From an optimization exercise on the open Yosys and OpenROAD flow, aimed at small area, a short achievable clock period and few clock cycles; shortcuts taken in it are not production practice.
RTL that was checked went through simulation tests only; none was proved equivalent to the original.
Some runs may be left out. An edit can pass the tests and still lose a function that they never use.
The RTL of runs 2 and 8 was laid out without a check of its function.
No activity file was given, so power comes from the tool's default toggle rates.

run_1/m1.png
(1.5 px per um) Supply wires on this layer in grey.
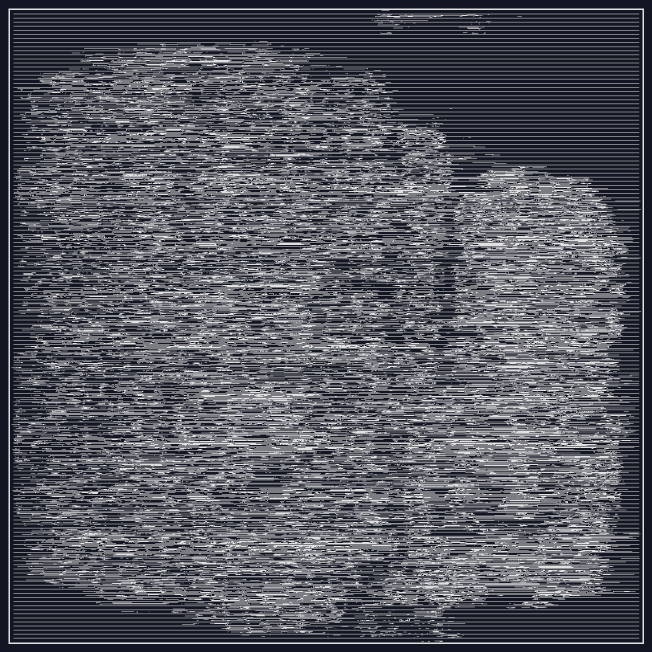
run_1/m2.png
(1 px per um)
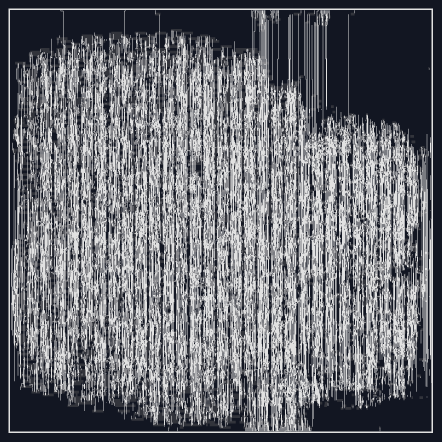
run_1/m3.png
(1 px per um)
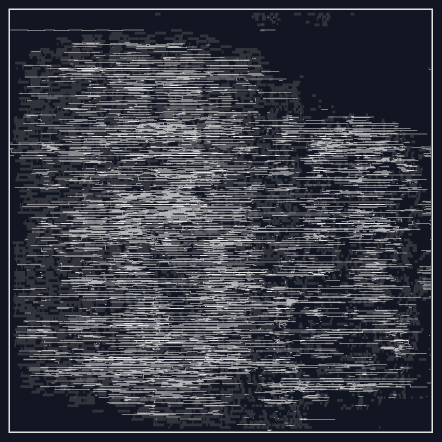
**design/flow/config.mk**
```make
export PLATFORM = sky130hd
export DESIGN_NAME = s_core
export DESIGN_NICKNAME = s_core
export VERILOG_FILES = /design/flow/design.v
export SDC_FILE = /design/flow/constraint.sdc
export NUM_CORES = 4
export LEC_CHECK = 0
export CAP_MARGIN = 20
export CORE_MARGIN = 2
export CORE_UTILIZATION = 40
export PLACE_DENSITY = 0.6
export SLEW_MARGIN = 20
```
**design/flow/constraint.sdc**
```tcl
create_clock -name core_clock -period 28.0 [get_ports {clk}]
set_input_delay 5.6000 -clock core_clock [delete_from_list [all_inputs] [get_ports {clk}]]
set_output_delay 5.6000 -clock core_clock [all_outputs]
set_load 0.01 [all_outputs]
```
**design/flow/design.v**
```verilog
`timescale 1ns/1ps
module full_adder 
  (
   i_bit1,
   i_bit2,
   i_carry,
   o_sum,
   o_carry
   );
  input  i_bit1;
  input  i_bit2;
  input  i_carry;
  output o_sum;
  output o_carry;
  wire   w_WIRE_1;
  wire   w_WIRE_2;
  wire   w_WIRE_3;
  assign w_WIRE_1 = i_bit1 ^ i_bit2;
  assign w_WIRE_2 = w_WIRE_1 & i_carry;
  assign w_WIRE_3 = i_bit1 & i_bit2;
  assign o_sum   = w_WIRE_1 ^ i_carry;
  assign o_carry = w_WIRE_2 | w_WIRE_3;
endmodule
module carry_lookahead_adder
  #(parameter WIDTH=32)
  (
   input [WIDTH-1:0] i_add1,
   input [WIDTH-1:0] i_add2,
   output [WIDTH:0]  o_result
   );
  wire [WIDTH:0]     w_C;
  wire [WIDTH-1:0]   w_G, w_P, w_SUM;
  genvar             ii;
  generate
    for (ii=0; ii<WIDTH; ii=ii+1) 
      begin
        full_adder full_adder_inst
            ( 
              .i_bit1(i_add1[ii]),
              .i_bit2(i_add2[ii]),
              .i_carry(w_C[ii]),
              .o_sum(w_SUM[ii]),
              .o_carry()
              );
      end
  endgenerate
  genvar             jj;
  generate
    for (jj=0; jj<WIDTH; jj=jj+1) 
      begin
        assign w_G[jj]   = i_add1[jj] & i_add2[jj];
        assign w_P[jj]   = i_add1[jj] | i_add2[jj];
        assign w_C[jj+1] = w_G[jj] | (w_P[jj] & w_C[jj]);
      end
  endgenerate
  assign w_C[0] = 1'b0;  
  assign o_result = {w_C[WIDTH], w_SUM};    
endmodule  
`timescale 1ns/1ps
module alu (
    input wire[4:0] i_alu_operator,
    input  wire[31:0] i_alu_operand_1,
    input  wire[31:0] i_alu_operand_2,
    output wire[31:0] o_alu_output,
    output wire o_alu_br_cond
);
wire [32:0] r_adder_out;
wire [32:0] r_substract_out;
wire [31:0] i_alu_operand_2_comp;
carry_lookahead_adder uut1
                (
                .i_add1(i_alu_operand_1),
                .i_add2(i_alu_operand_2),
                .o_result(r_adder_out)
                );
assign i_alu_operand_2_comp=((~i_alu_operand_2)+1);
carry_lookahead_adder  uut2
                (
                .i_add1(i_alu_operand_1),
                .i_add2(i_alu_operand_2_comp),
                .o_result(r_substract_out)
                );
wire[31:0] lsl_val;
wire[31:0] lru_val;
wire[31:0] lra_val;
wire[31:0] add_val;
wire[31:0] sub_val;
wire[31:0] and_val;
wire[31:0] or_val;
wire[31:0] xor_val;
wire[31:0] sltu_val;
wire[31:0] slt_val;
assign lsl_val = i_alu_operand_1 << i_alu_operand_2[4:0];
assign lru_val = i_alu_operand_1 >> i_alu_operand_2[4:0];
assign lra_val = $signed(i_alu_operand_1) >>> $signed(i_alu_operand_2[4:0]);
assign add_val = r_adder_out[31:0];
assign sub_val = r_substract_out[31:0];
assign and_val = i_alu_operand_1 & i_alu_operand_2;
assign or_val = i_alu_operand_1 | i_alu_operand_2;
assign xor_val = i_alu_operand_1 ^ i_alu_operand_2;
assign sltu_val = i_alu_operand_1 < i_alu_operand_2;
assign slt_val = $signed(i_alu_operand_1) < $signed(i_alu_operand_2);
assign o_alu_output = i_alu_operator == 5'b00000 ? i_alu_operand_1 :
                      i_alu_operator == 5'b00001             ? lsl_val         :
                      i_alu_operator == 5'b00010      ? lru_val         :
                      i_alu_operator == 5'b00011        ? lra_val         :
                      i_alu_operator == 5'b00100             ? add_val         :
                      i_alu_operator == 5'b00101             ? sub_val         :
                      i_alu_operator == 5'b00110             ? and_val         :
                      i_alu_operator == 5'b00111              ? or_val          :
                      i_alu_operator == 5'b01000             ? xor_val         :
                      i_alu_operator == 5'b01001      ? sltu_val         :
                      i_alu_operator == 5'b01010        ? slt_val        :
                      i_alu_operator == 5'b01011 ? i_alu_operand_2 :
                      32'b0;
assign o_alu_br_cond = i_alu_operator == 5'b01100 && sub_val==32'b0   ?  1'b1 :
                       i_alu_operator == 5'b01101 && sub_val!=32'b0   ?  1'b1 :
                       i_alu_operator == 5'b01110 && slt_val==32'b1  ?  1'b1 :
                       i_alu_operator == 5'b01111 && sltu_val==32'b1 ?  1'b1 :
                       i_alu_operator == 5'b10000 && slt_val==32'b0  ?  1'b1 :
                       i_alu_operator == 5'b10001 && sltu_val==32'b0 ?  1'b1 :
                       1'b0;
endmodule
`timescale 1ns / 1ps
module branch(
input wire i_branch_cond,
input wire[31:0] i_jump_br_addr,
input wire[1:0] i_br_type,
output wire o_is_branching,
output wire[31:0] o_branch_addr
);
wire[31:0] jalr_jump_addr;
assign jalr_jump_addr = {i_jump_br_addr[31:1],1'b0};
assign o_is_branching = i_br_type== 2'b00 ? 1'b0 :  
                                            i_br_type== 2'b01 ? 1'b1 : 
                                                               i_br_type== 2'b10 ?  1'b1 :  
                                                                                    i_br_type==2'b11 && i_branch_cond==1'b1 ? 1'b1:
                                                                                                                            1'b0;
assign o_branch_addr = 
                        i_br_type== 2'b01 ? i_jump_br_addr : 
                                            i_br_type== 2'b10 ? jalr_jump_addr :  
                                                                i_br_type==2'b11 && i_branch_cond==1 ?   i_jump_br_addr: 32'b0  ;
endmodule
`timescale 1ns / 1ps
module control(
input wire[31:0] instr_in,
output wire[4:0] ALU_OP,
output wire REG_write_en,
output wire[1:0] BR_type,
output wire RAM_write_en ,
output wire RAM_read_en ,
output wire[3:0] RAM_ram_type ,
output wire RAM_sign,
output wire MUX_op1_select,
output wire MUX_op2_select,
output wire MUX_br_ret_addr_select,
output wire MUX_br_Addr_sel,
output wire[1:0] MUX_writeback 
    );
    wire is_branch;
    wire is_jal;
    wire is_jalr;
    wire is_auipc;
    wire is_lui;
    wire is_load;
    wire is_store;
    wire is_system;
    wire is_op;
    wire is_op_imm;
    assign is_branch = instr_in[6] & instr_in[5] & ~instr_in[4] & ~instr_in[3] & ~instr_in[2] & instr_in[1] & instr_in[0];
    assign is_jal = instr_in[6] & instr_in[5] & ~instr_in[4] & instr_in[3] & instr_in[2]  & instr_in[1] & instr_in[0];
    assign is_jalr = instr_in[6] & instr_in[5] & ~instr_in[4] & ~instr_in[3] & instr_in[2]  & instr_in[1] & instr_in[0];
    assign is_auipc = ~instr_in[6] & ~instr_in[5] & instr_in[4] & ~instr_in[3] & instr_in[2]  & instr_in[1] & instr_in[0];
    assign is_lui = ~instr_in[6] & instr_in[5] & instr_in[4] & ~instr_in[3] & instr_in[2]  & instr_in[1] & instr_in[0];
    assign is_op = ~instr_in[6] & instr_in[5] & instr_in[4] & ~instr_in[3] & ~instr_in[2]  & instr_in[1] & instr_in[0];
    assign is_op_imm = ~instr_in[6] & ~instr_in[5] & instr_in[4] & ~instr_in[3] & ~instr_in[2]  & instr_in[1] & instr_in[0];
    assign is_load = ~instr_in[6] & ~instr_in[5] & ~instr_in[4] & ~instr_in[3] & ~instr_in[2]  & instr_in[1] & instr_in[0];
    assign is_store = ~instr_in[6] & instr_in[5] & ~instr_in[4] & ~instr_in[3] & ~instr_in[2]  & instr_in[1] & instr_in[0];
    wire[2:0] FN3;
    wire FN7_BIT30;
    assign FN3 =  instr_in[14:12];
    assign FN7_BIT30=instr_in[30];
    assign ALU_OP = is_load || is_store || is_auipc || is_jal || is_jalr || (is_op && FN3==3'b000 && FN7_BIT30==0) || (is_op_imm && FN3==3'b000) ? 5'b00100 :
                      is_op && FN3==3'b000 && FN7_BIT30==1                                                                                             ? 5'b00101 :
                      ( is_op && FN3==3'b001 ) || (is_op_imm && FN3==3'b001)                                                                             ? 5'b00001 :
                      (is_op && FN3==3'b010) || (is_op_imm && FN3==3'b010)                                                                               ? 5'b01010 :
                      (is_op && FN3==3'b011) || (is_op_imm && FN3==3'b011)                                                                             ? 5'b01001 :
                      (is_op && FN3==3'b100) || (is_op_imm && FN3==3'b100)                                                                               ? 5'b01000 :
                      (is_op && FN3==3'b110) || (is_op_imm && FN3==3'b110)                                                                                 ? 5'b00111 :
                      (is_op && FN3==3'b111) || (is_op_imm && FN3==3'b111)                                                                               ? 5'b00110 :
                      (is_op && FN3==3'b101 && FN7_BIT30==0)|| (is_op_imm && FN3==3'b101 && FN7_BIT30==0)                                        ? 5'b00010 :
                      (is_op && FN3==3'b101 && FN7_BIT30==1)|| (is_op_imm && FN3==3'b101 && FN7_BIT30==1)                                        ? 5'b00011 :
                       is_lui == 1                                                                                                                           ? 5'b01011:
                       is_branch && FN3==3'b000                                                                                                            ? 5'b01100 :
                       is_branch && FN3==3'b001                                                                                                            ? 5'b01101 :
                       is_branch && FN3==3'b100                                                                                                            ? 5'b01110 :
                       is_branch && FN3==3'b101                                                                                                            ? 5'b10000 :
                       is_branch && FN3==3'b110                                                                                                           ? 5'b01111 :
                       is_branch && FN3==3'b111                                                                                                           ? 5'b10001 :
                      5'b00000;
    assign REG_write_en = is_op || is_op_imm || is_lui || is_auipc || is_jal || is_jalr || is_load   ? 1'b1 :
                          1'b0 ;
    assign BR_type       =  is_jal      ?  2'b01 :
                            is_jalr     ?  2'b10:
                            is_branch   ?  2'b11  :
                            2'b00 ;
    assign RAM_write_en  = is_store ? 1'b1 :
                           1'b0 ;
    assign RAM_read_en  = is_load ? 1'b1 :
                           1'b0 ;
    assign RAM_ram_type = (is_load && FN3==3'b000)|| (is_load && FN3==3'b100) || (is_store && FN3==3'b000)  ?  4'b0001 :
                          (is_load && FN3==3'b001)|| (is_load && FN3==3'b101) || (is_store && FN3==3'b001)  ?  4'b0011 :
                          (is_load && FN3==3'b010)  || (is_store && FN3==3'b010)                         ?  4'b1111 :
                          4'b0000 ; 
    assign RAM_sign    = (is_load && FN3==3'b100) || (is_load && FN3==3'b101) ? 1'b0 : 
                          1'b1 ;
    assign MUX_op1_select = is_auipc || is_jal ?  1'b0 :
                            1'b1 ;
    assign MUX_op2_select = is_op || is_branch ? 1'b1 :
                            1'b0 ;
    assign MUX_br_ret_addr_select =  is_branch  ? 1'b1 :
                                     1'b0 ;
    assign MUX_br_Addr_sel =         is_branch  ? 1'b1 :
                                     1'b0 ;
    assign MUX_writeback = is_jal || is_jalr                         ? 2'b01:
                           is_op || is_op_imm ||  is_lui || is_auipc ? 2'b10 :
                           is_load                                   ?  2'b11 :
                                                                         2'b00 ;  
endmodule
`timescale 1ns / 1ps
`timescale 1ns / 1ps
module IMM_OP (
    input  [31:0] INSTR,
    output [31:0] IMM_OP
    );
    wire [31:0] i_type;
    wire [31:0] s_type;
    wire [31:0] b_type;
    wire [31:0] u_type;
    wire [31:0] j_type;
    wire [31:0] csr_type;
    wire is_branch;
    wire is_jal;
    wire is_jalr;
    wire is_auipc;
    wire is_lui;
    wire is_load;
    wire is_store;
    wire is_system;
    wire is_op;
    wire is_op_imm;
    wire [2:0] IMM_TYPE;
    assign is_branch = INSTR[6] & INSTR[5] & ~INSTR[4] & ~INSTR[3] & ~INSTR[2];
    assign is_jal = INSTR[6] & INSTR[5] & ~INSTR[4] & INSTR[3] & INSTR[2];
    assign is_jalr = INSTR[6] & INSTR[5] & ~INSTR[4] & ~INSTR[3] & INSTR[2];
    assign is_auipc = ~INSTR[6] & ~INSTR[5] & INSTR[4] & ~INSTR[3] & INSTR[2];
    assign is_lui = ~INSTR[6] & INSTR[5] & INSTR[4] & ~INSTR[3] & INSTR[2];
    assign is_op = ~INSTR[6] & INSTR[5] & INSTR[4] & ~INSTR[3] & ~INSTR[2];
    assign is_op_imm = ~INSTR[6] & ~INSTR[5] & INSTR[4] & ~INSTR[3] & ~INSTR[2];
    assign is_load = ~INSTR[6] & ~INSTR[5] & ~INSTR[4] & ~INSTR[3] & ~INSTR[2];
    assign is_store = ~INSTR[6] & INSTR[5] & ~INSTR[4] & ~INSTR[3] & ~INSTR[2];
    assign i_type = { {20{INSTR[31]}}, INSTR[31:20] };
    assign s_type = { {20{INSTR[31]}}, INSTR[31:25], INSTR[11:7] };
    assign b_type = { {19{INSTR[31]}}, INSTR[31], INSTR[7], INSTR[30:25], INSTR[11:8], 1'b0 };
    assign u_type = { INSTR[31:12], 12'h000 };
    assign j_type = { {11{INSTR[31]}}, INSTR[31], INSTR[19:12], INSTR[20], INSTR[30:21], 1'b0 };
    assign csr_type = { 27'b0, INSTR[19:15] };
    assign IMM_TYPE = {is_lui | is_auipc | is_jal , is_store | is_branch , is_op_imm | is_load | is_jalr | is_branch | is_jal } ;
assign IMM_OP = 3'b010 == IMM_TYPE ? s_type :
                3'b011 == IMM_TYPE ? b_type :
                3'b100 == IMM_TYPE ? u_type :
                3'b101 == IMM_TYPE ? j_type : 
                i_type ;  
endmodule
`timescale 1ns / 1ps
module pc(
input wire i_clk,
input wire i_rst_n,
input wire[2:0] trap,
input wire i_is_branch_true,
input wire[31:0] i_branch_addr,
output reg[31:0] o_r_pc
);
reg branch_address_misaligned;
always @(*)
begin
if (i_is_branch_true==1'b1 && i_branch_addr[1:0]!=2'b00)
    branch_address_misaligned <= 1'b1;
else
    branch_address_misaligned <= 1'b0;
end
wire[32:0] pc_plus4_addr;
wire[31:0] pc_nxt;
carry_lookahead_adder uut(.i_add1(o_r_pc),.i_add2(4),.o_result(pc_plus4_addr));
always@(posedge i_clk)
begin
if (i_rst_n == 0)
    o_r_pc<=32'b0;
else 
    o_r_pc<=pc_nxt;
end
assign pc_nxt = branch_address_misaligned==0 && i_is_branch_true==1 ?   i_branch_addr :
                branch_address_misaligned==1 ? 1020:
                trap==2'b001 ?  2050 :
                trap==2'b010 ?  2051 :
                trap==2'b011 ?  2052 :
                trap==3'b100 ? o_r_pc:
                pc_plus4_addr[31:0] ;
endmodule
`timescale 1ns / 1ps
module regs(
input i_clk,
input wire i_rst_n,
input wire[4:0] i_rs1_addr,
input wire[4:0] i_rs2_addr,
input wire[4:0] i_rd_addr,
input wire[31:0] i_rd_data,
input wire i_write_en,
output wire[31:0] o_rs1_data,
output wire[31:0] o_rs2_data
    );
    wire is_i_rs1_addr_zero;
    wire is_i_rs2_addr_zero;
    wire is_rd_fwd_rs1;
    wire is_rd_fwd_rs2;
    reg[31:0] reg_x[31:1];
    integer i;
    always@(posedge i_clk)
    begin
    if(i_rst_n==0)
    begin
    for(i=1;i<32;i=i+1)
                reg_x[i]<=32'b0;  
    end
    else if(i_write_en==1'b1 &&  i_rd_addr != 5'b00000)
    begin
            reg_x[i_rd_addr]<=i_rd_data;
    end        
    end
    assign is_i_rs1_addr_zero= i_rs1_addr==5'b00000;
    assign is_i_rs2_addr_zero= i_rs2_addr==5'b00000;
    assign o_rs1_data = is_i_rs1_addr_zero==1 ? 32'b0 :  reg_x[i_rs1_addr];
    assign o_rs2_data = is_i_rs2_addr_zero==1 ? 32'b0 : reg_x[i_rs2_addr];
endmodule
`timescale 1ns / 1ps
module ram_2 #(
    parameter w=32,
    parameter h=8,
    parameter l=4
    )(
    clk,
    ram_wdat,
    ram_we,
    ram_type,
    sign,
    ram_addr,
    ram_re,
    data_reg,
    o_memory_address_misaligned,
    wea,
    dina,
    bram_addr,
    data_read
    );
    input   wire          clk;
    input   wire   [w-1:0]  ram_wdat;
    input   wire          ram_we;
    input   wire  [l-1:0]   ram_type;
    input wire sign;
    input   wire   [w-1:0]  ram_addr;
    input   wire            ram_re;
    output  wire     [w-1:0] data_reg;
    output  wire o_memory_address_misaligned;
wire[31:0] ram_word_aligned_addr;
wire[1:0] ram_word__position;
assign ram_word_aligned_addr = {2'b00,ram_addr[31:2]};
assign ram_word__position=ram_addr[1:0];
output wire [3 : 0] wea;
output wire [31 : 0] dina; 
output wire [31:0] bram_addr;
input wire [31:0] data_read ;
assign bram_addr = ram_word_aligned_addr;
reg memory_address_misaligned ;
always @(*)
begin
if (    (ram_type==4'b0011 && ram_addr[0] != 1'b0 ) || (ram_type==4'b1111 && ram_addr[1:0] != 2'b00) ) 
        memory_address_misaligned<= 1'b1;
else 
        memory_address_misaligned<= 1'b0;
end
assign o_memory_address_misaligned = memory_address_misaligned ;
assign wea = memory_address_misaligned==1'b0 && ram_we && ram_type==4'b1111 ? 4'b1111 :
              memory_address_misaligned==1'b0 &&  ram_we && ram_type==4'b0011 && ram_word__position==2'b00 ? 4'b0011 :
             memory_address_misaligned==1'b0 &&  ram_we && ram_type==4'b0011 && ram_word__position==2'b10 ? 4'b1100 :
              memory_address_misaligned==1'b0 &&  ram_we &&  ram_type==4'b0001 && ram_word__position==2'b00 ? 4'b0001 : 
              memory_address_misaligned==1'b0 &&  ram_we &&  ram_type==4'b0001 && ram_word__position==2'b01 ? 4'b0010 :
              memory_address_misaligned==1'b0 &&  ram_we &&  ram_type==4'b0001 && ram_word__position==2'b10 ? 4'b0100 :
              memory_address_misaligned==1'b0 &&  ram_we &&  ram_type==4'b0001 && ram_word__position==2'b11 ? 4'b1000 : 4'b0000;
assign dina =memory_address_misaligned==1'b0 &&  ram_we && ram_type==4'b1111 ? ram_wdat :
              memory_address_misaligned==1'b0 &&  ram_we && ram_type==4'b0011 && ram_word__position==2'b00 ? ram_wdat :
              memory_address_misaligned==1'b0 &&  ram_we && ram_type==4'b0011 && ram_word__position==2'b10 ? {ram_wdat[2*h-1:0],16'b0} :
              memory_address_misaligned==1'b0 &&  ram_we &&  ram_type==4'b0001 && ram_word__position==2'b00 ? {24'b0,ram_wdat[h-1:0]} : 
              memory_address_misaligned==1'b0 &&  ram_we &&  ram_type==4'b0001 && ram_word__position==2'b01 ? {16'b0,ram_wdat[h-1:0],8'b0} :
              memory_address_misaligned==1'b0 &&  ram_we &&  ram_type==4'b0001 && ram_word__position==2'b10 ?{8'b0,ram_wdat[h-1:0],16'b0} :
              memory_address_misaligned==1'b0 &&  ram_we &&  ram_type==4'b0001 && ram_word__position==2'b11 ? {ram_wdat[h-1:0],24'b0} : 32'b0000;             
wire[h-1:0] data1;
wire[h-1:0] data2;
wire[h-1:0] data3;
wire[h-1:0] data4;
assign data1 = ram_type==4'b1111 || (ram_type==4'b0011 && ram_word__position==2'b00) || (ram_type==4'b0001 && ram_word__position==2'b00)  ? data_read[h-1:0] :
               ram_type==4'b0001 && ram_word__position==2'b01 ? data_read[2*h-1:h] :
               ram_type==4'b0011 && ram_word__position==2'b10 || (ram_type==4'b0001 && ram_word__position==2'b10)? data_read[3*h-1:2*h] :
               ram_type==4'b0001 && ram_word__position==2'b11 ? data_read[4*h-1:3*h]: 8'b00000000;
assign data2 =  ram_type==4'b1111 || (ram_type==4'b0011 && ram_word__position==2'b00)  ? data_read[2*h-1:h] :
                ram_type==4'b0011 && ram_word__position==2'b10  ? data_read[4*h-1:3*h] :  8'b00000000;
assign data3 =ram_type==4'b1111 ? data_read[3*h-1:2*h]:8'b00000000;
assign data4 =ram_type==4'b1111 ? data_read[4*h-1:3*h]:8'b00000000;
wire [w-1:0]signedbyte;
wire [w-1:0]unsignedbyte;
wire [w-1:0]signedhalfword;
wire [w-1:0]unsignedhalfword;
wire [w-1:0]signedthreequaters;
wire [w-1:0]unsignedthreequaters;
wire [w-1:0]fullword;
assign signedbyte={{24{data1[7]}},data1};
assign unsignedbyte={24'b0,data1};
assign signedhalfword={{16{data2[7]}},data2,data1};
assign unsignedhalfword={16'b0,data2,data1};
assign signedthreequaters={{8{data3[7]}},data3,data2,data1};
assign unsignedthreequaters={8'b0,data3,data2,data1};
assign fullword={data4,data3,data2,data1};
assign data_reg=(memory_address_misaligned==1'b0 && sign==1 && ram_type==4'b0001 && ram_re==1 )?signedbyte:
                (memory_address_misaligned==1'b0 && sign==0 && ram_type==4'b0001 && ram_re==1)?unsignedbyte:
                (memory_address_misaligned==1'b0 && sign==1 && ram_type==4'b0011 && ram_re==1)?signedhalfword:
                (memory_address_misaligned==1'b0 && sign==0 && ram_type==4'b0011 && ram_re==1)?unsignedhalfword:
                (memory_address_misaligned==1'b0 && ram_type==4'b1111 && ram_re==1)?fullword:
                 32'b0;
endmodule
`timescale 1ns / 1ps
module s_core(
input wire clk ,
input wire rst_n,
output wire[31:0] o_imem_addr,
input wire[31:0] i_imem_data,
output wire[31:0] o_dmem_addr,
output wire[3:0] o_dmem_we,
output wire[31:0] o_dmem_wdata,
input wire[31:0] i_dmem_rdata
);
wire[2:0] trap;
wire o_memory_address_misaligned;             
wire i_pc_is_branch_true; 
wire[31:0] i_pc_branch_addr;
wire[31:0] pc_out;
wire o_branch_address_misaligned;
pc uut_pc (clk,
        rst_n,
        trap,
        i_pc_is_branch_true,
        i_pc_branch_addr,
        pc_out
);
wire instrom_write_en; 
wire[31:0] instrom_pc_in;
wire[31:0] inst_mem_addr;
wire[31:0] inst_mem_data;
wire[31:0] inst_rom_out;
assign instrom_write_en=0;
assign inst_mem_data =0;
assign inst_mem_addr=0;
assign inst_rom_out = i_imem_data;
assign o_imem_addr = instrom_pc_in;
reg reg_load_handle;
wire wire_load_handle;
assign wire_load_handle = inst_rom_out[6:2] == 5'b00000 && reg_load_handle==0 ? 1'b1:0;
always @(posedge clk)
begin 
if(rst_n==0) 
        reg_load_handle<=0;
else
        reg_load_handle<=wire_load_handle;
end
assign trap = o_memory_address_misaligned==1 ? 2'b011:
              inst_rom_out[6:2] == 5'b11100 && inst_rom_out[14:12]==3'b000 && inst_rom_out[31:20]==12'b000000000000 ?2'b001 :
              inst_rom_out[6:2] == 5'b11100 && inst_rom_out[14:12]==3'b000 && inst_rom_out[31:20]==12'b000000000001 ?2'b010 :
               wire_load_handle==1 ? 3'b100 :3'b000;
wire[4:0] rs1_addr;
wire[4:0] rs2_addr;
wire[4:0]  rd_addr;
wire[31:0] rd_data;
wire reg_write_en; 
wire[31:0] rs1_data;
wire[31:0] rs2_data;
regs uut_reg (clk,
            rst_n,
            rs1_addr,
            rs2_addr,
            rd_addr,
            rd_data,
            reg_write_en & ~wire_load_handle,  
            rs1_data,
            rs2_data);
wire reg_rd_ctrl; 
wire [31:0 ] ALU_input_1;
wire [31:0 ] ALU_input_2;
wire[4:0] ALU_operator;
wire[31:0] ALU_out;
wire ALU_br_cond;
alu uut_alu(.i_alu_operator(ALU_operator),.i_alu_operand_1(ALU_input_1),.i_alu_operand_2(ALU_input_2),.o_alu_output(ALU_out),.o_alu_br_cond(ALU_br_cond));
wire[31:0] imm_out;
IMM_OP uut_imm_gen (inst_rom_out,imm_out);
wire[31:0] adder_in_1;
wire[32:0] cla_adder_out;
carry_lookahead_adder uut_adder(.i_add1(adder_in_1),.i_add2(pc_out),.o_result(cla_adder_out));
wire[31:0] adder_out;
assign adder_out=cla_adder_out[31:0];
wire[31:0] br_jump_addr ;
wire br_cond_in ;
wire[1:0] br_type ;   
wire br_is_branching ;
wire[31:0] br_addr ; 
branch uut_branch (br_cond_in , br_jump_addr , br_type ,br_is_branching, br_addr) ;
wire[31:0] ram_write_data_in;
wire ram_write_en ;  
wire[3:0] ram_type ; 
wire[31:0] ram_addr ;
wire ram_read_en ; 
wire[31:0] ram_data_out ;
wire ram_sign ; 
ram_2 uut_ram(
    clk,
    ram_write_data_in,
    ram_write_en,
    ram_type,
    ram_sign,
    ram_addr,
    ram_read_en,
    ram_data_out ,
    o_memory_address_misaligned,
    o_dmem_we,
    o_dmem_wdata,
    o_dmem_addr,
    i_dmem_rdata
    );
wire op1_select;
assign ALU_input_1 = op1_select==1 ? rs1_data : pc_out ;
wire op2_select;
assign ALU_input_2 = op2_select==1 ? rs2_data : imm_out ;
wire BR_OR_RETURN_select;
assign adder_in_1 = BR_OR_RETURN_select==1 ? imm_out : 32'h00000004 ; 
wire addr_sel;
assign br_jump_addr = addr_sel==1 ? adder_out : ALU_out;
wire[1:0] writeback_sel;
wire[31:0] rd_writeback;
assign rd_writeback = writeback_sel == 2'b01 ? adder_out    :
                      writeback_sel == 2'b10  ? ALU_out      :
                      writeback_sel == 2'b11 ? ram_data_out : 32'b0 ;
control uut_ctrl ( 
inst_rom_out,
ALU_operator,
reg_write_en,
br_type,
ram_write_en ,
ram_read_en ,
ram_type,
ram_sign,
op1_select,
op2_select,
BR_OR_RETURN_select,
addr_sel,
writeback_sel
 );
assign instrom_pc_in=pc_out;
assign rs1_addr=inst_rom_out[19:15];
assign rs2_addr=inst_rom_out[24:20];
assign rd_addr=inst_rom_out[11:7];  
assign rd_data =rd_writeback;  
assign br_cond_in = ALU_br_cond;
assign i_pc_is_branch_true = br_is_branching;
assign i_pc_branch_addr = br_addr; 
assign ram_write_data_in = rs2_data ; 
assign ram_addr = ALU_out ;
endmodule
```
**design/flow/run.sh**
```bash
#!/bin/bash
# synth_recipe.tcl (not shown) runs the flow's synth.tcl, then flattens the netlist and writes it again
# the make line also repeats each setting of config.mk as NAME=value (left out here)
make -C /OpenROAD-flow-scripts/flow DESIGN_CONFIG=/design/flow/config.mk WORK_HOME=/design/flow/orfs CLKGATE_MAP_FILE= SYNTH_SCRIPT=/design/flow/synth_recipe.tcl finish
```
==> run notes, run 1 <==
status timing/DRC/antenna clean; CP Capture Point o_dmem_addr[29]; top post-synthesis cells by area edfxtp_1 (44%), mux4_2 (11%), mux2i_1 (5.4%); PwrDens 53.5 nW/um2; Worst EP required 22.40 ns; DR pass1 iterations 7; met2 usage 58.9%; CTS tree yes; synthesis warning total 4; FF-to-FF Start uut_reg.reg_x[12][1]; total core area 174000 um2; Worst EP arrival 21.81 ns; pin count of the biggest net entering global routing 79; Num CTS Buffers 110; CP Depth 51; Worst Reg-to-Reg Cells 51; Max VDD drop 0.0532 mV; dpl hpwl 250000 um; final setup TNS 0 ns; leak pwr 28.7 nW; Synth cell types 103; Async SR Flop Fraction 0%; hold_buf cts 0; Slew HR 5.29%; P_seq 1.82 mW; final hold vios 0; Sw Pwr 1.35 mW; final net count 6707; initial DRC count 10800; dominant synthesized flop cell edfxtp_1; CP Max Fanout 6; placed instance count 8625; vias in the first global route 59100; Yosys top cell by area edfxtp_1; share of layout cells above drive strength 1 21.3%; M1 WL 122000 um; # rows 153
Testbench counts for the RTL of run 1, summed over its fixed seeds: cycles 88,061.
## Picture notes: m1.png
main direction: horizontal
wire length on this layer: 122 mm
nets with wire on the layer: 6370
share of all routed wire: 33%

## Picture notes: m2.png
share of all routed wire: 42%
main direction: vertical
wire length on this layer: 156 mm
longest straight run: 253 um
nets with wire on the layer: 5763

## Picture notes: m3.png
share of all routed wire: 14%
main direction: horizontal
nets with wire on the layer: 1196
wire length on this layer: 52.6 mm

## run 1: logic make-up (layout without fill, tap and decap cells)
| family | after synthesis | in the layout | share of synthesized area [%] |
|---|---|---|---|
| AOI/OAI and AO/OA | 1555 | 1555 | 15.3 |
| buffers and inverters | 810 | 1052 | 5.30 |
| muxes | 797 | 797 | 17.8 |
| adders and majority gates | 217 | 217 | 4.86 |
| DFF | 1057 | 1057 | 45.0 |
| other | 1 | 47 | 0.00538 |
| and+or+nand+nor | 1767 | 1767 | 11.2 |
| xor gates and xnor gates | 36 | 36 | 0.452 |
## run 1: registers in the layout (all words and copies together) (netlist names)
name	count
uut_reg.reg_x	1024
uut_pc.o_r_pc	32
reg_load_handle	1
## run 1: area by class of cell
class	instances	area [um2]
antenna	12	30.0
clock buffer	136	2870
clock inverter	68	606
fill	16000	93600
inverter	148	558
multi-input combinational	4407	35700
sequential	1057	31400
tap	2325	2910
timing repair buffer	700	5950
## run 1: worst reg2reg max path, delay by kind of cell, from the launching register on
kind | cells | cell delay [ns]
mux | 1 | 0.48
compound gates | 7 | 1.79
simple gates | 8 | 1.94
fa+ha+maj | 31 | 12.63
flops | 1 | 0.43
buf+inv | 4 | 0.59
## Run 2: files that changed since run 1, shown whole
removed: design/flow/run.sh
==> design/flow/design.v <==
module ks_add32(
input wire [31:0] i_a,
input wire [31:0] i_b,
input wire i_cin,
output wire [32:0] o_sum
);
wire [31:0] p0 = i_a ^ i_b;
wire [31:0] g0 = i_a & i_b;
wire [31:0] g [0:5];
wire [31:0] p [0:5];
assign g[0] = {g0[31:1], g0[0] | (p0[0] & i_cin)};
assign p[0] = p0;
genvar l, i;
generate
for (l = 0; l < 5; l = l + 1) begin : lvl
    for (i = 0; i < 32; i = i + 1) begin : b
        if (i >= (1 << l)) begin : comb
            assign g[l+1][i] = g[l][i] | (p[l][i] & g[l][i - (1 << l)]);
            assign p[l+1][i] = p[l][i] & p[l][i - (1 << l)];
        end else begin : pass
            assign g[l+1][i] = g[l][i];
            assign p[l+1][i] = p[l][i];
        end
    end
end
endgenerate
assign o_sum = {g[5][31], p0 ^ {g[5][30:0], i_cin}};
endmodule
`timescale 1ns / 1ps
module s_core(
input wire clk ,
input wire rst_n,
output wire[31:0] o_imem_addr,
input wire[31:0] i_imem_data,
output wire[31:0] o_dmem_addr,
output wire[3:0] o_dmem_we,
output wire[31:0] o_dmem_wdata,
input wire[31:0] i_dmem_rdata
);
reg [31:2] pc;           
reg [31:0] ir;           
reg [31:2] pcx;          
reg        vx;           
assign o_imem_addr = {pc, 2'b00};
wire [4:0] opc = ir[6:2];
wire [4:0] rd  = ir[11:7];
wire [4:0] rs1 = ir[19:15];
wire [4:0] rs2 = ir[24:20];
wire [2:0] f3  = ir[14:12];
wire is_lui   = opc == 5'b01101;
wire is_auipc = opc == 5'b00101;
wire is_jal   = opc == 5'b11011;
wire is_jalr  = opc == 5'b11001;
wire is_br    = opc == 5'b11000;
wire is_ld    = opc == 5'b00000;
wire is_st    = opc == 5'b01000;
wire is_opi   = opc == 5'b00100;
wire is_op    = opc == 5'b01100;
wire rs1_used = !(is_lui || is_auipc || is_jal);
wire rs2_used = is_op || is_st || is_br;
wire wr_rd    = !(is_st || is_br) && rd != 5'd0;
wire [31:0] imm_i = {{20{ir[31]}}, ir[31:20]};
wire [31:0] imm_s = {{20{ir[31]}}, ir[31:25], ir[11:7]};
wire [31:0] imm_b = {{20{ir[31]}}, ir[7], ir[30:25], ir[11:8], 1'b0};
wire [31:0] imm_u = {ir[31:12], 12'b0};
wire [31:0] imm_j = {{12{ir[31]}}, ir[19:12], ir[20], ir[30:21], 1'b0};
reg [31:0] rf [1:31];
wire [31:0] rf1 = (rs1 == 5'd0) ? 32'b0 : rf[rs1];
wire [31:0] rf2 = (rs2 == 5'd0) ? 32'b0 : rf[rs2];
reg       m_ldv;         
reg [4:0] m_rd;
reg [2:0] m_f3;
reg [1:0] m_off;
reg       w_ldv;         
reg [4:0] w_rd;
reg [2:0] w_f3;
reg [1:0] w_off;
reg        e0_v;
reg [4:0]  e0_rd;
reg [2:0]  e0_f3;
reg [1:0]  e0_off;
reg [31:0] e0_raw;
reg        e1_v;
reg [4:0]  e1_rd;
reg [31:0] e1_val;
reg [31:0] e0_val;
reg [31:0] e0_sh;
always @(*) begin
    e0_sh = e0_raw >> {e0_off, 3'b000};
    case (e0_f3[1:0])
        2'b00:   e0_val = {{24{~e0_f3[2] & e0_sh[7]}}, e0_sh[7:0]};
        2'b01:   e0_val = {{16{~e0_f3[2] & e0_sh[15]}}, e0_sh[15:0]};
        default: e0_val = e0_raw;
    endcase
end
wire f01 = e0_v && e0_rd == rs1;
wire f11 = e1_v && e1_rd == rs1;
wire f02 = e0_v && e0_rd == rs2;
wire f12 = e1_v && e1_rd == rs2;
wire [31:0] a = f01 ? e0_val : f11 ? e1_val : rf1;
wire [31:0] b = f02 ? e0_val : f12 ? e1_val : rf2;
wire hz1 = rs1_used && ((m_ldv && m_rd == rs1) || (w_ldv && w_rd == rs1));
wire hz2 = rs2_used && ((m_ldv && m_rd == rs2) || (w_ldv && w_rd == rs2));
wire full  = w_ldv && e0_v && e1_v;      
wire stall = vx && (hz1 || hz2 || (full && wr_rd));
wire go    = vx && !stall;               
wire x_we  = go && wr_rd;
wire e1_we = e1_v && !x_we;
wire e0_we = e0_v && !x_we && !e1_v;
wire e0_stay = e0_v && !e0_we && !(x_we && rd == e0_rd);
wire e1_stay = e1_v && !e1_we && !(x_we && rd == e1_rd);
wire ld_new  = w_ldv && !(x_we && rd == w_rd);
wire e0_mv   = ld_new && e0_stay && e0_rd != w_rd;     
wire e0_v_n  = ld_new || e0_stay;
wire e1_v_n  = e0_mv || (e1_stay && !(ld_new && e1_rd == w_rd));
wire use_imm = !(is_op || is_br);
wire [31:0] opb = !use_imm ? b : (is_st ? imm_s : imm_i);
wire sub = is_br || ((is_op || is_opi) && (f3 == 3'b010 || f3 == 3'b011)) || (is_op && f3 == 3'b000 && ir[30]);
wire [32:0] sum;
ks_add32 u_add(.i_a(a), .i_b(sub ? ~opb : opb), .i_cin(sub), .o_sum(sum));
wire ltu = ~sum[32];
wire lts = (a[31] ^ opb[31]) ? a[31] : sum[31];
wire eq  = a == b;
wire [4:0] shamt = opb[4:0];
wire [31:0] sll = a << shamt;
wire [31:0] srx = $signed({ir[30] & a[31], a}) >>> shamt;
reg [31:0] alu;
always @(*) begin
    case (f3)
        3'b000: alu = sum[31:0];
        3'b001: alu = sll;
        3'b010: alu = {31'b0, lts};
        3'b011: alu = {31'b0, ltu};
        3'b100: alu = a ^ opb;
        3'b101: alu = srx;
        3'b110: alu = a | opb;
        default: alu = a & opb;
    endcase
end
wire [31:0] pcimm = {pcx, 2'b00} + (is_br ? imm_b : is_jal ? imm_j : imm_u);
wire [31:0] res = is_lui ? imm_u :
                  is_auipc ? pcimm :
                  (is_jal || is_jalr) ? {pc, 2'b00} :    
                  alu;
reg bcond;
always @(*) begin
    case (f3)
        3'b000: bcond = eq;
        3'b001: bcond = !eq;
        3'b100: bcond = lts;
        3'b101: bcond = !lts;
        3'b110: bcond = ltu;
        default: bcond = !ltu;
    endcase
end
wire taken = go && (is_jal || is_jalr || (is_br && bcond));
wire [31:2] target = is_jalr ? sum[31:2] : pcimm[31:2];
wire [4:0]  wa = x_we ? rd : e1_v ? e1_rd : e0_rd;
wire [31:0] wd = x_we ? res : e1_v ? e1_val : e0_val;
always @(posedge clk) begin
    if (x_we || e0_v || e1_v)
        rf[wa] <= wd;
end
always @(posedge clk) begin
    if (!rst_n) begin
        pc <= 30'd0;
        vx <= 1'b0;
    end else if (taken) begin
        pc <= target;
        vx <= 1'b0;
    end else if (!stall) begin
        pc <= pc + 30'd1;
        vx <= 1'b1;
    end
end
always @(posedge clk) begin
    if (!stall) begin
        ir  <= i_imem_data;
        pcx <= pc;
    end
end
reg [29:0] m_addr;
reg [3:0]  m_we;
reg [31:0] m_wdata;
assign o_dmem_addr  = {2'b00, m_addr};
assign o_dmem_we    = m_we;
assign o_dmem_wdata = m_wdata;
always @(posedge clk) begin
    m_addr  <= sum[31:2];
    m_wdata <= f3[1] ? b : f3[0] ? {2{b[15:0]}} : {4{b[7:0]}};
    m_f3    <= f3;
    m_off   <= sum[1:0];
    m_rd    <= rd;
    w_rd    <= m_rd;
    w_f3    <= m_f3;
    w_off   <= m_off;
end
always @(posedge clk) begin
    if (!rst_n) begin
        m_we  <= 4'b0;
        m_ldv <= 1'b0;
        w_ldv <= 1'b0;
        e0_v  <= 1'b0;
        e1_v  <= 1'b0;
    end else begin
        m_we  <= (go && is_st) ? (f3[1] ? 4'b1111 :
                                  f3[0] ? (sum[1] ? 4'b1100 : 4'b0011) :
                                  (4'b0001 << sum[1:0])) : 4'b0000;
        m_ldv <= go && is_ld && rd != 5'd0;
        w_ldv <= m_ldv && !(x_we && rd == m_rd);
        e0_v  <= e0_v_n;
        e1_v  <= e1_v_n;
    end
end
always @(posedge clk) begin
    if (ld_new) begin
        e0_raw <= i_dmem_rdata;
        e0_rd  <= w_rd;
        e0_f3  <= w_f3;
        e0_off <= w_off;
    end
    if (e0_mv) begin
        e1_rd  <= e0_rd;
        e1_val <= e0_val;
    end
end
endmodule
==> design/flow/flow/run.sh <==
#!/bin/bash
# Standard ORFS layout (standard.sh, unchanged synthesis), with the
# repair_timing steps asked for extra setup margin so the resizer works on the
# critical paths instead of stopping at the (loose) clock constraint. The SDC
# is the standard flow's own, unchanged.
set -euo pipefail
cd "$(dirname "$0")/.."
MARGIN=$(cat flow/margin.txt)
bash standard.sh SETUP_SLACK_MARGIN=$MARGIN TNS_END_PERCENT=$(cat flow/tns.txt) finish > flow_make.log 2>&1
==> design/flow/flow/margin.txt <==
21
==> design/flow/flow/tns.txt <==
10
==> design/flow/standard.sh <==
#!/bin/bash
# synth_recipe.tcl (not shown) runs the flow's synth.tcl, then flattens the netlist and writes it again
# the make line also repeats each setting of config.mk as NAME=value (left out here)
make -C /OpenROAD-flow-scripts/flow DESIGN_CONFIG=/design/flow/config.mk WORK_HOME=/design/flow/orfs CLKGATE_MAP_FILE= SYNTH_SCRIPT=/design/flow/synth_recipe.tcl "${@:-finish}"
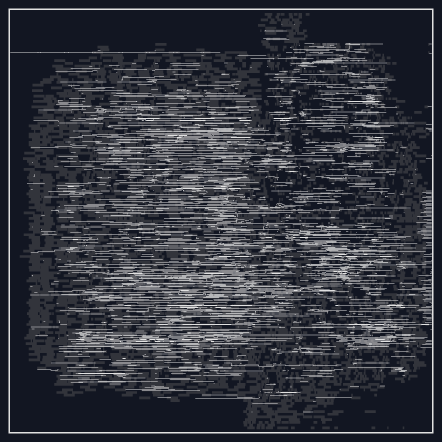
run_2/m3.png
(1 px per um)
main direction: horizontal
share of all routed wire: 12%
longest straight run: 199 um
wire length on this layer: 38.5 mm

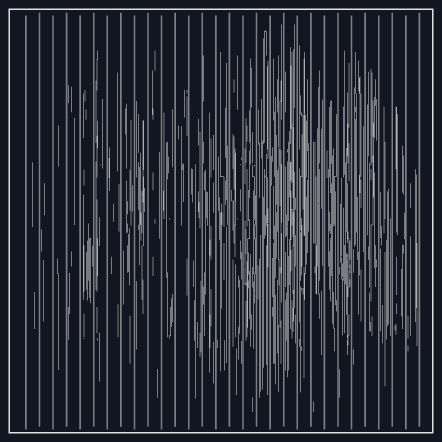
run_2/m4.png
(1 px per um) Supply wires on this layer in grey.
main direction: vertical
share of all routed wire: 8.0%

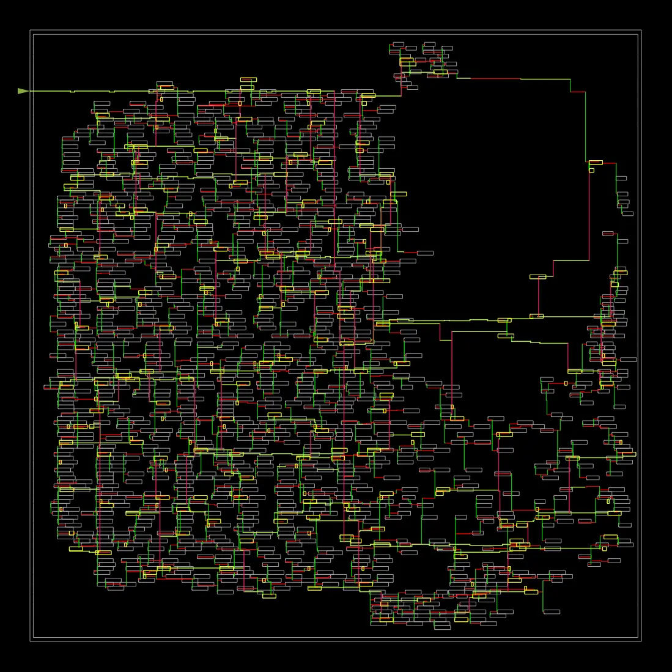
run_2/clock_nets.png
later-pin clock latency in the skew report: 0.84 ns
CTS Sinks: 1262
Clk. pwr: 1.84 mW

==> run 2 against run 1 <==
  * Total power increased by 18%
  * Still clean
  * Largest power group unchanged
  * Die area up 0.17%
  * Count of clock-buffer cells in the layout increased by 42
  * Cell count fell by 8.6%
  * Wire length down 15%
  * Maximum frequency rose to 3.8 times the previous value
  * Critical endpoint is now o_imem_addr[16]
  * Clock power is 25% higher
  * Sequential share of layout area increased by 5.4 points
==> run notes, run 2 <==
status timing/DRC/antenna clean; leak pwr 29.1 nW; Worst EP arrival 1.70 ns; # rows 153; Largest Register rf; total core area 174000 um2; M1 WL 111000 um; dpl hpwl 193000 um; CP Max Fanout 2; pin count of the biggest net entering global routing 60; Slew HR 13.6%; Register Area 36700 um2; Multi-input gate area 32000 um2; synthesis warning total 2; Worst Reg-to-Reg Cells 16; FFs & Latches 1262; initial DRC count 8900; NonClk Buf Share 6.94%; FILL cells 15300; CP Depth 1; CP Capture Point o_imem_addr[16]; Max VDD drop 0.0444 mV; n_taps 2325; dominant synthesized flop cell edfxtp_1; diodes inserted 8; share of layout cells above drive strength 1 22.6%; final setup TNS 0 ns; CTS tree yes; inverters 123; top post-synthesis cells by area edfxtp_1 (49%), mux4_2 (12%), mux2i_1 (4.9%); Yosys top cell by area edfxtp_1; Async SR Flop Fraction 0%; Non-clock buffers 521; Worst EP required 22.40 ns; final net count 5840; largest class registers; fraction of area in multi-input gates 38.9%; hold_buf cts 0; PwrDens 61.5 nW/um2; placed instance count 7695; Synth cell types 102; clock-cell share of area 5.48%; final hold vios 0; sequential cell area share 44.6%; vias in the first global route 51500
[run 2: cell types whose count changed after synthesis, sizes merged, moves of 51 or more]
cell,previous run,this run
dfxtp,33,131
fa,90,2
edfxtp,1024,1131
xor2,4,87
clkbuf,386,230
nand2,328,397
xnor2,32,104
mux4,349,400
a21oi,464,323
nor2,910,366
nor3,172,63
buf,276,194
[run 2: power by group through the flow]
stage	Combinational [mW]	Clock, mW	Sequential (mW)
after global routing	1.08	1.93	2.17
final	1.06	1.84	2.16
after global placement	0.920	0	2.21
after detailed placement	0.925	0	2.21
after CTS	0.998	1.86	2.16
after floorplan	0.487	0	2.21
[run 2: per-stage QoR]
stage | power, mW | utilization, % | area [um2]
after floorplan | 2.69 | - | 69900
after global placement | 3.13 | 42.9 | 74600
after detailed placement | 3.13 | 43.0 | 74600
after CTS | 5.02 | 46.9 | 81500
after global routing | 5.18 | 47.4 | 82300
final | 5.06 | 47.4 | 82300
[run 2: logic make-up after synthesis]
kind of cell	synth area share, %
muxes	18.9
and+or+nand+nor	7.93
adders and majority gates	2.31
xor gates and xnor gates	2.39
AOI/OAI and AO/OA	12.3
other	0.00537
DFF	52.4
buffers and inverters	3.82
==> run 3: a larger rewrite; changed files in full <==
==> design/flow/design.v <==
module ks_add32(
input wire [31:0] i_a,
input wire [31:0] i_b,
input wire i_cin,
output wire [32:0] o_sum
);
wire [31:0] p0 = i_a ^ i_b;
wire [31:0] g0 = i_a & i_b;
wire [31:0] g [0:5];
wire [31:0] p [0:5];
assign g[0] = {g0[31:1], g0[0] | (p0[0] & i_cin)};
assign p[0] = p0;
genvar l, i;
generate
for (l = 0; l < 5; l = l + 1) begin : lvl
    for (i = 0; i < 32; i = i + 1) begin : b
        if (i >= (1 << l)) begin : comb
            assign g[l+1][i] = g[l][i] | (p[l][i] & g[l][i - (1 << l)]);
            assign p[l+1][i] = p[l][i] & p[l][i - (1 << l)];
        end else begin : pass
            assign g[l+1][i] = g[l][i];
            assign p[l+1][i] = p[l][i];
        end
    end
end
endgenerate
assign o_sum = {g[5][31], p0 ^ {g[5][30:0], i_cin}};
endmodule
`timescale 1ns / 1ps
module s_core(
input wire clk ,
input wire rst_n,
output wire[31:0] o_imem_addr,
input wire[31:0] i_imem_data,
output wire[31:0] o_dmem_addr,
output wire[3:0] o_dmem_we,
output wire[31:0] o_dmem_wdata,
input wire[31:0] i_dmem_rdata
);
reg [31:2] pc;           
reg [31:0] ir;           
reg        vx;           
assign o_imem_addr = {pc, 2'b00};
wire [4:0] opc = ir[6:2];
wire [4:0] rd  = ir[11:7];
wire [4:0] rs1 = ir[19:15];
wire [4:0] rs2 = ir[24:20];
wire [2:0] f3  = ir[14:12];
wire is_lui   = opc == 5'b01101;
wire is_auipc = opc == 5'b00101;
wire is_jal   = opc == 5'b11011;
wire is_jalr  = opc == 5'b11001;
wire is_br    = opc == 5'b11000;
wire is_ld    = opc == 5'b00000;
wire is_st    = opc == 5'b01000;
wire is_opi   = opc == 5'b00100;
wire is_op    = opc == 5'b01100;
wire rs1_used = !(is_lui || is_auipc || is_jal);
wire rs2_used = is_op || is_st || is_br;
wire wr_rd    = !(is_st || is_br) && rd != 5'd0;
wire [31:0] imm_i = {{20{ir[31]}}, ir[31:20]};
wire [31:0] imm_s = {{20{ir[31]}}, ir[31:25], ir[11:7]};
wire [31:0] imm_b = {{20{ir[31]}}, ir[7], ir[30:25], ir[11:8], 1'b0};
wire [31:0] imm_u = {ir[31:12], 12'b0};
wire [31:0] imm_j = {{12{ir[31]}}, ir[19:12], ir[20], ir[30:21], 1'b0};
reg [31:0] rf [1:31];
reg [31:1] sel1, sel2;
reg [31:0] rf1, rf2;
integer j;
always @(*) begin
    rf1 = 32'b0;
    rf2 = 32'b0;
    for (j = 1; j < 32; j = j + 1) begin
        rf1 = rf1 | ({32{sel1[j]}} & rf[j]);
        rf2 = rf2 | ({32{sel2[j]}} & rf[j]);
    end
end
reg       m_ldv;         
reg [4:0] m_rd;
reg [2:0] m_f3;
reg [1:0] m_off;
reg       w_ldv;         
reg [4:0] w_rd;
reg [2:0] w_f3;
reg [1:0] w_off;
reg        lb_v;         
reg [4:0]  lb_rd;
reg [31:0] lb_val;
reg [31:0] w_val;
reg [31:0] w_sh;
always @(*) begin
    w_sh = i_dmem_rdata >> {w_off, 3'b000};
    case (w_f3[1:0])
        2'b00:   w_val = {{24{~w_f3[2] & w_sh[7]}}, w_sh[7:0]};
        2'b01:   w_val = {{16{~w_f3[2] & w_sh[15]}}, w_sh[15:0]};
        default: w_val = i_dmem_rdata;
    endcase
end
wire fw1 = lb_v && lb_rd == rs1;
wire fw2 = lb_v && lb_rd == rs2;
wire [31:0] a = fw1 ? lb_val : rf1;
wire [31:0] b = fw2 ? lb_val : rf2;
wire hz1 = rs1_used && ((m_ldv && m_rd == rs1) || (w_ldv && w_rd == rs1));
wire hz2 = rs2_used && ((m_ldv && m_rd == rs2) || (w_ldv && w_rd == rs2));
wire drain = lb_v && w_ldv;              
wire stall = vx && (hz1 || hz2 || (drain && wr_rd));
wire go    = vx && !stall;               
wire x_we  = go && wr_rd;
wire lb_we = lb_v && !x_we;
wire use_imm = !(is_op || is_br);
wire [31:0] opb = !use_imm ? b : (is_st ? imm_s : imm_i);
wire sub = is_br || ((is_op || is_opi) && (f3 == 3'b010 || f3 == 3'b011)) || (is_op && f3 == 3'b000 && ir[30]);
wire [32:0] sum;
ks_add32 u_add(.i_a(a), .i_b(sub ? ~opb : opb), .i_cin(sub), .o_sum(sum));
wire ltu = ~sum[32];
wire lts = (a[31] ^ opb[31]) ? a[31] : sum[31];
wire eq  = a == b;
wire [4:0] shamt = opb[4:0];
wire shl = ~f3[2];
reg [31:0] a_rev, sh_rev;
wire [31:0] sh_out;
integer k;
always @(*) for (k = 0; k < 32; k = k + 1) begin a_rev[k] = a[31-k]; sh_rev[k] = sh_out[31-k]; end
wire [31:0] sh_in = shl ? a_rev : a;
wire [32:0] sh_ext = {ir[30] & ~shl & a[31], sh_in};
wire [32:0] sh_full = $signed(sh_ext) >>> shamt;
assign sh_out = sh_full[31:0];
wire [31:0] shres = shl ? sh_rev : sh_out;
reg [31:0] alu;
always @(*) begin
    case (f3)
        3'b000: alu = sum[31:0];
        3'b001: alu = shres;
        3'b010: alu = {31'b0, lts};
        3'b011: alu = {31'b0, ltu};
        3'b100: alu = a ^ opb;
        3'b101: alu = shres;
        3'b110: alu = a | opb;
        default: alu = a & opb;
    endcase
end
wire [31:0] immx  = is_br ? imm_b : is_jal ? imm_j : imm_u;
wire [31:0] pcimm = {pc, 2'b00} + (immx - 32'd4);
wire [31:0] res = is_lui ? imm_u :
                  is_auipc ? pcimm :
                  (is_jal || is_jalr) ? {pc, 2'b00} :
                  alu;
reg bcond;
always @(*) begin
    case (f3)
        3'b000: bcond = eq;
        3'b001: bcond = !eq;
        3'b100: bcond = lts;
        3'b101: bcond = !lts;
        3'b110: bcond = ltu;
        default: bcond = !ltu;
    endcase
end
wire taken = go && (is_jal || is_jalr || (is_br && bcond));
wire [31:2] target = is_jalr ? sum[31:2] : pcimm[31:2];
wire [4:0]  wa = x_we ? rd : lb_rd;
wire [31:0] wd = x_we ? res : lb_val;
always @(posedge clk) begin
    if (x_we || lb_we)
        rf[wa] <= wd;
end
always @(posedge clk) begin
    if (!rst_n) begin
        pc <= 30'd0;
        vx <= 1'b0;
    end else if (taken) begin
        pc <= target;
        vx <= 1'b0;
    end else if (!stall) begin
        pc <= pc + 30'd1;
        vx <= 1'b1;
    end
end
integer q;
always @(posedge clk) begin
    if (!stall) begin
        ir  <= i_imem_data;
        for (q = 1; q < 32; q = q + 1) begin
            sel1[q] <= i_imem_data[19:15] == q;
            sel2[q] <= i_imem_data[24:20] == q;
        end
    end
end
reg [29:0] m_addr;
reg [3:0]  m_we;
reg [31:0] m_wdata;
assign o_dmem_addr  = {2'b00, m_addr};
assign o_dmem_we    = m_we;
assign o_dmem_wdata = m_wdata;
always @(posedge clk) begin
    m_addr  <= sum[31:2];
    m_wdata <= f3[1] ? b : f3[0] ? {2{b[15:0]}} : {4{b[7:0]}};
    m_f3    <= f3;
    m_off   <= sum[1:0];
    m_rd    <= rd;
    w_rd    <= m_rd;
    w_f3    <= m_f3;
    w_off   <= m_off;
end
always @(posedge clk) begin
    if (!rst_n) begin
        m_we  <= 4'b0;
        m_ldv <= 1'b0;
        w_ldv <= 1'b0;
        lb_v  <= 1'b0;
    end else begin
        m_we  <= (go && is_st) ? (f3[1] ? 4'b1111 :
                                  f3[0] ? (sum[1] ? 4'b1100 : 4'b0011) :
                                  (4'b0001 << sum[1:0])) : 4'b0000;
        m_ldv <= go && is_ld && rd != 5'd0;
        w_ldv <= m_ldv && !(x_we && rd == m_rd);
        if (w_ldv && !(x_we && rd == w_rd))
            lb_v <= 1'b1;
        else if (lb_we || (x_we && rd == lb_rd))
            lb_v <= 1'b0;
    end
end
always @(posedge clk) begin
    if (w_ldv) begin
        lb_val <= w_val;
        lb_rd  <= w_rd;
    end
end
endmodule
==> design/flow/flow/run.sh <==
#!/bin/bash
# Standard ORFS layout (standard.sh, unchanged synthesis), with the
# repair_timing steps asked for extra setup margin so the resizer works on the
# critical paths instead of stopping at the (loose) clock constraint, and the
# port buffers made plain buffers instead of the delay cell buffer_ports picks.
# The SDC is the standard flow's own, unchanged.
set -euo pipefail
cd "$(dirname "$0")/.."
MARGIN=$(cat flow/margin.txt)
bash standard.sh SETUP_SLACK_MARGIN=$MARGIN TNS_END_PERCENT=$(cat flow/tns.txt) \
  "BUFFER_PORTS_ARGS=-buffer_cell sky130_fd_sc_hd__buf_2" finish > flow_make.log 2>&1
==> design/flow/flow/margin.txt <==
21.2
==> design/flow/config.mk <==
export PLATFORM = sky130hd
export DESIGN_NAME = s_core
export DESIGN_NICKNAME = s_core
export VERILOG_FILES = /design/flow/design.v
export SDC_FILE = /design/flow/constraint.sdc
export NUM_CORES = 4
export LEC_CHECK = 0
export CAP_MARGIN = 20
export CORE_MARGIN = 2
export CORE_UTILIZATION = 40
export CTS_CLUSTER_DIAMETER = 60
export CTS_CLUSTER_SIZE = 30
export PLACE_DENSITY = 0.6
export SLEW_MARGIN = 20
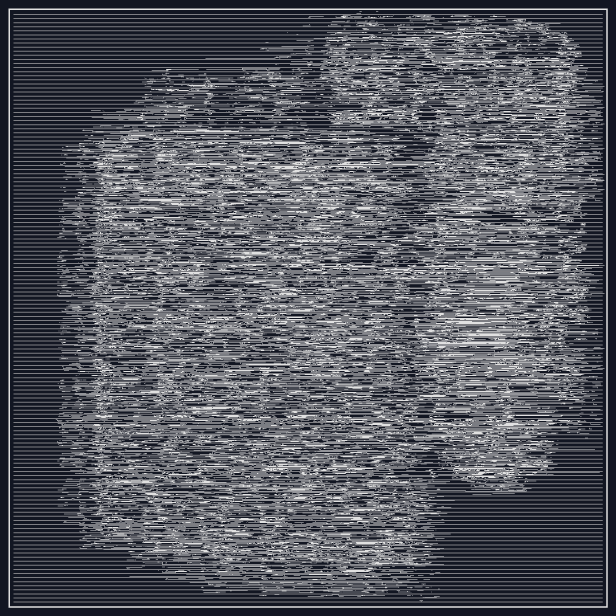
run_3/m1.png
(1.5 px per um) Supply wires on this layer in grey.
share of all routed wire: 31%
longest straight run: 119 um
nets with wire on the layer: 5384

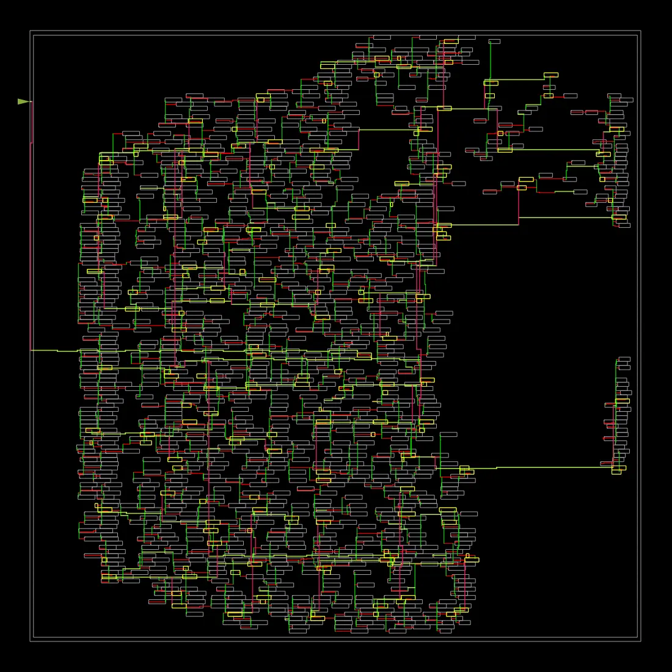
run_3/clock_nets.png
Num CTS Buffers: 95
worst clock skew: 0.0585 ns
later-pin clock latency in the skew report: 0.79 ns
CTS Sinks: 1241
Clock buffer cells: 105

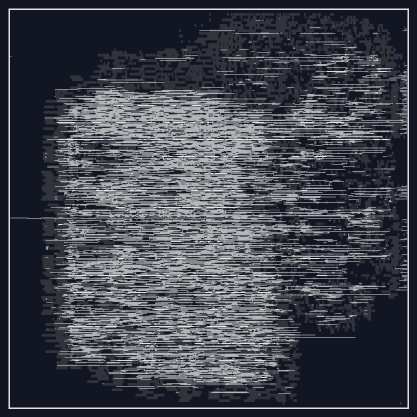
run_3/m3.png
(1 px per um)
longest straight run: 212 um
main direction: horizontal
share of all routed wire: 18%
nets with wire on the layer: 1164

==> run 3 against run 2 <==
  * The layout now fails its checks (max-capacitance violations, max-slew violations)
  * Clock skew up 0.0061 ns
  * Wire length rose by 9.2%
  * Sequential share of layout area up 6.2 points
  * Global-route usage rose by 7.2 points
  * Total power down 7.5%
  * Maximum frequency increased by 2.5%
  * Combinational power down 5%
  * Final area shrank 14%
  * Count of clock-buffer cells in the layout down 73
  * Cell count decreased by 5.3%
  * Critical endpoint is now rf[12][17]
==> run notes, run 3 <==
status complete, but fails checks; Failed Checks max-capacitance violations, max-slew violations; M1 WL 106000 um; vias in the first global route 52500; share of layout cells above drive strength 1 15.9%; synthesis warning total 2; cell area after layout 71200 um2; max reg flops 992; P_seq 2.14 mW; Post-DP Area 66400 um2; final slew viol count 9; CP Max Fanout 19; final net count 5728; Worst EP arrival 7.59 ns; DR pass1 iterations 14; combinational power 1.01 mW; # rows 144; FF-to-FF Start sel2[19]; Max Cap Viol 2; met2 usage 57.9%; Clk. pwr 1.53 mW; xor-xnor portion of the synthesized cell area 2.34%; CP Depth 21; placed instance count 7398; Tot Pwr 4.68 mW; Register Area 36200 um2; dominant synthesized flop cell edfxtp_1; leak pwr 24.6 nW; PwrDens 65.8 nW/um2; initial DRC count 14100; total core area 154000 um2; simple-gate portion of the synthesized area 9.71%; Largest Register rf; Slew HR -62.7%; Yosys top cell by area edfxtp_1; Top Consumer sequential cells; Worst Reg-to-Reg Cells 21; Multi-input gate area 24600 um2; CTS tree yes; Synth cell types 84; dpl hpwl 202000 um; Sw Pwr 1.55 mW; top flop regs rf (992), lb_val (32), m_wdata (32); Async SR Flop Fraction 0%
Testbench counts for the RTL of run 3, summed over its fixed seeds: cycles 88,639.
==> run 3: cell types whose count changed after synthesis, sizes merged, moves of 57 or more <==
cell    delta
a22oi    +718
mux4     -396
mux2i    -192
nand4    +132
a21oi    -111
buf      -108
nor3      +92
inv       +71
o21ai     -71
clkbuf    +64
a31oi     +63
nand2     -57
==> run 3: layout make-up <==
class                           instances  share of cell area [%]
Sequential cell                      1241                    50.8
Multi-Input combinational cell       3477                    34.6
Timing Repair Buffer                  499                    5.04
Tap cell                             2044                    3.59
Clock buffer                          105                    3.57
Clock inverter                         73                    1.30
Inverter                              193                    1.04
Antenna cell                           25                  0.0879
==> run 3: worst max path at each step <==
stage | from | endpoint | slack (ns)
after floorplan | i_dmem_rdata[31] | lb_val[21] | 20.93
after global placement | ir[24] | rf[23][28] | 19.36
after detailed placement | ir[24] | rf[23][28] | 19.35
after CTS | pc[26] | o_imem_addr[26] | 21.01
after global routing | pc[18] | o_imem_addr[18] | 21.04
final | sel2[19] | rf[12][17] | 20.88
==> run 3: timing repair <==
item	4_1_cts	5_1_grt
resized for setup	97	73
gates cloned	4	6
pin swaps	13	19
setup buffers	22	24
hold buffers	0	0
endpoints found under the hold margin	0	0
endpoints found under the setup margin	995	876
## Run 4: what changed since run 3
--- a/design/flow/design.v
+++ b/design/flow/design.v
@@ -96,8 +96,7 @@
         default: w_val = i_dmem_rdata;
     endcase
 end
-wire fw1 = lb_v && lb_rd == rs1;
-wire fw2 = lb_v && lb_rd == rs2;
+reg fw1, fw2;
 wire [31:0] a = fw1 ? lb_val : rf1;
 wire [31:0] b = fw2 ? lb_val : rf2;
 wire hz1 = rs1_used && ((m_ldv && m_rd == rs1) || (w_ldv && w_rd == rs1));
@@ -207,18 +206,23 @@
         m_we  <= 4'b0;
         m_ldv <= 1'b0;
         w_ldv <= 1'b0;
-        lb_v  <= 1'b0;
     end else begin
         m_we  <= (go && is_st) ? (f3[1] ? 4'b1111 :
                                   f3[0] ? (sum[1] ? 4'b1100 : 4'b0011) :
                                   (4'b0001 << sum[1:0])) : 4'b0000;
         m_ldv <= go && is_ld && rd != 5'd0;
         w_ldv <= m_ldv && !(x_we && rd == m_rd);
-        if (w_ldv && !(x_we && rd == w_rd))
-            lb_v <= 1'b1;
-        else if (lb_we || (x_we && rd == lb_rd))
-            lb_v <= 1'b0;
-    end
+    end
+end
+wire       lb_v_n  = rst_n && ((w_ldv && !(x_we && rd == w_rd)) ||
+                               (lb_v && !lb_we && !(x_we && rd == lb_rd)));
+wire [4:0] lb_rd_n = w_ldv ? w_rd : lb_rd;
+wire [4:0] rs1_n   = stall ? rs1 : i_imem_data[19:15];
+wire [4:0] rs2_n   = stall ? rs2 : i_imem_data[24:20];
+always @(posedge clk) begin
+    lb_v <= lb_v_n;
+    fw1  <= lb_v_n && lb_rd_n == rs1_n;
+    fw2  <= lb_v_n && lb_rd_n == rs2_n;
 end
 always @(posedge clk) begin
     if (w_ldv) begin
--- a/design/flow/config.mk
+++ b/design/flow/config.mk
@@ -8,7 +8,7 @@
 export CAP_MARGIN = 20
 export CORE_MARGIN = 2
 export CORE_UTILIZATION = 40
-export CTS_CLUSTER_DIAMETER = 60
-export CTS_CLUSTER_SIZE = 30
+export CTS_CLUSTER_DIAMETER = 80
+export CTS_CLUSTER_SIZE = 20
 export PLACE_DENSITY = 0.6
 export SLEW_MARGIN = 20
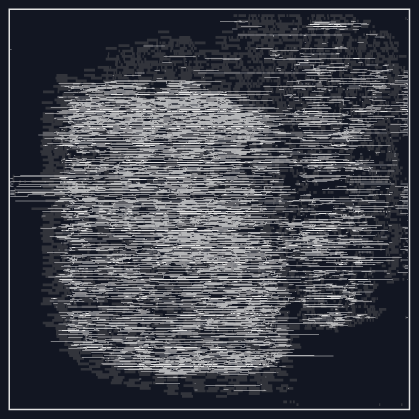
run_4/m3.png
(1 px per um)
longest straight run: 248 um
nets with wire on the layer: 1198
share of all routed wire: 18%
wire length on this layer: 59.6 mm

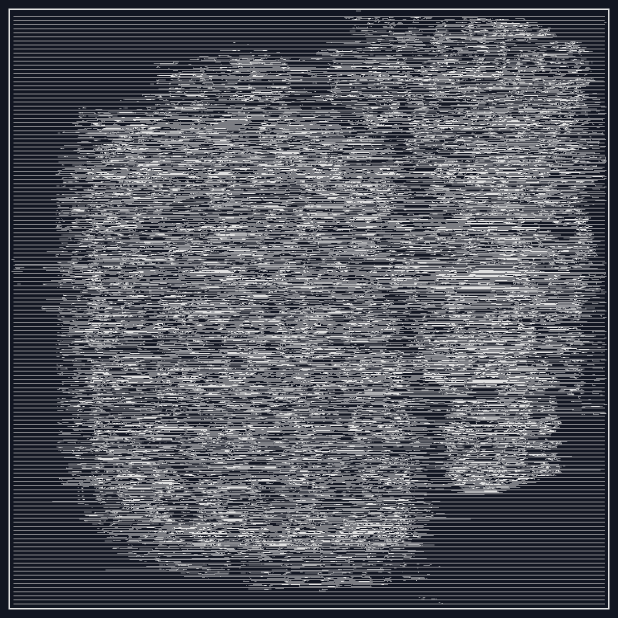
run_4/m1.png
(1.5 px per um) Supply wires on this layer in grey.
longest straight run: 96.8 um
wire length on this layer: 108 mm
main direction: horizontal

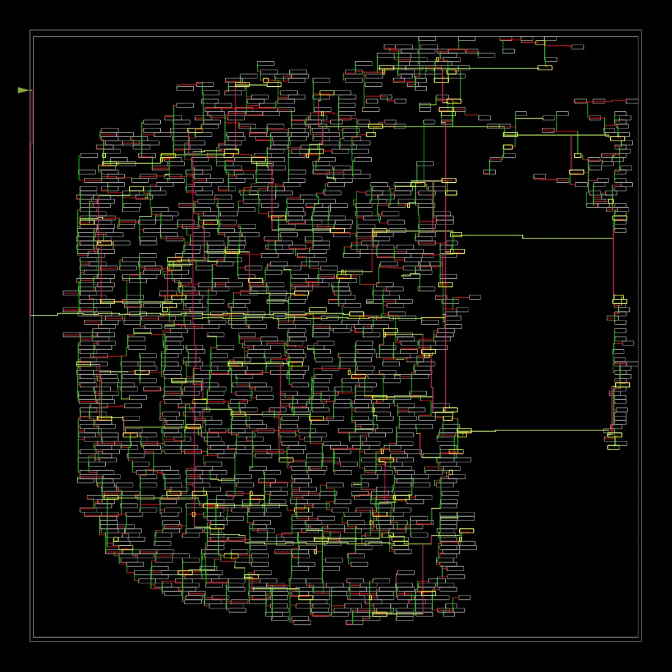
run_4/clock_nets.png
Clk. pwr: 1.25 mW
CTS Sinks: 1243
Clock buffer cells: 100
Num CTS Buffers: 80
worst clock skew: 0.0436 ns

==> run 4 against run 3 <==
  * Still fails the layout checks on max-capacitance violations, max-slew violations
  * Global-route usage down 0.17 points
  * Wire length decreased by 0.78%
  * Maximum frequency is 0.85% higher
  * Clock skew shrank 0.015 ns
  * First-iteration DRC count is 7.3% lower
  * Core utilization down 0.77 points
  * Total power shrank 6.3%
  * Cell count shrank 2.6%
  * Largest power group unchanged
  * Highest routed layer unchanged
==> run notes, run 4 <==
Synth cell types 96; met2 usage 56.4%; PwrDens 62.5 nW/um2; status complete, but fails checks; simple-gate portion of the synthesized area 8.49%; P_seq 2.14 mW; final net count 5567; Failed Checks max-capacitance violations, max-slew violations; CTS tree yes; post-synthesis adder-cell area fraction 3.14%; later-pin clock latency in the skew report 0.76 ns; placed instance count 7274; Top Consumer sequential cells; final slew viol count 3; Post-DP Area 66500 um2; Sw Pwr 1.43 mW; Largest Register rf; total core area 154000 um2; initial DRC count 13100; Worst EP arrival 7.48 ns; share of layout cells above drive strength 1 14.7%; max reg flops 992; final hold vios 0; CP Max Fanout 31; leak pwr 24.3 nW; Max VDD drop 0.0431 mV; M1 WL 108000 um; DR pass1 iterations 21; Max Cap Viol 1; compound-cell area share of the yosys netlist 22.0%; hold_buf cts 0; dominant synthesized flop cell edfxtp_1
Testbench counts for the RTL of run 4, summed over its fixed seeds: cycles 88,639.
==> run 4: cell types whose count changed after synthesis, moves of 63 or more <==
cell / change
nor2_1: -85
nor3_1: -97
a22o_1: +267
a221oi_1: +271
clkbuf_1: -66
a22oi_1: -478
a222oi_1: -63
a21oi_1: +79
a31oi_1: -69
==> run 4: area by class of cell <==
cell class | instances | area [um2] | area share [%]
flip-flops and latches | 1243 | 36100 | 51.4
repair buffers | 444 | 3340 | 4.75
diodes | 24 | 60.1 | 0.0855
clock buffers | 100 | 2140 | 3.05
clock inverters | 24 | 318 | 0.452
well taps | 2044 | 2560 | 3.64
inverters | 196 | 776 | 1.10
multi-input cells | 3381 | 25000 | 35.5
==> run 4: timing repair <==
action,CTS,global route
gates cloned,4,3
resized for setup,72,126
endpoints found under the hold margin,0,0
buffers inserted,15,12
setup endpoints to repair,1030,814
pin swaps,8,14
==> run 4: final timing paths <==
check,endpoint,depth (start not counted),startpoint,slack [ns]
worst max-delay path,rf[17][10],16,sel1[11],20.94
worst min-delay path,w_f3[2],0,m_f3[2],0.34
worst max register to register,rf[17][10],16,sel1[11],20.94
worst min register to register,w_f3[2],0,m_f3[2],0.34
## Run 5: what changed since run 4
==> design/flow/flow/run.sh (replaced) <==
#!/bin/bash
# Standard ORFS layout (standard.sh, unchanged synthesis), with the
# repair_timing steps asked for extra setup margin so the resizer works on the
# critical paths instead of stopping at the (loose) clock constraint, the port
# buffers made plain buffers instead of the delay cell buffer_ports picks, and
# no gate cloning (clones overloaded their drivers once antenna diodes were
# added). The SDC is the standard flow's own, unchanged. ORFS writes each step's log under
# orfs/logs; make's own output goes to flow_make.log.
set -euo pipefail
cd "$(dirname "$0")/.."
MARGIN=$(cat flow/margin.txt)
bash standard.sh SETUP_SLACK_MARGIN=$MARGIN TNS_END_PERCENT=$(cat flow/tns.txt) SKIP_GATE_CLONING=1 \
  "BUFFER_PORTS_ARGS=-buffer_cell sky130_fd_sc_hd__buf_2" finish > flow_make.log 2>&1
==> design/flow/config.mk (replaced) <==
export PLATFORM = sky130hd
export DESIGN_NAME = s_core
export DESIGN_NICKNAME = s_core
export VERILOG_FILES = /design/flow/design.v
export SDC_FILE = /design/flow/constraint.sdc
export NUM_CORES = 4
export LEC_CHECK = 0
export CAP_MARGIN = 30
export CORE_MARGIN = 2
export CORE_UTILIZATION = 40
export CTS_CLUSTER_DIAMETER = 80
export CTS_CLUSTER_SIZE = 20
export PLACE_DENSITY = 0.6
export SLEW_MARGIN = 30
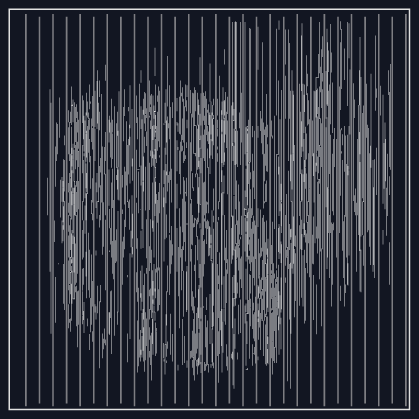
run_5/m4.png
(1 px per um) Supply wires on this layer in grey.
longest straight run: 231 um
main direction: vertical
wire length on this layer: 36.7 mm
share of all routed wire: 11%

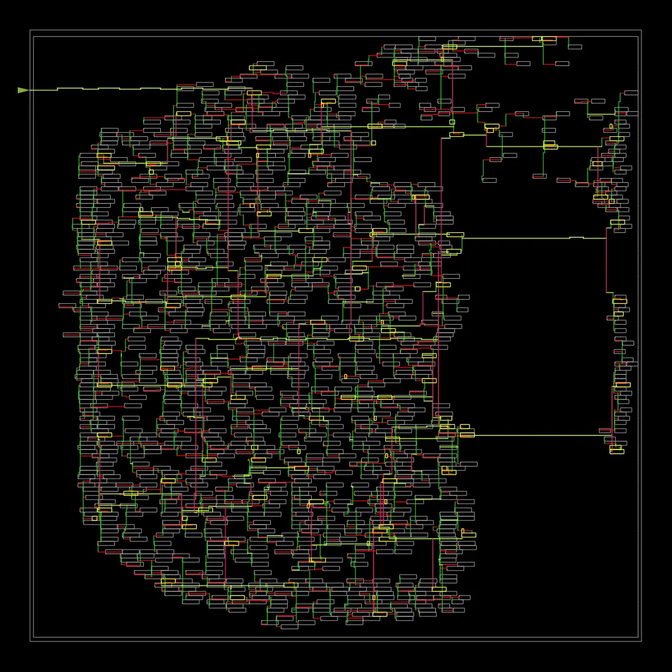
run_5/clock_nets.png
worst clock skew: 0.0388 ns
later-pin clock latency in the skew report: 0.76 ns
Clock buffer cells: 97
FFs & Latches: 1243

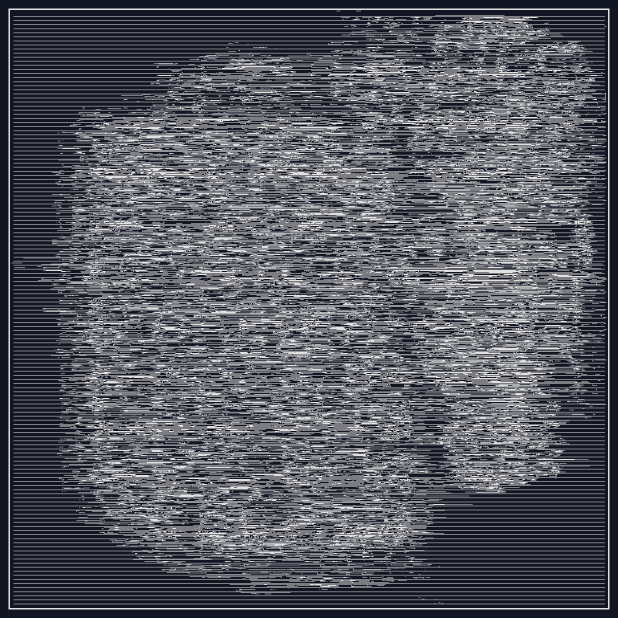
run_5/m1.png
(1.5 px per um) Supply wires on this layer in grey.
share of all routed wire: 32%
nets with wire on the layer: 5244
main direction: horizontal
longest straight run: 121 um
wire length on this layer: 109 mm

==> run 5 against run 4 <==
  * Now clean on timing, DRC and antenna
  * Largest cell class unchanged
  * Hold slack got worse by 0.0032 ns
  * Combinational power increased by 0.6%
  * Final area increased by 0.88%
  * Wire length about the same
  * Critical path depth increased by 6
  * Sequential power about the same
  * Die area unchanged
  * Critical endpoint is now rf[19][15]
  * Synthesized cell count unchanged
  * Synthesized area unchanged
==> run notes, run 5 <==
Multi-input gate area 25000 um2; dpl hpwl 205000 um; largest family of logic cells by synthesized area compound AO/OA/AOI/OAI gates; Max VDD drop 0.0433 mV; Top Consumer sequential cells; compound-cell area share of the yosys netlist 22.0%; max reg flops 992; Tot Pwr 4.41 mW; Worst R2R Setup Slack 21.02 ns; status timing/DRC/antenna clean; dominant synthesized flop cell edfxtp_1; Max Cap Viol 0; total core area 154000 um2; Synth cell types 96; FILL cells 13900; PwrDens 62.2 nW/um2; P_seq 2.14 mW; reg2reg end rf[19][15]; Hold Path End w_f3[1]; DR pass1 iterations 13; leak pwr 24.6 nW; CTS tree yes; initial DRC count 13100; simple-gate portion of the synthesized area 8.49%; CP Capture Point rf[19][15]; vias in the first global route 51800
## run 5: changes by cell type in the layout (fill, tap and decap cells not counted), moves of 7 or more
cell     delta
dfxtp_4    +31
dfxtp_2    -27
buf_4      +20
buf_6      +20
buf_2      -11
buf_16      +7
## run 5: kinds of logic (layout without fill, tap and decap cells)
logic type / Yosys count / in the layout
buffers and inverters: 581 / 802
flip-flops: 1243 / 1243
adder cells (fa/ha/maj): 155 / 155
other: 1 / 30
AND/OR/NAND/NOR: 1086 / 1086
AO/OA/AOI/OAI: 1825 / 1825
multiplexers: 139 / 139
XOR/XNOR: 168 / 168
## run 5: repair_timing
| action | in CTS | in global routing |
|---|---|---|
| hold buffers | 0 | 0 |
| endpoints found under the setup margin | 1032 | 815 |
| buffers inserted | 37 | 22 |
| gates resized for setup | 117 | 136 |
| pin swaps | 5 | 17 |
## run 5: worst max-delay path: cells and delay by family (launching register included)
kind	cells	cell delay, ns
XOR/XNOR	2	0.66
AND/OR/NAND/NOR	1	0.13
flip-flops	1	0.33
buffers and inverters	7	1.92
AO/OA/AOI/OAI	11	3.16
adder cells (fa/ha/maj)	1	0.38
## Run 6: what changed since run 5
==> design/flow/config.mk (replaced) <==
export PLATFORM = sky130hd
export DESIGN_NAME = s_core
export DESIGN_NICKNAME = s_core
export VERILOG_FILES = /design/flow/design.v
export SDC_FILE = /design/flow/constraint.sdc
export NUM_CORES = 4
export LEC_CHECK = 0
export CAP_MARGIN = 20
export CORE_MARGIN = 2
export CORE_UTILIZATION = 40
export CTS_CLUSTER_DIAMETER = 80
export CTS_CLUSTER_SIZE = 20
export PLACE_DENSITY = 0.6
export SLEW_MARGIN = 20
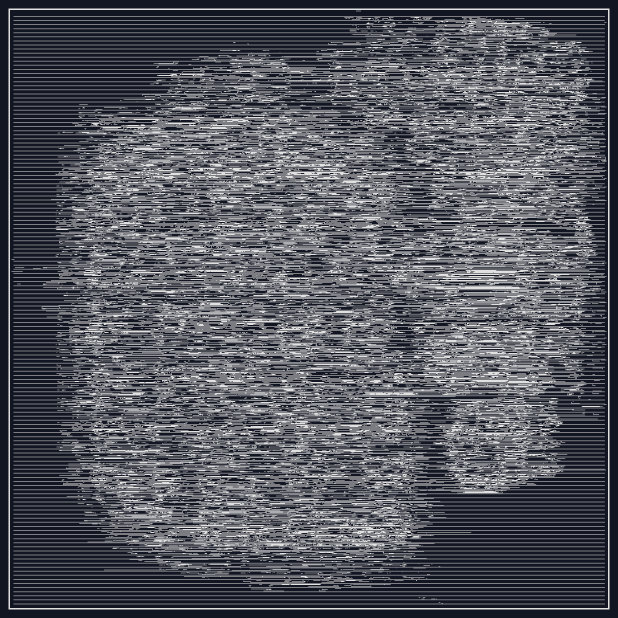
run_6/m1.png
(1.5 px per um) Supply wires on this layer in grey.
main direction: horizontal
share of all routed wire: 32%
wire length on this layer: 107 mm
nets with wire on the layer: 5219

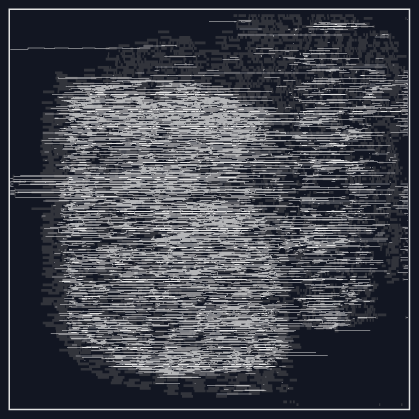
run_6/m3.png
(1 px per um)
main direction: horizontal
wire length on this layer: 60.3 mm
longest straight run: 215 um
share of all routed wire: 18%
nets with wire on the layer: 1177

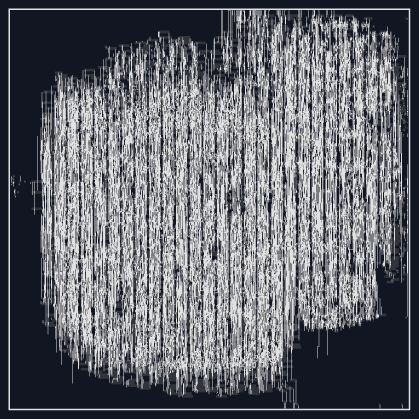
run_6/m2.png
(1 px per um)
main direction: vertical
nets with wire on the layer: 4693
wire length on this layer: 132 mm
longest straight run: 152 um
share of all routed wire: 39%

==> run 6 against run 5 <==
  * Synthesized area did not move
  * Cell count decreased by 0.52%
  * Clock skew rose by 0.0061 ns
  * Core utilization fell by 0.56 points
  * Hold slack better by 0.010 ns
  * Total power decreased by 0.82%
  * Sequential cell count did not move
  * Maximum frequency is 2.2% lower
  * Sequential power is essentially flat
  * Highest routed layer unchanged
  * Non-clock buffer count down 38
  * Combinational power is 2.1% lower
==> run notes, run 6 <==
combinational power 978 uW; Largest Register rf; leak pwr 24.3 nW; status timing/DRC/antenna clean; # rows 144; Worst EP arrival 7.54 ns; simple-gate portion of the synthesized area 8.49%; final hold vios 0; post-synthesis adder-cell area fraction 3.14%; placed instance count 7274; final slew viol count 0; Largest delay share family, worst path compound AO/OA/AOI/OAI gates; compound-cell area share of the yosys netlist 22.0%; CTS Sinks 1243; DR pass1 iterations 17; xor-xnor portion of the synthesized cell area 2.36%; top flop regs rf (992), lb_val (32), m_wdata (32); Slew HR 15.3%; synthesis warning total 2; Post-DP Area 66500 um2; CTS tree yes; P_seq 2.14 mW; start point of the critical path sel1[18]; final setup TNS 0 ns; Clk. pwr 1.25 mW; CP Max Fanout 31; Async SR Flop Fraction 0%; M1 WL 107000 um; later-pin clock latency in the skew report 0.76 ns; final net count 5562; FF-to-FF Start sel1[18]; share of layout cells above drive strength 1 14.5%; hold_buf cts 0; Synth cell types 96; Sw Pwr 1.42 mW; initial DRC count 13000; PwrDens 62.4 nW/um2; worst clock skew 0.0449 ns; Num CTS Buffers 80; cell area after layout 70000 um2; Worst Path Buf+Inv 4
-- run 6: cell count changes in the layout (fill, tap and decap cells not counted), moves of 7 or more --
cell | previous run | this run
buf_4 | 257 | 238
buf_16 | 8 | 1
buf_8 | 11 | 3
buf_2 | 148 | 159
dfxtp_2 | 3 | 17
xnor2_1 | 96 | 103
buf_6 | 41 | 25
dfxtp_4 | 31 | 15
xnor2_2 | 9 | 2
-- run 6: per-stage QoR --
stage               worst slack (ns)  hold WS, ns  utilization (%)
floorplan                      20.93        0.310                -
detailed placement             19.72        0.315             43.1
finish                         20.87        0.346             45.3
global route                   21.00        0.351             45.3
global placement               19.81        0.314             43.1
CTS                            21.00        0.339             44.9
-- run 6: area by class of cell --
class	instances	area, um2
timing repair buffer	443	3270
multi-input combinational	3377	24800
clock inverter	24	318
sequential	1243	36100
tap	2044	2560
inverter	196	759
fill	13900	84400
clock buffer	100	2140
antenna	26	65.1
-- run 6: final timing paths --
check / end / slack (ns) / depth (start not counted)
setup reg to reg: rf[17][10] / 20.87 / 16
hold reg to reg: w_f3[0] / 0.35 / 0
hold / removal: w_f3[0] / 0.35 / 0
setup / recovery: rf[17][10] / 20.87 / 16
## Run 7: what changed since run 6
--- a/design/flow/design.v
+++ b/design/flow/design.v
@@ -104,6 +104,8 @@
 wire drain = lb_v && w_ldv;              
 wire stall = vx && (hz1 || hz2 || (drain && wr_rd));
 wire go    = vx && !stall;               
+wire [4:0] rs1_n   = stall ? rs1 : i_imem_data[19:15];
+wire [4:0] rs2_n   = stall ? rs2 : i_imem_data[24:20];
 wire x_we  = go && wr_rd;
 wire lb_we = lb_v && !x_we;
 wire use_imm = !(is_op || is_br);
@@ -175,14 +177,15 @@
         vx <= 1'b1;
     end
 end
+always @(posedge clk) begin
+    if (!stall)
+        ir  <= i_imem_data;
+end
 integer q;
 always @(posedge clk) begin
-    if (!stall) begin
-        ir  <= i_imem_data;
-        for (q = 1; q < 32; q = q + 1) begin
-            sel1[q] <= i_imem_data[19:15] == q;
-            sel2[q] <= i_imem_data[24:20] == q;
-        end
+    for (q = 1; q < 32; q = q + 1) begin
+        sel1[q] <= rs1_n == q;
+        sel2[q] <= rs2_n == q;
     end
 end
 reg [29:0] m_addr;
@@ -217,8 +220,6 @@
 wire       lb_v_n  = rst_n && ((w_ldv && !(x_we && rd == w_rd)) ||
                                (lb_v && !lb_we && !(x_we && rd == lb_rd)));
 wire [4:0] lb_rd_n = w_ldv ? w_rd : lb_rd;
-wire [4:0] rs1_n   = stall ? rs1 : i_imem_data[19:15];
-wire [4:0] rs2_n   = stall ? rs2 : i_imem_data[24:20];
 always @(posedge clk) begin
     lb_v <= lb_v_n;
     fw1  <= lb_v_n && lb_rd_n == rs1_n;
==> design/flow/config.mk (replaced) <==
export PLATFORM = sky130hd
export DESIGN_NAME = s_core
export DESIGN_NICKNAME = s_core
export VERILOG_FILES = /design/flow/design.v
export SDC_FILE = /design/flow/constraint.sdc
export NUM_CORES = 4
export LEC_CHECK = 0
export CAP_MARGIN = 30
export CORE_MARGIN = 2
export CORE_UTILIZATION = 40
export CTS_CLUSTER_DIAMETER = 80
export CTS_CLUSTER_SIZE = 20
export PLACE_DENSITY = 0.6
export SLEW_MARGIN = 30
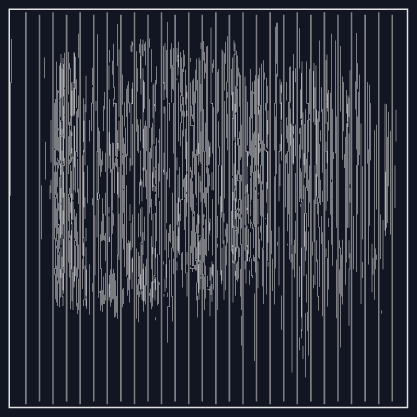
run_7/m4.png
(1 px per um) Supply wires on this layer in grey.
share of all routed wire: 9.9%
nets with wire on the layer: 344
longest straight run: 192 um

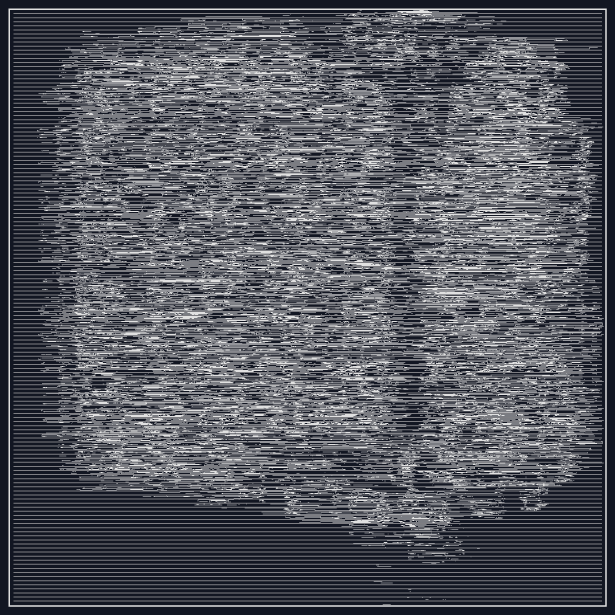
run_7/m1.png
(1.5 px per um) Supply wires on this layer in grey.
main direction: horizontal
longest straight run: 124 um
nets with wire on the layer: 5126
share of all routed wire: 33%
wire length on this layer: 106 mm

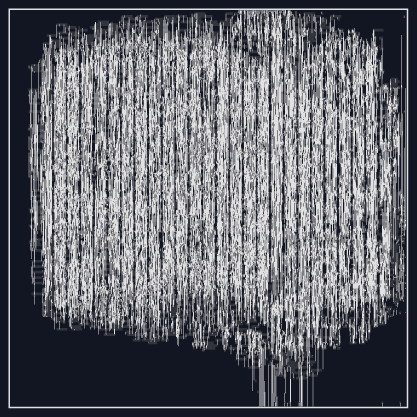
run_7/m2.png
(1 px per um)
main direction: vertical
longest straight run: 255 um
wire length on this layer: 130 mm
nets with wire on the layer: 4591
share of all routed wire: 40%

==> run 7 against run 6 <==
  * Maximum frequency up 0.47%
  * Count of clock-buffer cells in the layout rose by 5
  * Via count shrank 2.5%
  * Sequential share of layout area down 0.081 points
  * Core utilization is 0.42 points lower
  * Global-route usage fell by 0.89 points
  * Hold slack worse by 0.012 ns
  * Die area is 0.95% lower
  * Final area fell by 1.4%
  * Cell count is 1.8% lower
  * Sequential cell count unchanged
  * Highest routed layer unchanged
==> run notes, run 7 <==
status timing/DRC/antenna clean; CTS Sinks 1243; Top Consumer sequential cells; M1 WL 106000 um; Max Cap Viol 0; largest class registers; clock-cell share of area 3.81%; Fin Hold WS 0.334 ns; DR pass1 iterations 11; Yosys top cell by area edfxtp_1; Async SR Flop Fraction 0%; compound-cell area share of the yosys netlist 22.0%; Sw Pwr 1.41 mW; max reg flops 992; CTS tree yes; NonClk Buf Share 3.89%; cells resized by post-CTS repair 61; multiplexer share of the synthesized area 3.27%; diodes inserted 19; Max VDD drop 0.0442 mV; later-pin clock latency in the skew report 0.77 ns; CP Max Fanout 37; top flop regs rf (992), lb_val (32), m_wdata (32); #MultiIn Comb 3294; final hold vios 0; hold_buf cts 0; final setup TNS 0 ns; Multi-input gate area 24800 um2; Worst EP required 28.51 ns; Largest Register rf; Post-DP Area 65700 um2; top post-synthesis cells by area edfxtp_1 (51%), dfxtp_1 (6.1%), a221oi_1 (4.7%)
Testbench counts for the RTL of run 7, summed over its fixed seeds: cycles 88,639.
run 7: critical path, stage by stage (launching register included):
cell,delay (ns)
dfxtp_2,0.78
buf_4,0.67
a221oi_1,0.20
nand4_1,0.16
o32a_1,0.15
buf_4,0.25
nand2_1,0.10
o21ai_2,0.07
buf_4,0.38
inv_2,0.05
clkbuf_8,0.26
xnor2_1,0.18
ha_1,0.42
and3_1,0.21
nand3_1,0.15
nor4_4,0.26
nor3_2,0.14
or4_1,0.69
nand2_1,0.22
xor2_4,0.41
a221o_1,0.24
nand3_1,0.27
nand3_4,0.47
run 7: path summary, 6_finish.rpt:
check	slack, ns	cells past startpoint	end	from
min	0.33	0	w_f3[1]	m_f3[1]
max	20.90	22	rf[8][31]	sel2[14]
max reg2reg	20.90	22	rf[8][31]	sel2[14]
min reg2reg	0.33	0	w_f3[1]	m_f3[1]
run 7: cells by family (layout without fill, tap and decap cells):
| kind of cell | Yosys count | in the layout |
|---|---|---|
| simple gates | 990 | 990 |
| other cells | 1 | 23 |
| buf+inv | 576 | 719 |
| xor+xnor | 163 | 163 |
| mux | 192 | 192 |
| compound gates | 1790 | 1790 |
| flops | 1243 | 1243 |
| fa+ha+maj | 155 | 155 |
## Run 8: what changed since run 7
--- a/design/flow/design.v
+++ b/design/flow/design.v
@@ -39,6 +39,7 @@
 );
 reg [31:2] pc;           
 reg [31:0] ir;           
+reg [31:2] pcx;          
 reg        vx;           
 assign o_imem_addr = {pc, 2'b00};
 wire [4:0] opc = ir[6:2];
@@ -64,15 +65,14 @@
 wire [31:0] imm_u = {ir[31:12], 12'b0};
 wire [31:0] imm_j = {{12{ir[31]}}, ir[19:12], ir[20], ir[30:21], 1'b0};
 reg [31:0] rf [1:31];
-reg [31:1] sel1, sel2;
 reg [31:0] rf1, rf2;
 integer j;
 always @(*) begin
     rf1 = 32'b0;
     rf2 = 32'b0;
     for (j = 1; j < 32; j = j + 1) begin
-        rf1 = rf1 | ({32{sel1[j]}} & rf[j]);
-        rf2 = rf2 | ({32{sel2[j]}} & rf[j]);
+        rf1 = rf1 | ({32{rs1 == j}} & rf[j]);
+        rf2 = rf2 | ({32{rs2 == j}} & rf[j]);
     end
 end
 reg       m_ldv;         
@@ -85,18 +85,21 @@
 reg [1:0] w_off;
 reg        lb_v;         
 reg [4:0]  lb_rd;
+reg [2:0]  lb_f3;
+reg [1:0]  lb_off;
+reg [31:0] lb_raw;
 reg [31:0] lb_val;
-reg [31:0] w_val;
-reg [31:0] w_sh;
-always @(*) begin
-    w_sh = i_dmem_rdata >> {w_off, 3'b000};
-    case (w_f3[1:0])
-        2'b00:   w_val = {{24{~w_f3[2] & w_sh[7]}}, w_sh[7:0]};
-        2'b01:   w_val = {{16{~w_f3[2] & w_sh[15]}}, w_sh[15:0]};
-        default: w_val = i_dmem_rdata;
+reg [31:0] lb_sh;
+always @(*) begin
+    lb_sh = lb_raw >> {lb_off, 3'b000};
+    case (lb_f3[1:0])
+        2'b00:   lb_val = {{24{~lb_f3[2] & lb_sh[7]}}, lb_sh[7:0]};
+        2'b01:   lb_val = {{16{~lb_f3[2] & lb_sh[15]}}, lb_sh[15:0]};
+        default: lb_val = lb_raw;
     endcase
 end
-reg fw1, fw2;
+wire fw1 = lb_v && lb_rd == rs1;
+wire fw2 = lb_v && lb_rd == rs2;
 wire [31:0] a = fw1 ? lb_val : rf1;
 wire [31:0] b = fw2 ? lb_val : rf2;
 wire hz1 = rs1_used && ((m_ldv && m_rd == rs1) || (w_ldv && w_rd == rs1));
@@ -104,8 +107,6 @@
 wire drain = lb_v && w_ldv;              
 wire stall = vx && (hz1 || hz2 || (drain && wr_rd));
 wire go    = vx && !stall;               
-wire [4:0] rs1_n   = stall ? rs1 : i_imem_data[19:15];
-wire [4:0] rs2_n   = stall ? rs2 : i_imem_data[24:20];
 wire x_we  = go && wr_rd;
 wire lb_we = lb_v && !x_we;
 wire use_imm = !(is_op || is_br);
@@ -140,11 +141,10 @@
         default: alu = a & opb;
     endcase
 end
-wire [31:0] immx  = is_br ? imm_b : is_jal ? imm_j : imm_u;
-wire [31:0] pcimm = {pc, 2'b00} + (immx - 32'd4);
+wire [31:0] pcimm = {pcx, 2'b00} + (is_br ? imm_b : is_jal ? imm_j : imm_u);
 wire [31:0] res = is_lui ? imm_u :
                   is_auipc ? pcimm :
-                  (is_jal || is_jalr) ? {pc, 2'b00} :
+                  (is_jal || is_jalr) ? {pc, 2'b00} :    
                   alu;
 reg bcond;
 always @(*) begin
@@ -178,14 +178,9 @@
     end
 end
 always @(posedge clk) begin
-    if (!stall)
+    if (!stall) begin
         ir  <= i_imem_data;
-end
-integer q;
-always @(posedge clk) begin
-    for (q = 1; q < 32; q = q + 1) begin
-        sel1[q] <= rs1_n == q;
-        sel2[q] <= rs2_n == q;
+        pcx <= pc;
     end
 end
 reg [29:0] m_addr;
@@ -209,26 +204,25 @@
         m_we  <= 4'b0;
         m_ldv <= 1'b0;
         w_ldv <= 1'b0;
+        lb_v  <= 1'b0;
     end else begin
         m_we  <= (go && is_st) ? (f3[1] ? 4'b1111 :
                                   f3[0] ? (sum[1] ? 4'b1100 : 4'b0011) :
                                   (4'b0001 << sum[1:0])) : 4'b0000;
         m_ldv <= go && is_ld && rd != 5'd0;
         w_ldv <= m_ldv && !(x_we && rd == m_rd);
-    end
-end
-wire       lb_v_n  = rst_n && ((w_ldv && !(x_we && rd == w_rd)) ||
-                               (lb_v && !lb_we && !(x_we && rd == lb_rd)));
-wire [4:0] lb_rd_n = w_ldv ? w_rd : lb_rd;
-always @(posedge clk) begin
-    lb_v <= lb_v_n;
-    fw1  <= lb_v_n && lb_rd_n == rs1_n;
-    fw2  <= lb_v_n && lb_rd_n == rs2_n;
+        if (w_ldv && !(x_we && rd == w_rd))
+            lb_v <= 1'b1;
+        else if (lb_we || (x_we && rd == lb_rd))
+            lb_v <= 1'b0;
+    end
 end
 always @(posedge clk) begin
     if (w_ldv) begin
-        lb_val <= w_val;
+        lb_raw <= i_dmem_rdata;
         lb_rd  <= w_rd;
+        lb_f3  <= w_f3;
+        lb_off <= w_off;
     end
 end
 endmodule
==> design/flow/flow/run.sh (replaced) <==
#!/bin/bash
# Standard ORFS layout (standard.sh, unchanged synthesis), with the
# repair_timing steps asked for extra setup margin so the resizer works on the
# critical paths instead of stopping at the (loose) clock constraint. The SDC
# is the standard flow's own, unchanged.
set -euo pipefail
cd "$(dirname "$0")/.."
MARGIN=$(cat flow/margin.txt)
bash standard.sh SETUP_SLACK_MARGIN=$MARGIN TNS_END_PERCENT=$(cat flow/tns.txt) finish > flow_make.log 2>&1
==> design/flow/flow/margin.txt (replaced) <==
21
==> design/flow/config.mk (replaced) <==
export PLATFORM = sky130hd
export DESIGN_NAME = s_core
export DESIGN_NICKNAME = s_core
export VERILOG_FILES = /design/flow/design.v
export SDC_FILE = /design/flow/constraint.sdc
export NUM_CORES = 4
export LEC_CHECK = 0
export CAP_MARGIN = 20
export CORE_MARGIN = 2
export CORE_UTILIZATION = 40
export PLACE_DENSITY = 0.6
export SLEW_MARGIN = 20
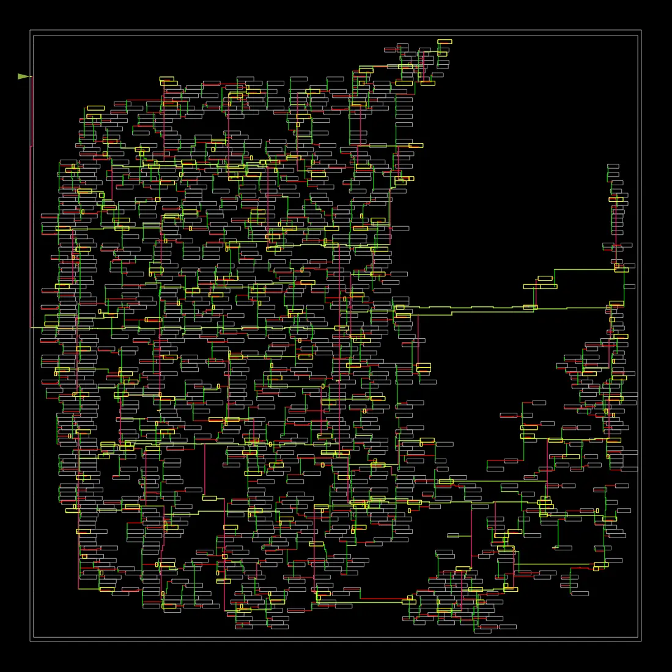
run_8/clock_nets.png
FFs & Latches: 1214
worst clock skew: 0.0933 ns

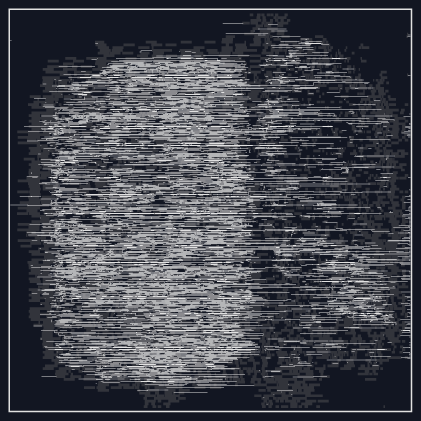
run_8/m3.png
(1 px per um)
wire length on this layer: 63.6 mm
longest straight run: 243 um
share of all routed wire: 17%
nets with wire on the layer: 1429
main direction: horizontal

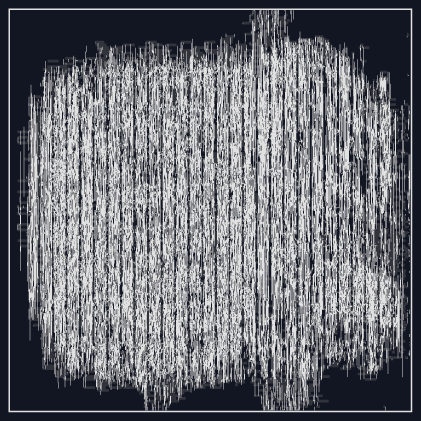
run_8/m2.png
(1 px per um)
wire length on this layer: 143 mm
main direction: vertical
longest straight run: 272 um
share of all routed wire: 39%

==> run 8 against run 7 <==
  * Clock power increased by about 40%
  * Maximum frequency decreased by 3.2%
  * Hold slack got worse by 0.0085 ns
  * Sequential cell count decreased by 29
  * Sequential power decreased by 3%
  * First-iteration DRC count increased by 19%
  * Total power increased by 13%
  * Core utilization increased by 4.9 points
  * Via count increased by 11%
  * Synthesized area increased by 2.0%
  * Final area increased by 13%
==> run notes, run 8 <==
status timing/DRC/antenna clean; Yosys top cell by area edfxtp_1; Max Cap Viol 0; Largest Register rf; xor-xnor portion of the synthesized cell area 2.37%; cell area after layout 77900 um2; vias in the first global route 55100; PwrDens 63.6 nW/um2; Tot Pwr 4.95 mW; crit path max-delay cell type or3b_2; later-pin clock latency in the skew report 0.83 ns; Sw Pwr 1.54 mW; Fin Hold WS 0.325 ns; M1 WL 120000 um; Top Consumer sequential cells; top flop regs rf (992), lb_raw (32), m_wdata (32); Worst Path Buf+Inv 7; Worst R2R Setup Slack 20.67 ns; top post-synthesis cells by area edfxtp_1 (52%), a22oi_1 (7.2%), dfxtp_1 (3.8%); Largest delay share family, worst path compound AO/OA/AOI/OAI gates; largest family of logic cells by synthesized area compound AO/OA/AOI/OAI gates; CP Max Fanout 27; final net count 6068; total core area 156000 um2; cells resized by post-CTS repair 390; synthesis warning total 2; Async SR Flop Fraction 0%; Clk. pwr 1.80 mW; max reg flops 992; DR pass1 iterations 9; Post-DP Area 68600 um2; dominant synthesized flop cell edfxtp_1; pin count of the biggest net entering global routing 69; final hold vios 0; met2 usage 59.4%; hold_buf cts 0; CTS tree yes; FILL cells 13600; initial DRC count 14400; compound-cell area share of the yosys netlist 19.0%; dpl hpwl 220000 um; combinational power 1.07 mW; leak pwr 28.4 nW
run 8: changes by cell type in the layout (fill, tap and decap cells not counted), sizes merged, moves of 79 or more:
cell | before | now
buf | 376 | 499
nor2 | 231 | 347
a221oi | 334 | 78
clkbuf | 107 | 186
and3 | 18 | 269
clkdlybuf4s50 | 0 | 98
a22oi | 351 | 603
nand2 | 260 | 365
a22o | 319 | 103
run 8: worst paths after layout:
path                 from       to  depth (start not counted)
hold reg to reg   m_f3[2]  w_f3[2]                          0
setup reg to reg   ir[17]   pc[24]                         27
setup / recovery   ir[17]   pc[24]                         27
hold / removal    m_f3[2]  w_f3[2]                          0
run 8: final cells by class:
| type | instances | area (um2) | area share [%] |
|---|---|---|---|
| Inverter | 131 | 505 | 0.649 |
| Antenna cell | 46 | 115 | 0.148 |
| Tap cell | 2058 | 2570 | 3.31 |
| Timing Repair inverter | 1 | 5.00 | 0.00643 |
| Timing Repair Buffer | 681 | 7000 | 9.00 |
| Multi-Input combinational cell | 3713 | 27900 | 35.8 |
| Clock buffer | 167 | 3550 | 4.56 |
| Clock inverter | 75 | 850 | 1.09 |
| Sequential cell | 1214 | 35400 | 45.4 |
## Run 9: what changed since run 8
--- a/design/flow/design.v
+++ b/design/flow/design.v
@@ -39,7 +39,6 @@
 );
 reg [31:2] pc;           
 reg [31:0] ir;           
-reg [31:2] pcx;          
 reg        vx;           
 assign o_imem_addr = {pc, 2'b00};
 wire [4:0] opc = ir[6:2];
@@ -65,14 +64,15 @@
 wire [31:0] imm_u = {ir[31:12], 12'b0};
 wire [31:0] imm_j = {{12{ir[31]}}, ir[19:12], ir[20], ir[30:21], 1'b0};
 reg [31:0] rf [1:31];
+reg [31:1] sel1, sel2;
 reg [31:0] rf1, rf2;
 integer j;
 always @(*) begin
     rf1 = 32'b0;
     rf2 = 32'b0;
     for (j = 1; j < 32; j = j + 1) begin
-        rf1 = rf1 | ({32{rs1 == j}} & rf[j]);
-        rf2 = rf2 | ({32{rs2 == j}} & rf[j]);
+        rf1 = rf1 | ({32{sel1[j]}} & rf[j]);
+        rf2 = rf2 | ({32{sel2[j]}} & rf[j]);
     end
 end
 reg       m_ldv;         
@@ -141,10 +141,11 @@
         default: alu = a & opb;
     endcase
 end
-wire [31:0] pcimm = {pcx, 2'b00} + (is_br ? imm_b : is_jal ? imm_j : imm_u);
+wire [31:0] immx  = is_br ? imm_b : is_jal ? imm_j : imm_u;
+wire [31:0] pcimm = {pc, 2'b00} + (immx - 32'd4);
 wire [31:0] res = is_lui ? imm_u :
                   is_auipc ? pcimm :
-                  (is_jal || is_jalr) ? {pc, 2'b00} :    
+                  (is_jal || is_jalr) ? {pc, 2'b00} :
                   alu;
 reg bcond;
 always @(*) begin
@@ -177,10 +178,14 @@
         vx <= 1'b1;
     end
 end
+integer q;
 always @(posedge clk) begin
     if (!stall) begin
         ir  <= i_imem_data;
-        pcx <= pc;
+        for (q = 1; q < 32; q = q + 1) begin
+            sel1[q] <= i_imem_data[19:15] == q;
+            sel2[q] <= i_imem_data[24:20] == q;
+        end
     end
 end
 reg [29:0] m_addr;
==> design/flow/flow/run.sh (replaced) <==
#!/bin/bash
# Standard ORFS layout (standard.sh, unchanged synthesis), with the
# repair_timing steps asked for extra setup margin so the resizer works on the
# critical paths instead of stopping at the (loose) clock constraint, and the
# port buffers made plain buffers instead of the delay cell buffer_ports picks.
# The SDC is the standard flow's own, unchanged.
set -euo pipefail
cd "$(dirname "$0")/.."
MARGIN=$(cat flow/margin.txt)
bash standard.sh SETUP_SLACK_MARGIN=$MARGIN TNS_END_PERCENT=$(cat flow/tns.txt) \
  "BUFFER_PORTS_ARGS=-buffer_cell sky130_fd_sc_hd__buf_2" finish > flow_make.log 2>&1
--- a/design/flow/config.mk
+++ b/design/flow/config.mk
@@ -8,5 +8,7 @@
 export CAP_MARGIN = 20
 export CORE_MARGIN = 2
 export CORE_UTILIZATION = 40
+export CTS_CLUSTER_DIAMETER = 60
+export CTS_CLUSTER_SIZE = 30
 export PLACE_DENSITY = 0.6
 export SLEW_MARGIN = 20
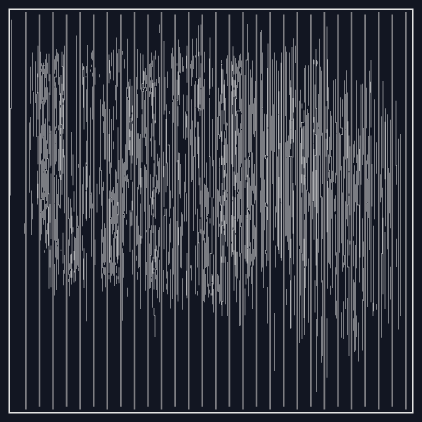
run_9/m4.png
(1 px per um) Supply wires on this layer in grey.
main direction: vertical
longest straight run: 233 um
share of all routed wire: 11%

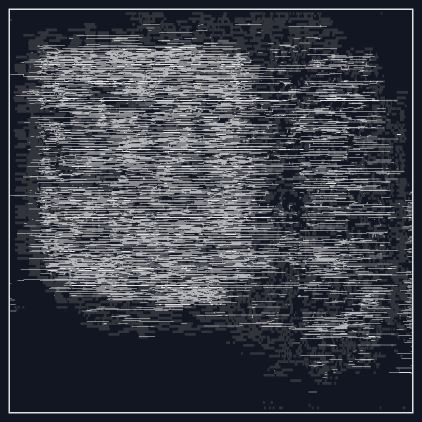
run_9/m3.png
(1 px per um)
longest straight run: 233 um
main direction: horizontal
nets with wire on the layer: 1253
wire length on this layer: 55.6 mm
share of all routed wire: 16%

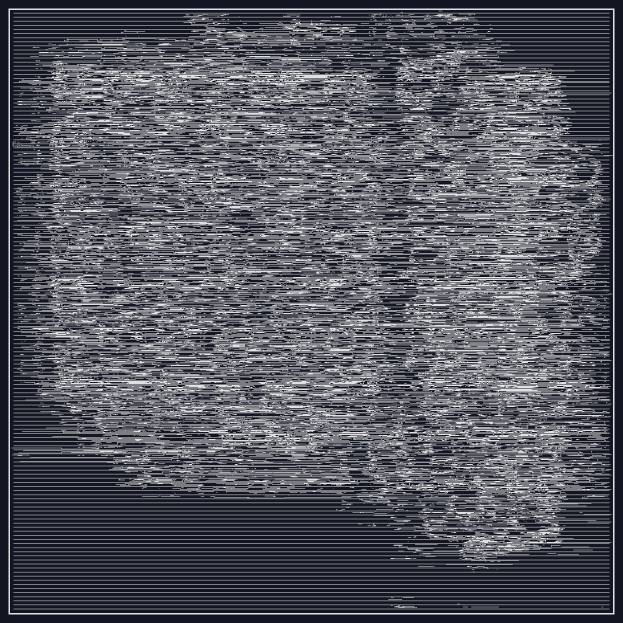
run_9/m1.png
(1.5 px per um) Supply wires on this layer in grey.
nets with wire on the layer: 5424
main direction: horizontal
share of all routed wire: 32%
wire length on this layer: 109 mm

==> run 9 against run 8 <==
  * Still clean
  * Total power shrank 5.3%
  * Die area is 0.62% higher
  * Sequential power grew 3%
  * Synthesized area up 0.63%
  * Critical path type is now in2reg
  * Critical endpoint is now m_we[1]
==> run notes, run 9 <==
Max VDD drop 0.0740 mV; FF-to-FF Start sel2[23]; top post-synthesis cells by area edfxtp_1 (53%), a221oi_1 (5.1%), a22o_1 (4.9%); critical path, cell by cell buf_2 > buf_4 > clkinv_1 > buf_4 > nor3_1 > nand2_1 > a21oi_1; Largest Register rf; PwrDens 64.6 nW/um2; CP Depth 7; FILL cells 14500; Worst Path Buf+Inv 4; DR pass1 iterations 13; vias in the first global route 53200; reg2reg end rf[18][0]; final hold vios 0; cells resized by post-CTS repair 59; dpl hpwl 207000 um; Register Area 36200 um2; dominant synthesized flop cell edfxtp_1; cell area after layout 72600 um2; fin util 46.0%; crit path max-delay cell type a21oi_1; Worst EP arrival 7.80 ns; Largest delay share family, worst path buffers and inverters; pin count of the biggest net entering global routing 75; multiplexer share of the synthesized area 2.23%; final setup TNS 0 ns; Worst EP required 28.56 ns; final net count 5728; synthesis warning total 2; # rows 146; Async SR Flop Fraction 0%; Multi-input gate area 25800 um2; CTS Sinks 1246; Num CTS Buffers 96; hold depth 0; Worst Reg-to-Reg Cells 23; Crit path top cell by count buf_4; Max Cap Viol 0; final slew viol count 0; CP Capture Point m_we[1]; top flop regs rf (992), lb_raw (32), m_wdata (32); Post-CTS Setup Bufs 41; Worst R2R Setup Slack 20.77 ns; status timing/DRC/antenna clean; Critical Path Max Stage Delay 0.55 ns; start point of the critical path rst_n; simple-gate portion of the synthesized area 9.36%; share of layout cells above drive strength 1 16.0%
Testbench counts for the RTL of run 9, summed over its fixed seeds: cycles 88,639.
[run 9: power groups by stage]
| stage | Sequential, mW | Combinational [mW] | Clock [mW] |
|---|---|---|---|
| 2_1_floorplan | 2.19 | 0.456 | 0 |
| 3_3_place_gp | 2.18 | 0.893 | 0 |
| 3_5_place_dp | 2.19 | 0.896 | 0 |
| 4_1_cts | 2.14 | 0.923 | 1.54 |
| 5_1_grt | 2.14 | 1.01 | 1.61 |
| 6_report | 2.14 | 1.00 | 1.55 |
[run 9: final cells by class]
type	instances	share of cell area [%]
Inverter	198	1.06
Sequential cell	1246	49.9
Clock inverter	80	1.58
Clock buffer	101	3.33
Timing Repair Buffer	502	5.06
Tap cell	2072	3.57
Multi-Input combinational cell	3463	35.5
Antenna cell	20	0.0689
[run 9: metrics by stage]
step                hold WS, ns  worst slack [ns]  instances  total power [mW]
floorplan                 0.310             21.25       5309              2.65
global placement          0.312             19.02       7401              3.08
detailed placement        0.312             18.96       7402              3.08
CTS                       0.332             20.78       7625              4.60
global route              0.337             20.79       7664              4.76
finish                    0.332             20.77       7682              4.69
[run 9: layer usage]
layer,up-vias,routed length (um)
met2,6414,137000
met5,-,30
met1,28100,109000
li1,22000,-
met3,1931,55600
met4,4,36100

==> layout pictures side by side <==
Clock routing.
picture 1
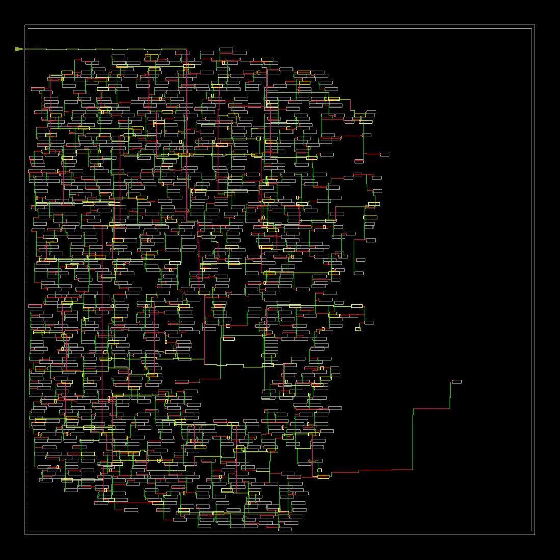
picture 2
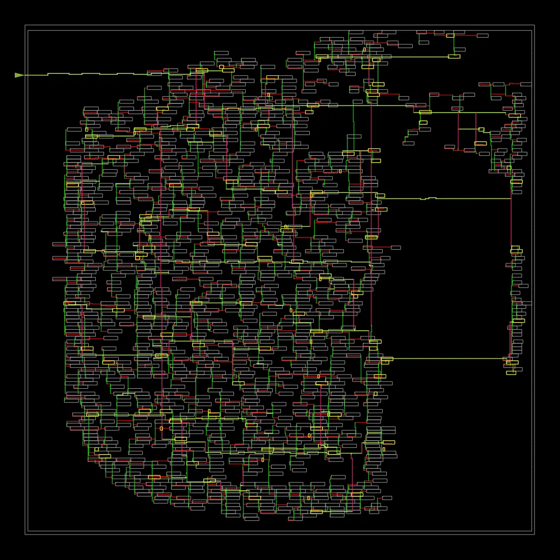
picture 3
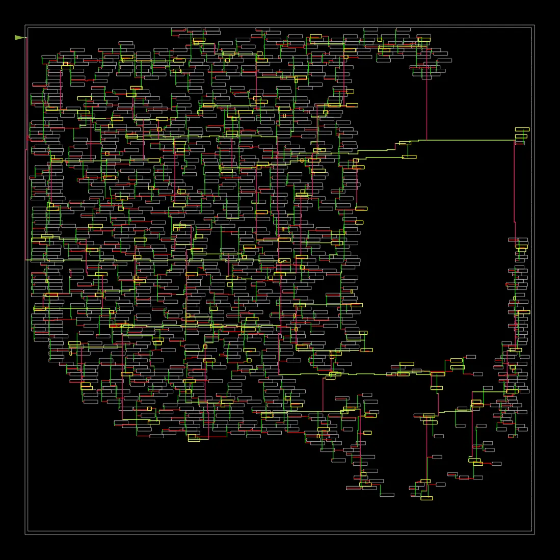
picture 4
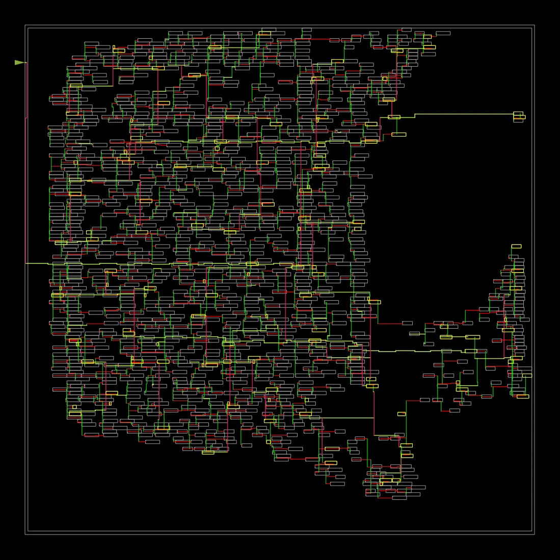
picture 2: run 6
picture 3: run 9
picture 4: run 7
picture 1: run 1
- most clock buffers: picture 1


==> gallery <==
The metal 2 layer.
(1 px per um)
image #1
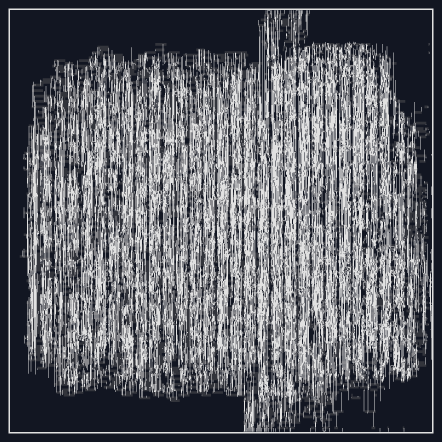
image #2
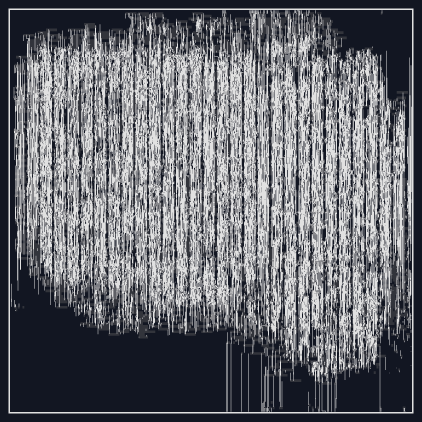
image #3
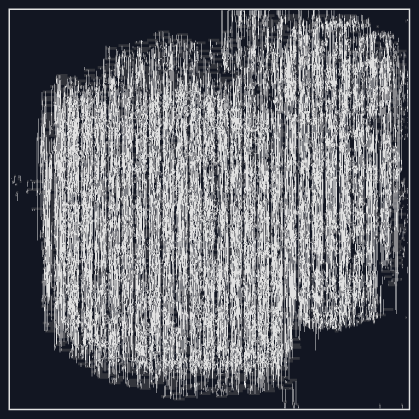
image #3 -> run 5
image #1 -> run 2
image #2 -> run 9

what the ideal ports hide:
No port has a modelled driver above. Below, the same layouts with a new extraction and two added sets of constraints.
Step 1 sets driving cells, clkbuf_16 on the clock port and buf_2 on the other inputs (assumed; they add their load-dependent delay and slew).
Step 2, shift: input delay + t, output delay - t, t = (earliest + latest rising clock arrival at the registers) / 2. This alone moves slack from input paths to output paths.
Slacks: ideal ports / drivers / drivers and shift; pairs: ideal ports / drivers.
run | t (ns) | setup slack, ns | worst hold slack (ns) | worst data-port slew with drivers (ns) | pins driven straight from the clock port
run 1 | 0.832 | 0.594 / 0.464 / 0.464 | 0.456 / 0.456 / 0.456 | 0.15 | 1
run 2 | 0.893 | 20.703 / 20.619 / 20.435 | 0.310 / 0.310 / 0.310 | 0.09 | 1
run 3 | 0.847 | 20.881 / 20.881 / 20.290 | 0.331 / 0.331 / 0.331 | 0.05 | 1
run 4 | 0.822 | 20.941 / 20.886 / 20.243 | 0.338 / 0.338 / 0.338 | 0.05 | 1
run 5 | 0.827 | 21.022 / 21.022 / 20.527 | 0.335 / 0.335 / 0.335 | 0.06 | 1
run 6 | 0.816 | 20.868 / 20.868 / 20.295 | 0.346 / 0.346 / 0.346 | 0.05 | 1
run 7 | 0.803 | 20.902 / 20.902 / 20.492 | 0.334 / 0.334 / 0.334 | 0.07 | 1
run 8 | 0.867 | 20.668 / 20.668 / 20.222 | 0.325 / 0.325 / 0.325 | 0.07 | 1
run 9 | 0.844 | 20.766 / 20.690 / 19.969 | 0.332 / 0.332 / 0.332 | 0.14 | 1
The setup slack of run 9, which loses most, moves by -0.076 ns with the drivers and by -0.797 ns with both steps.
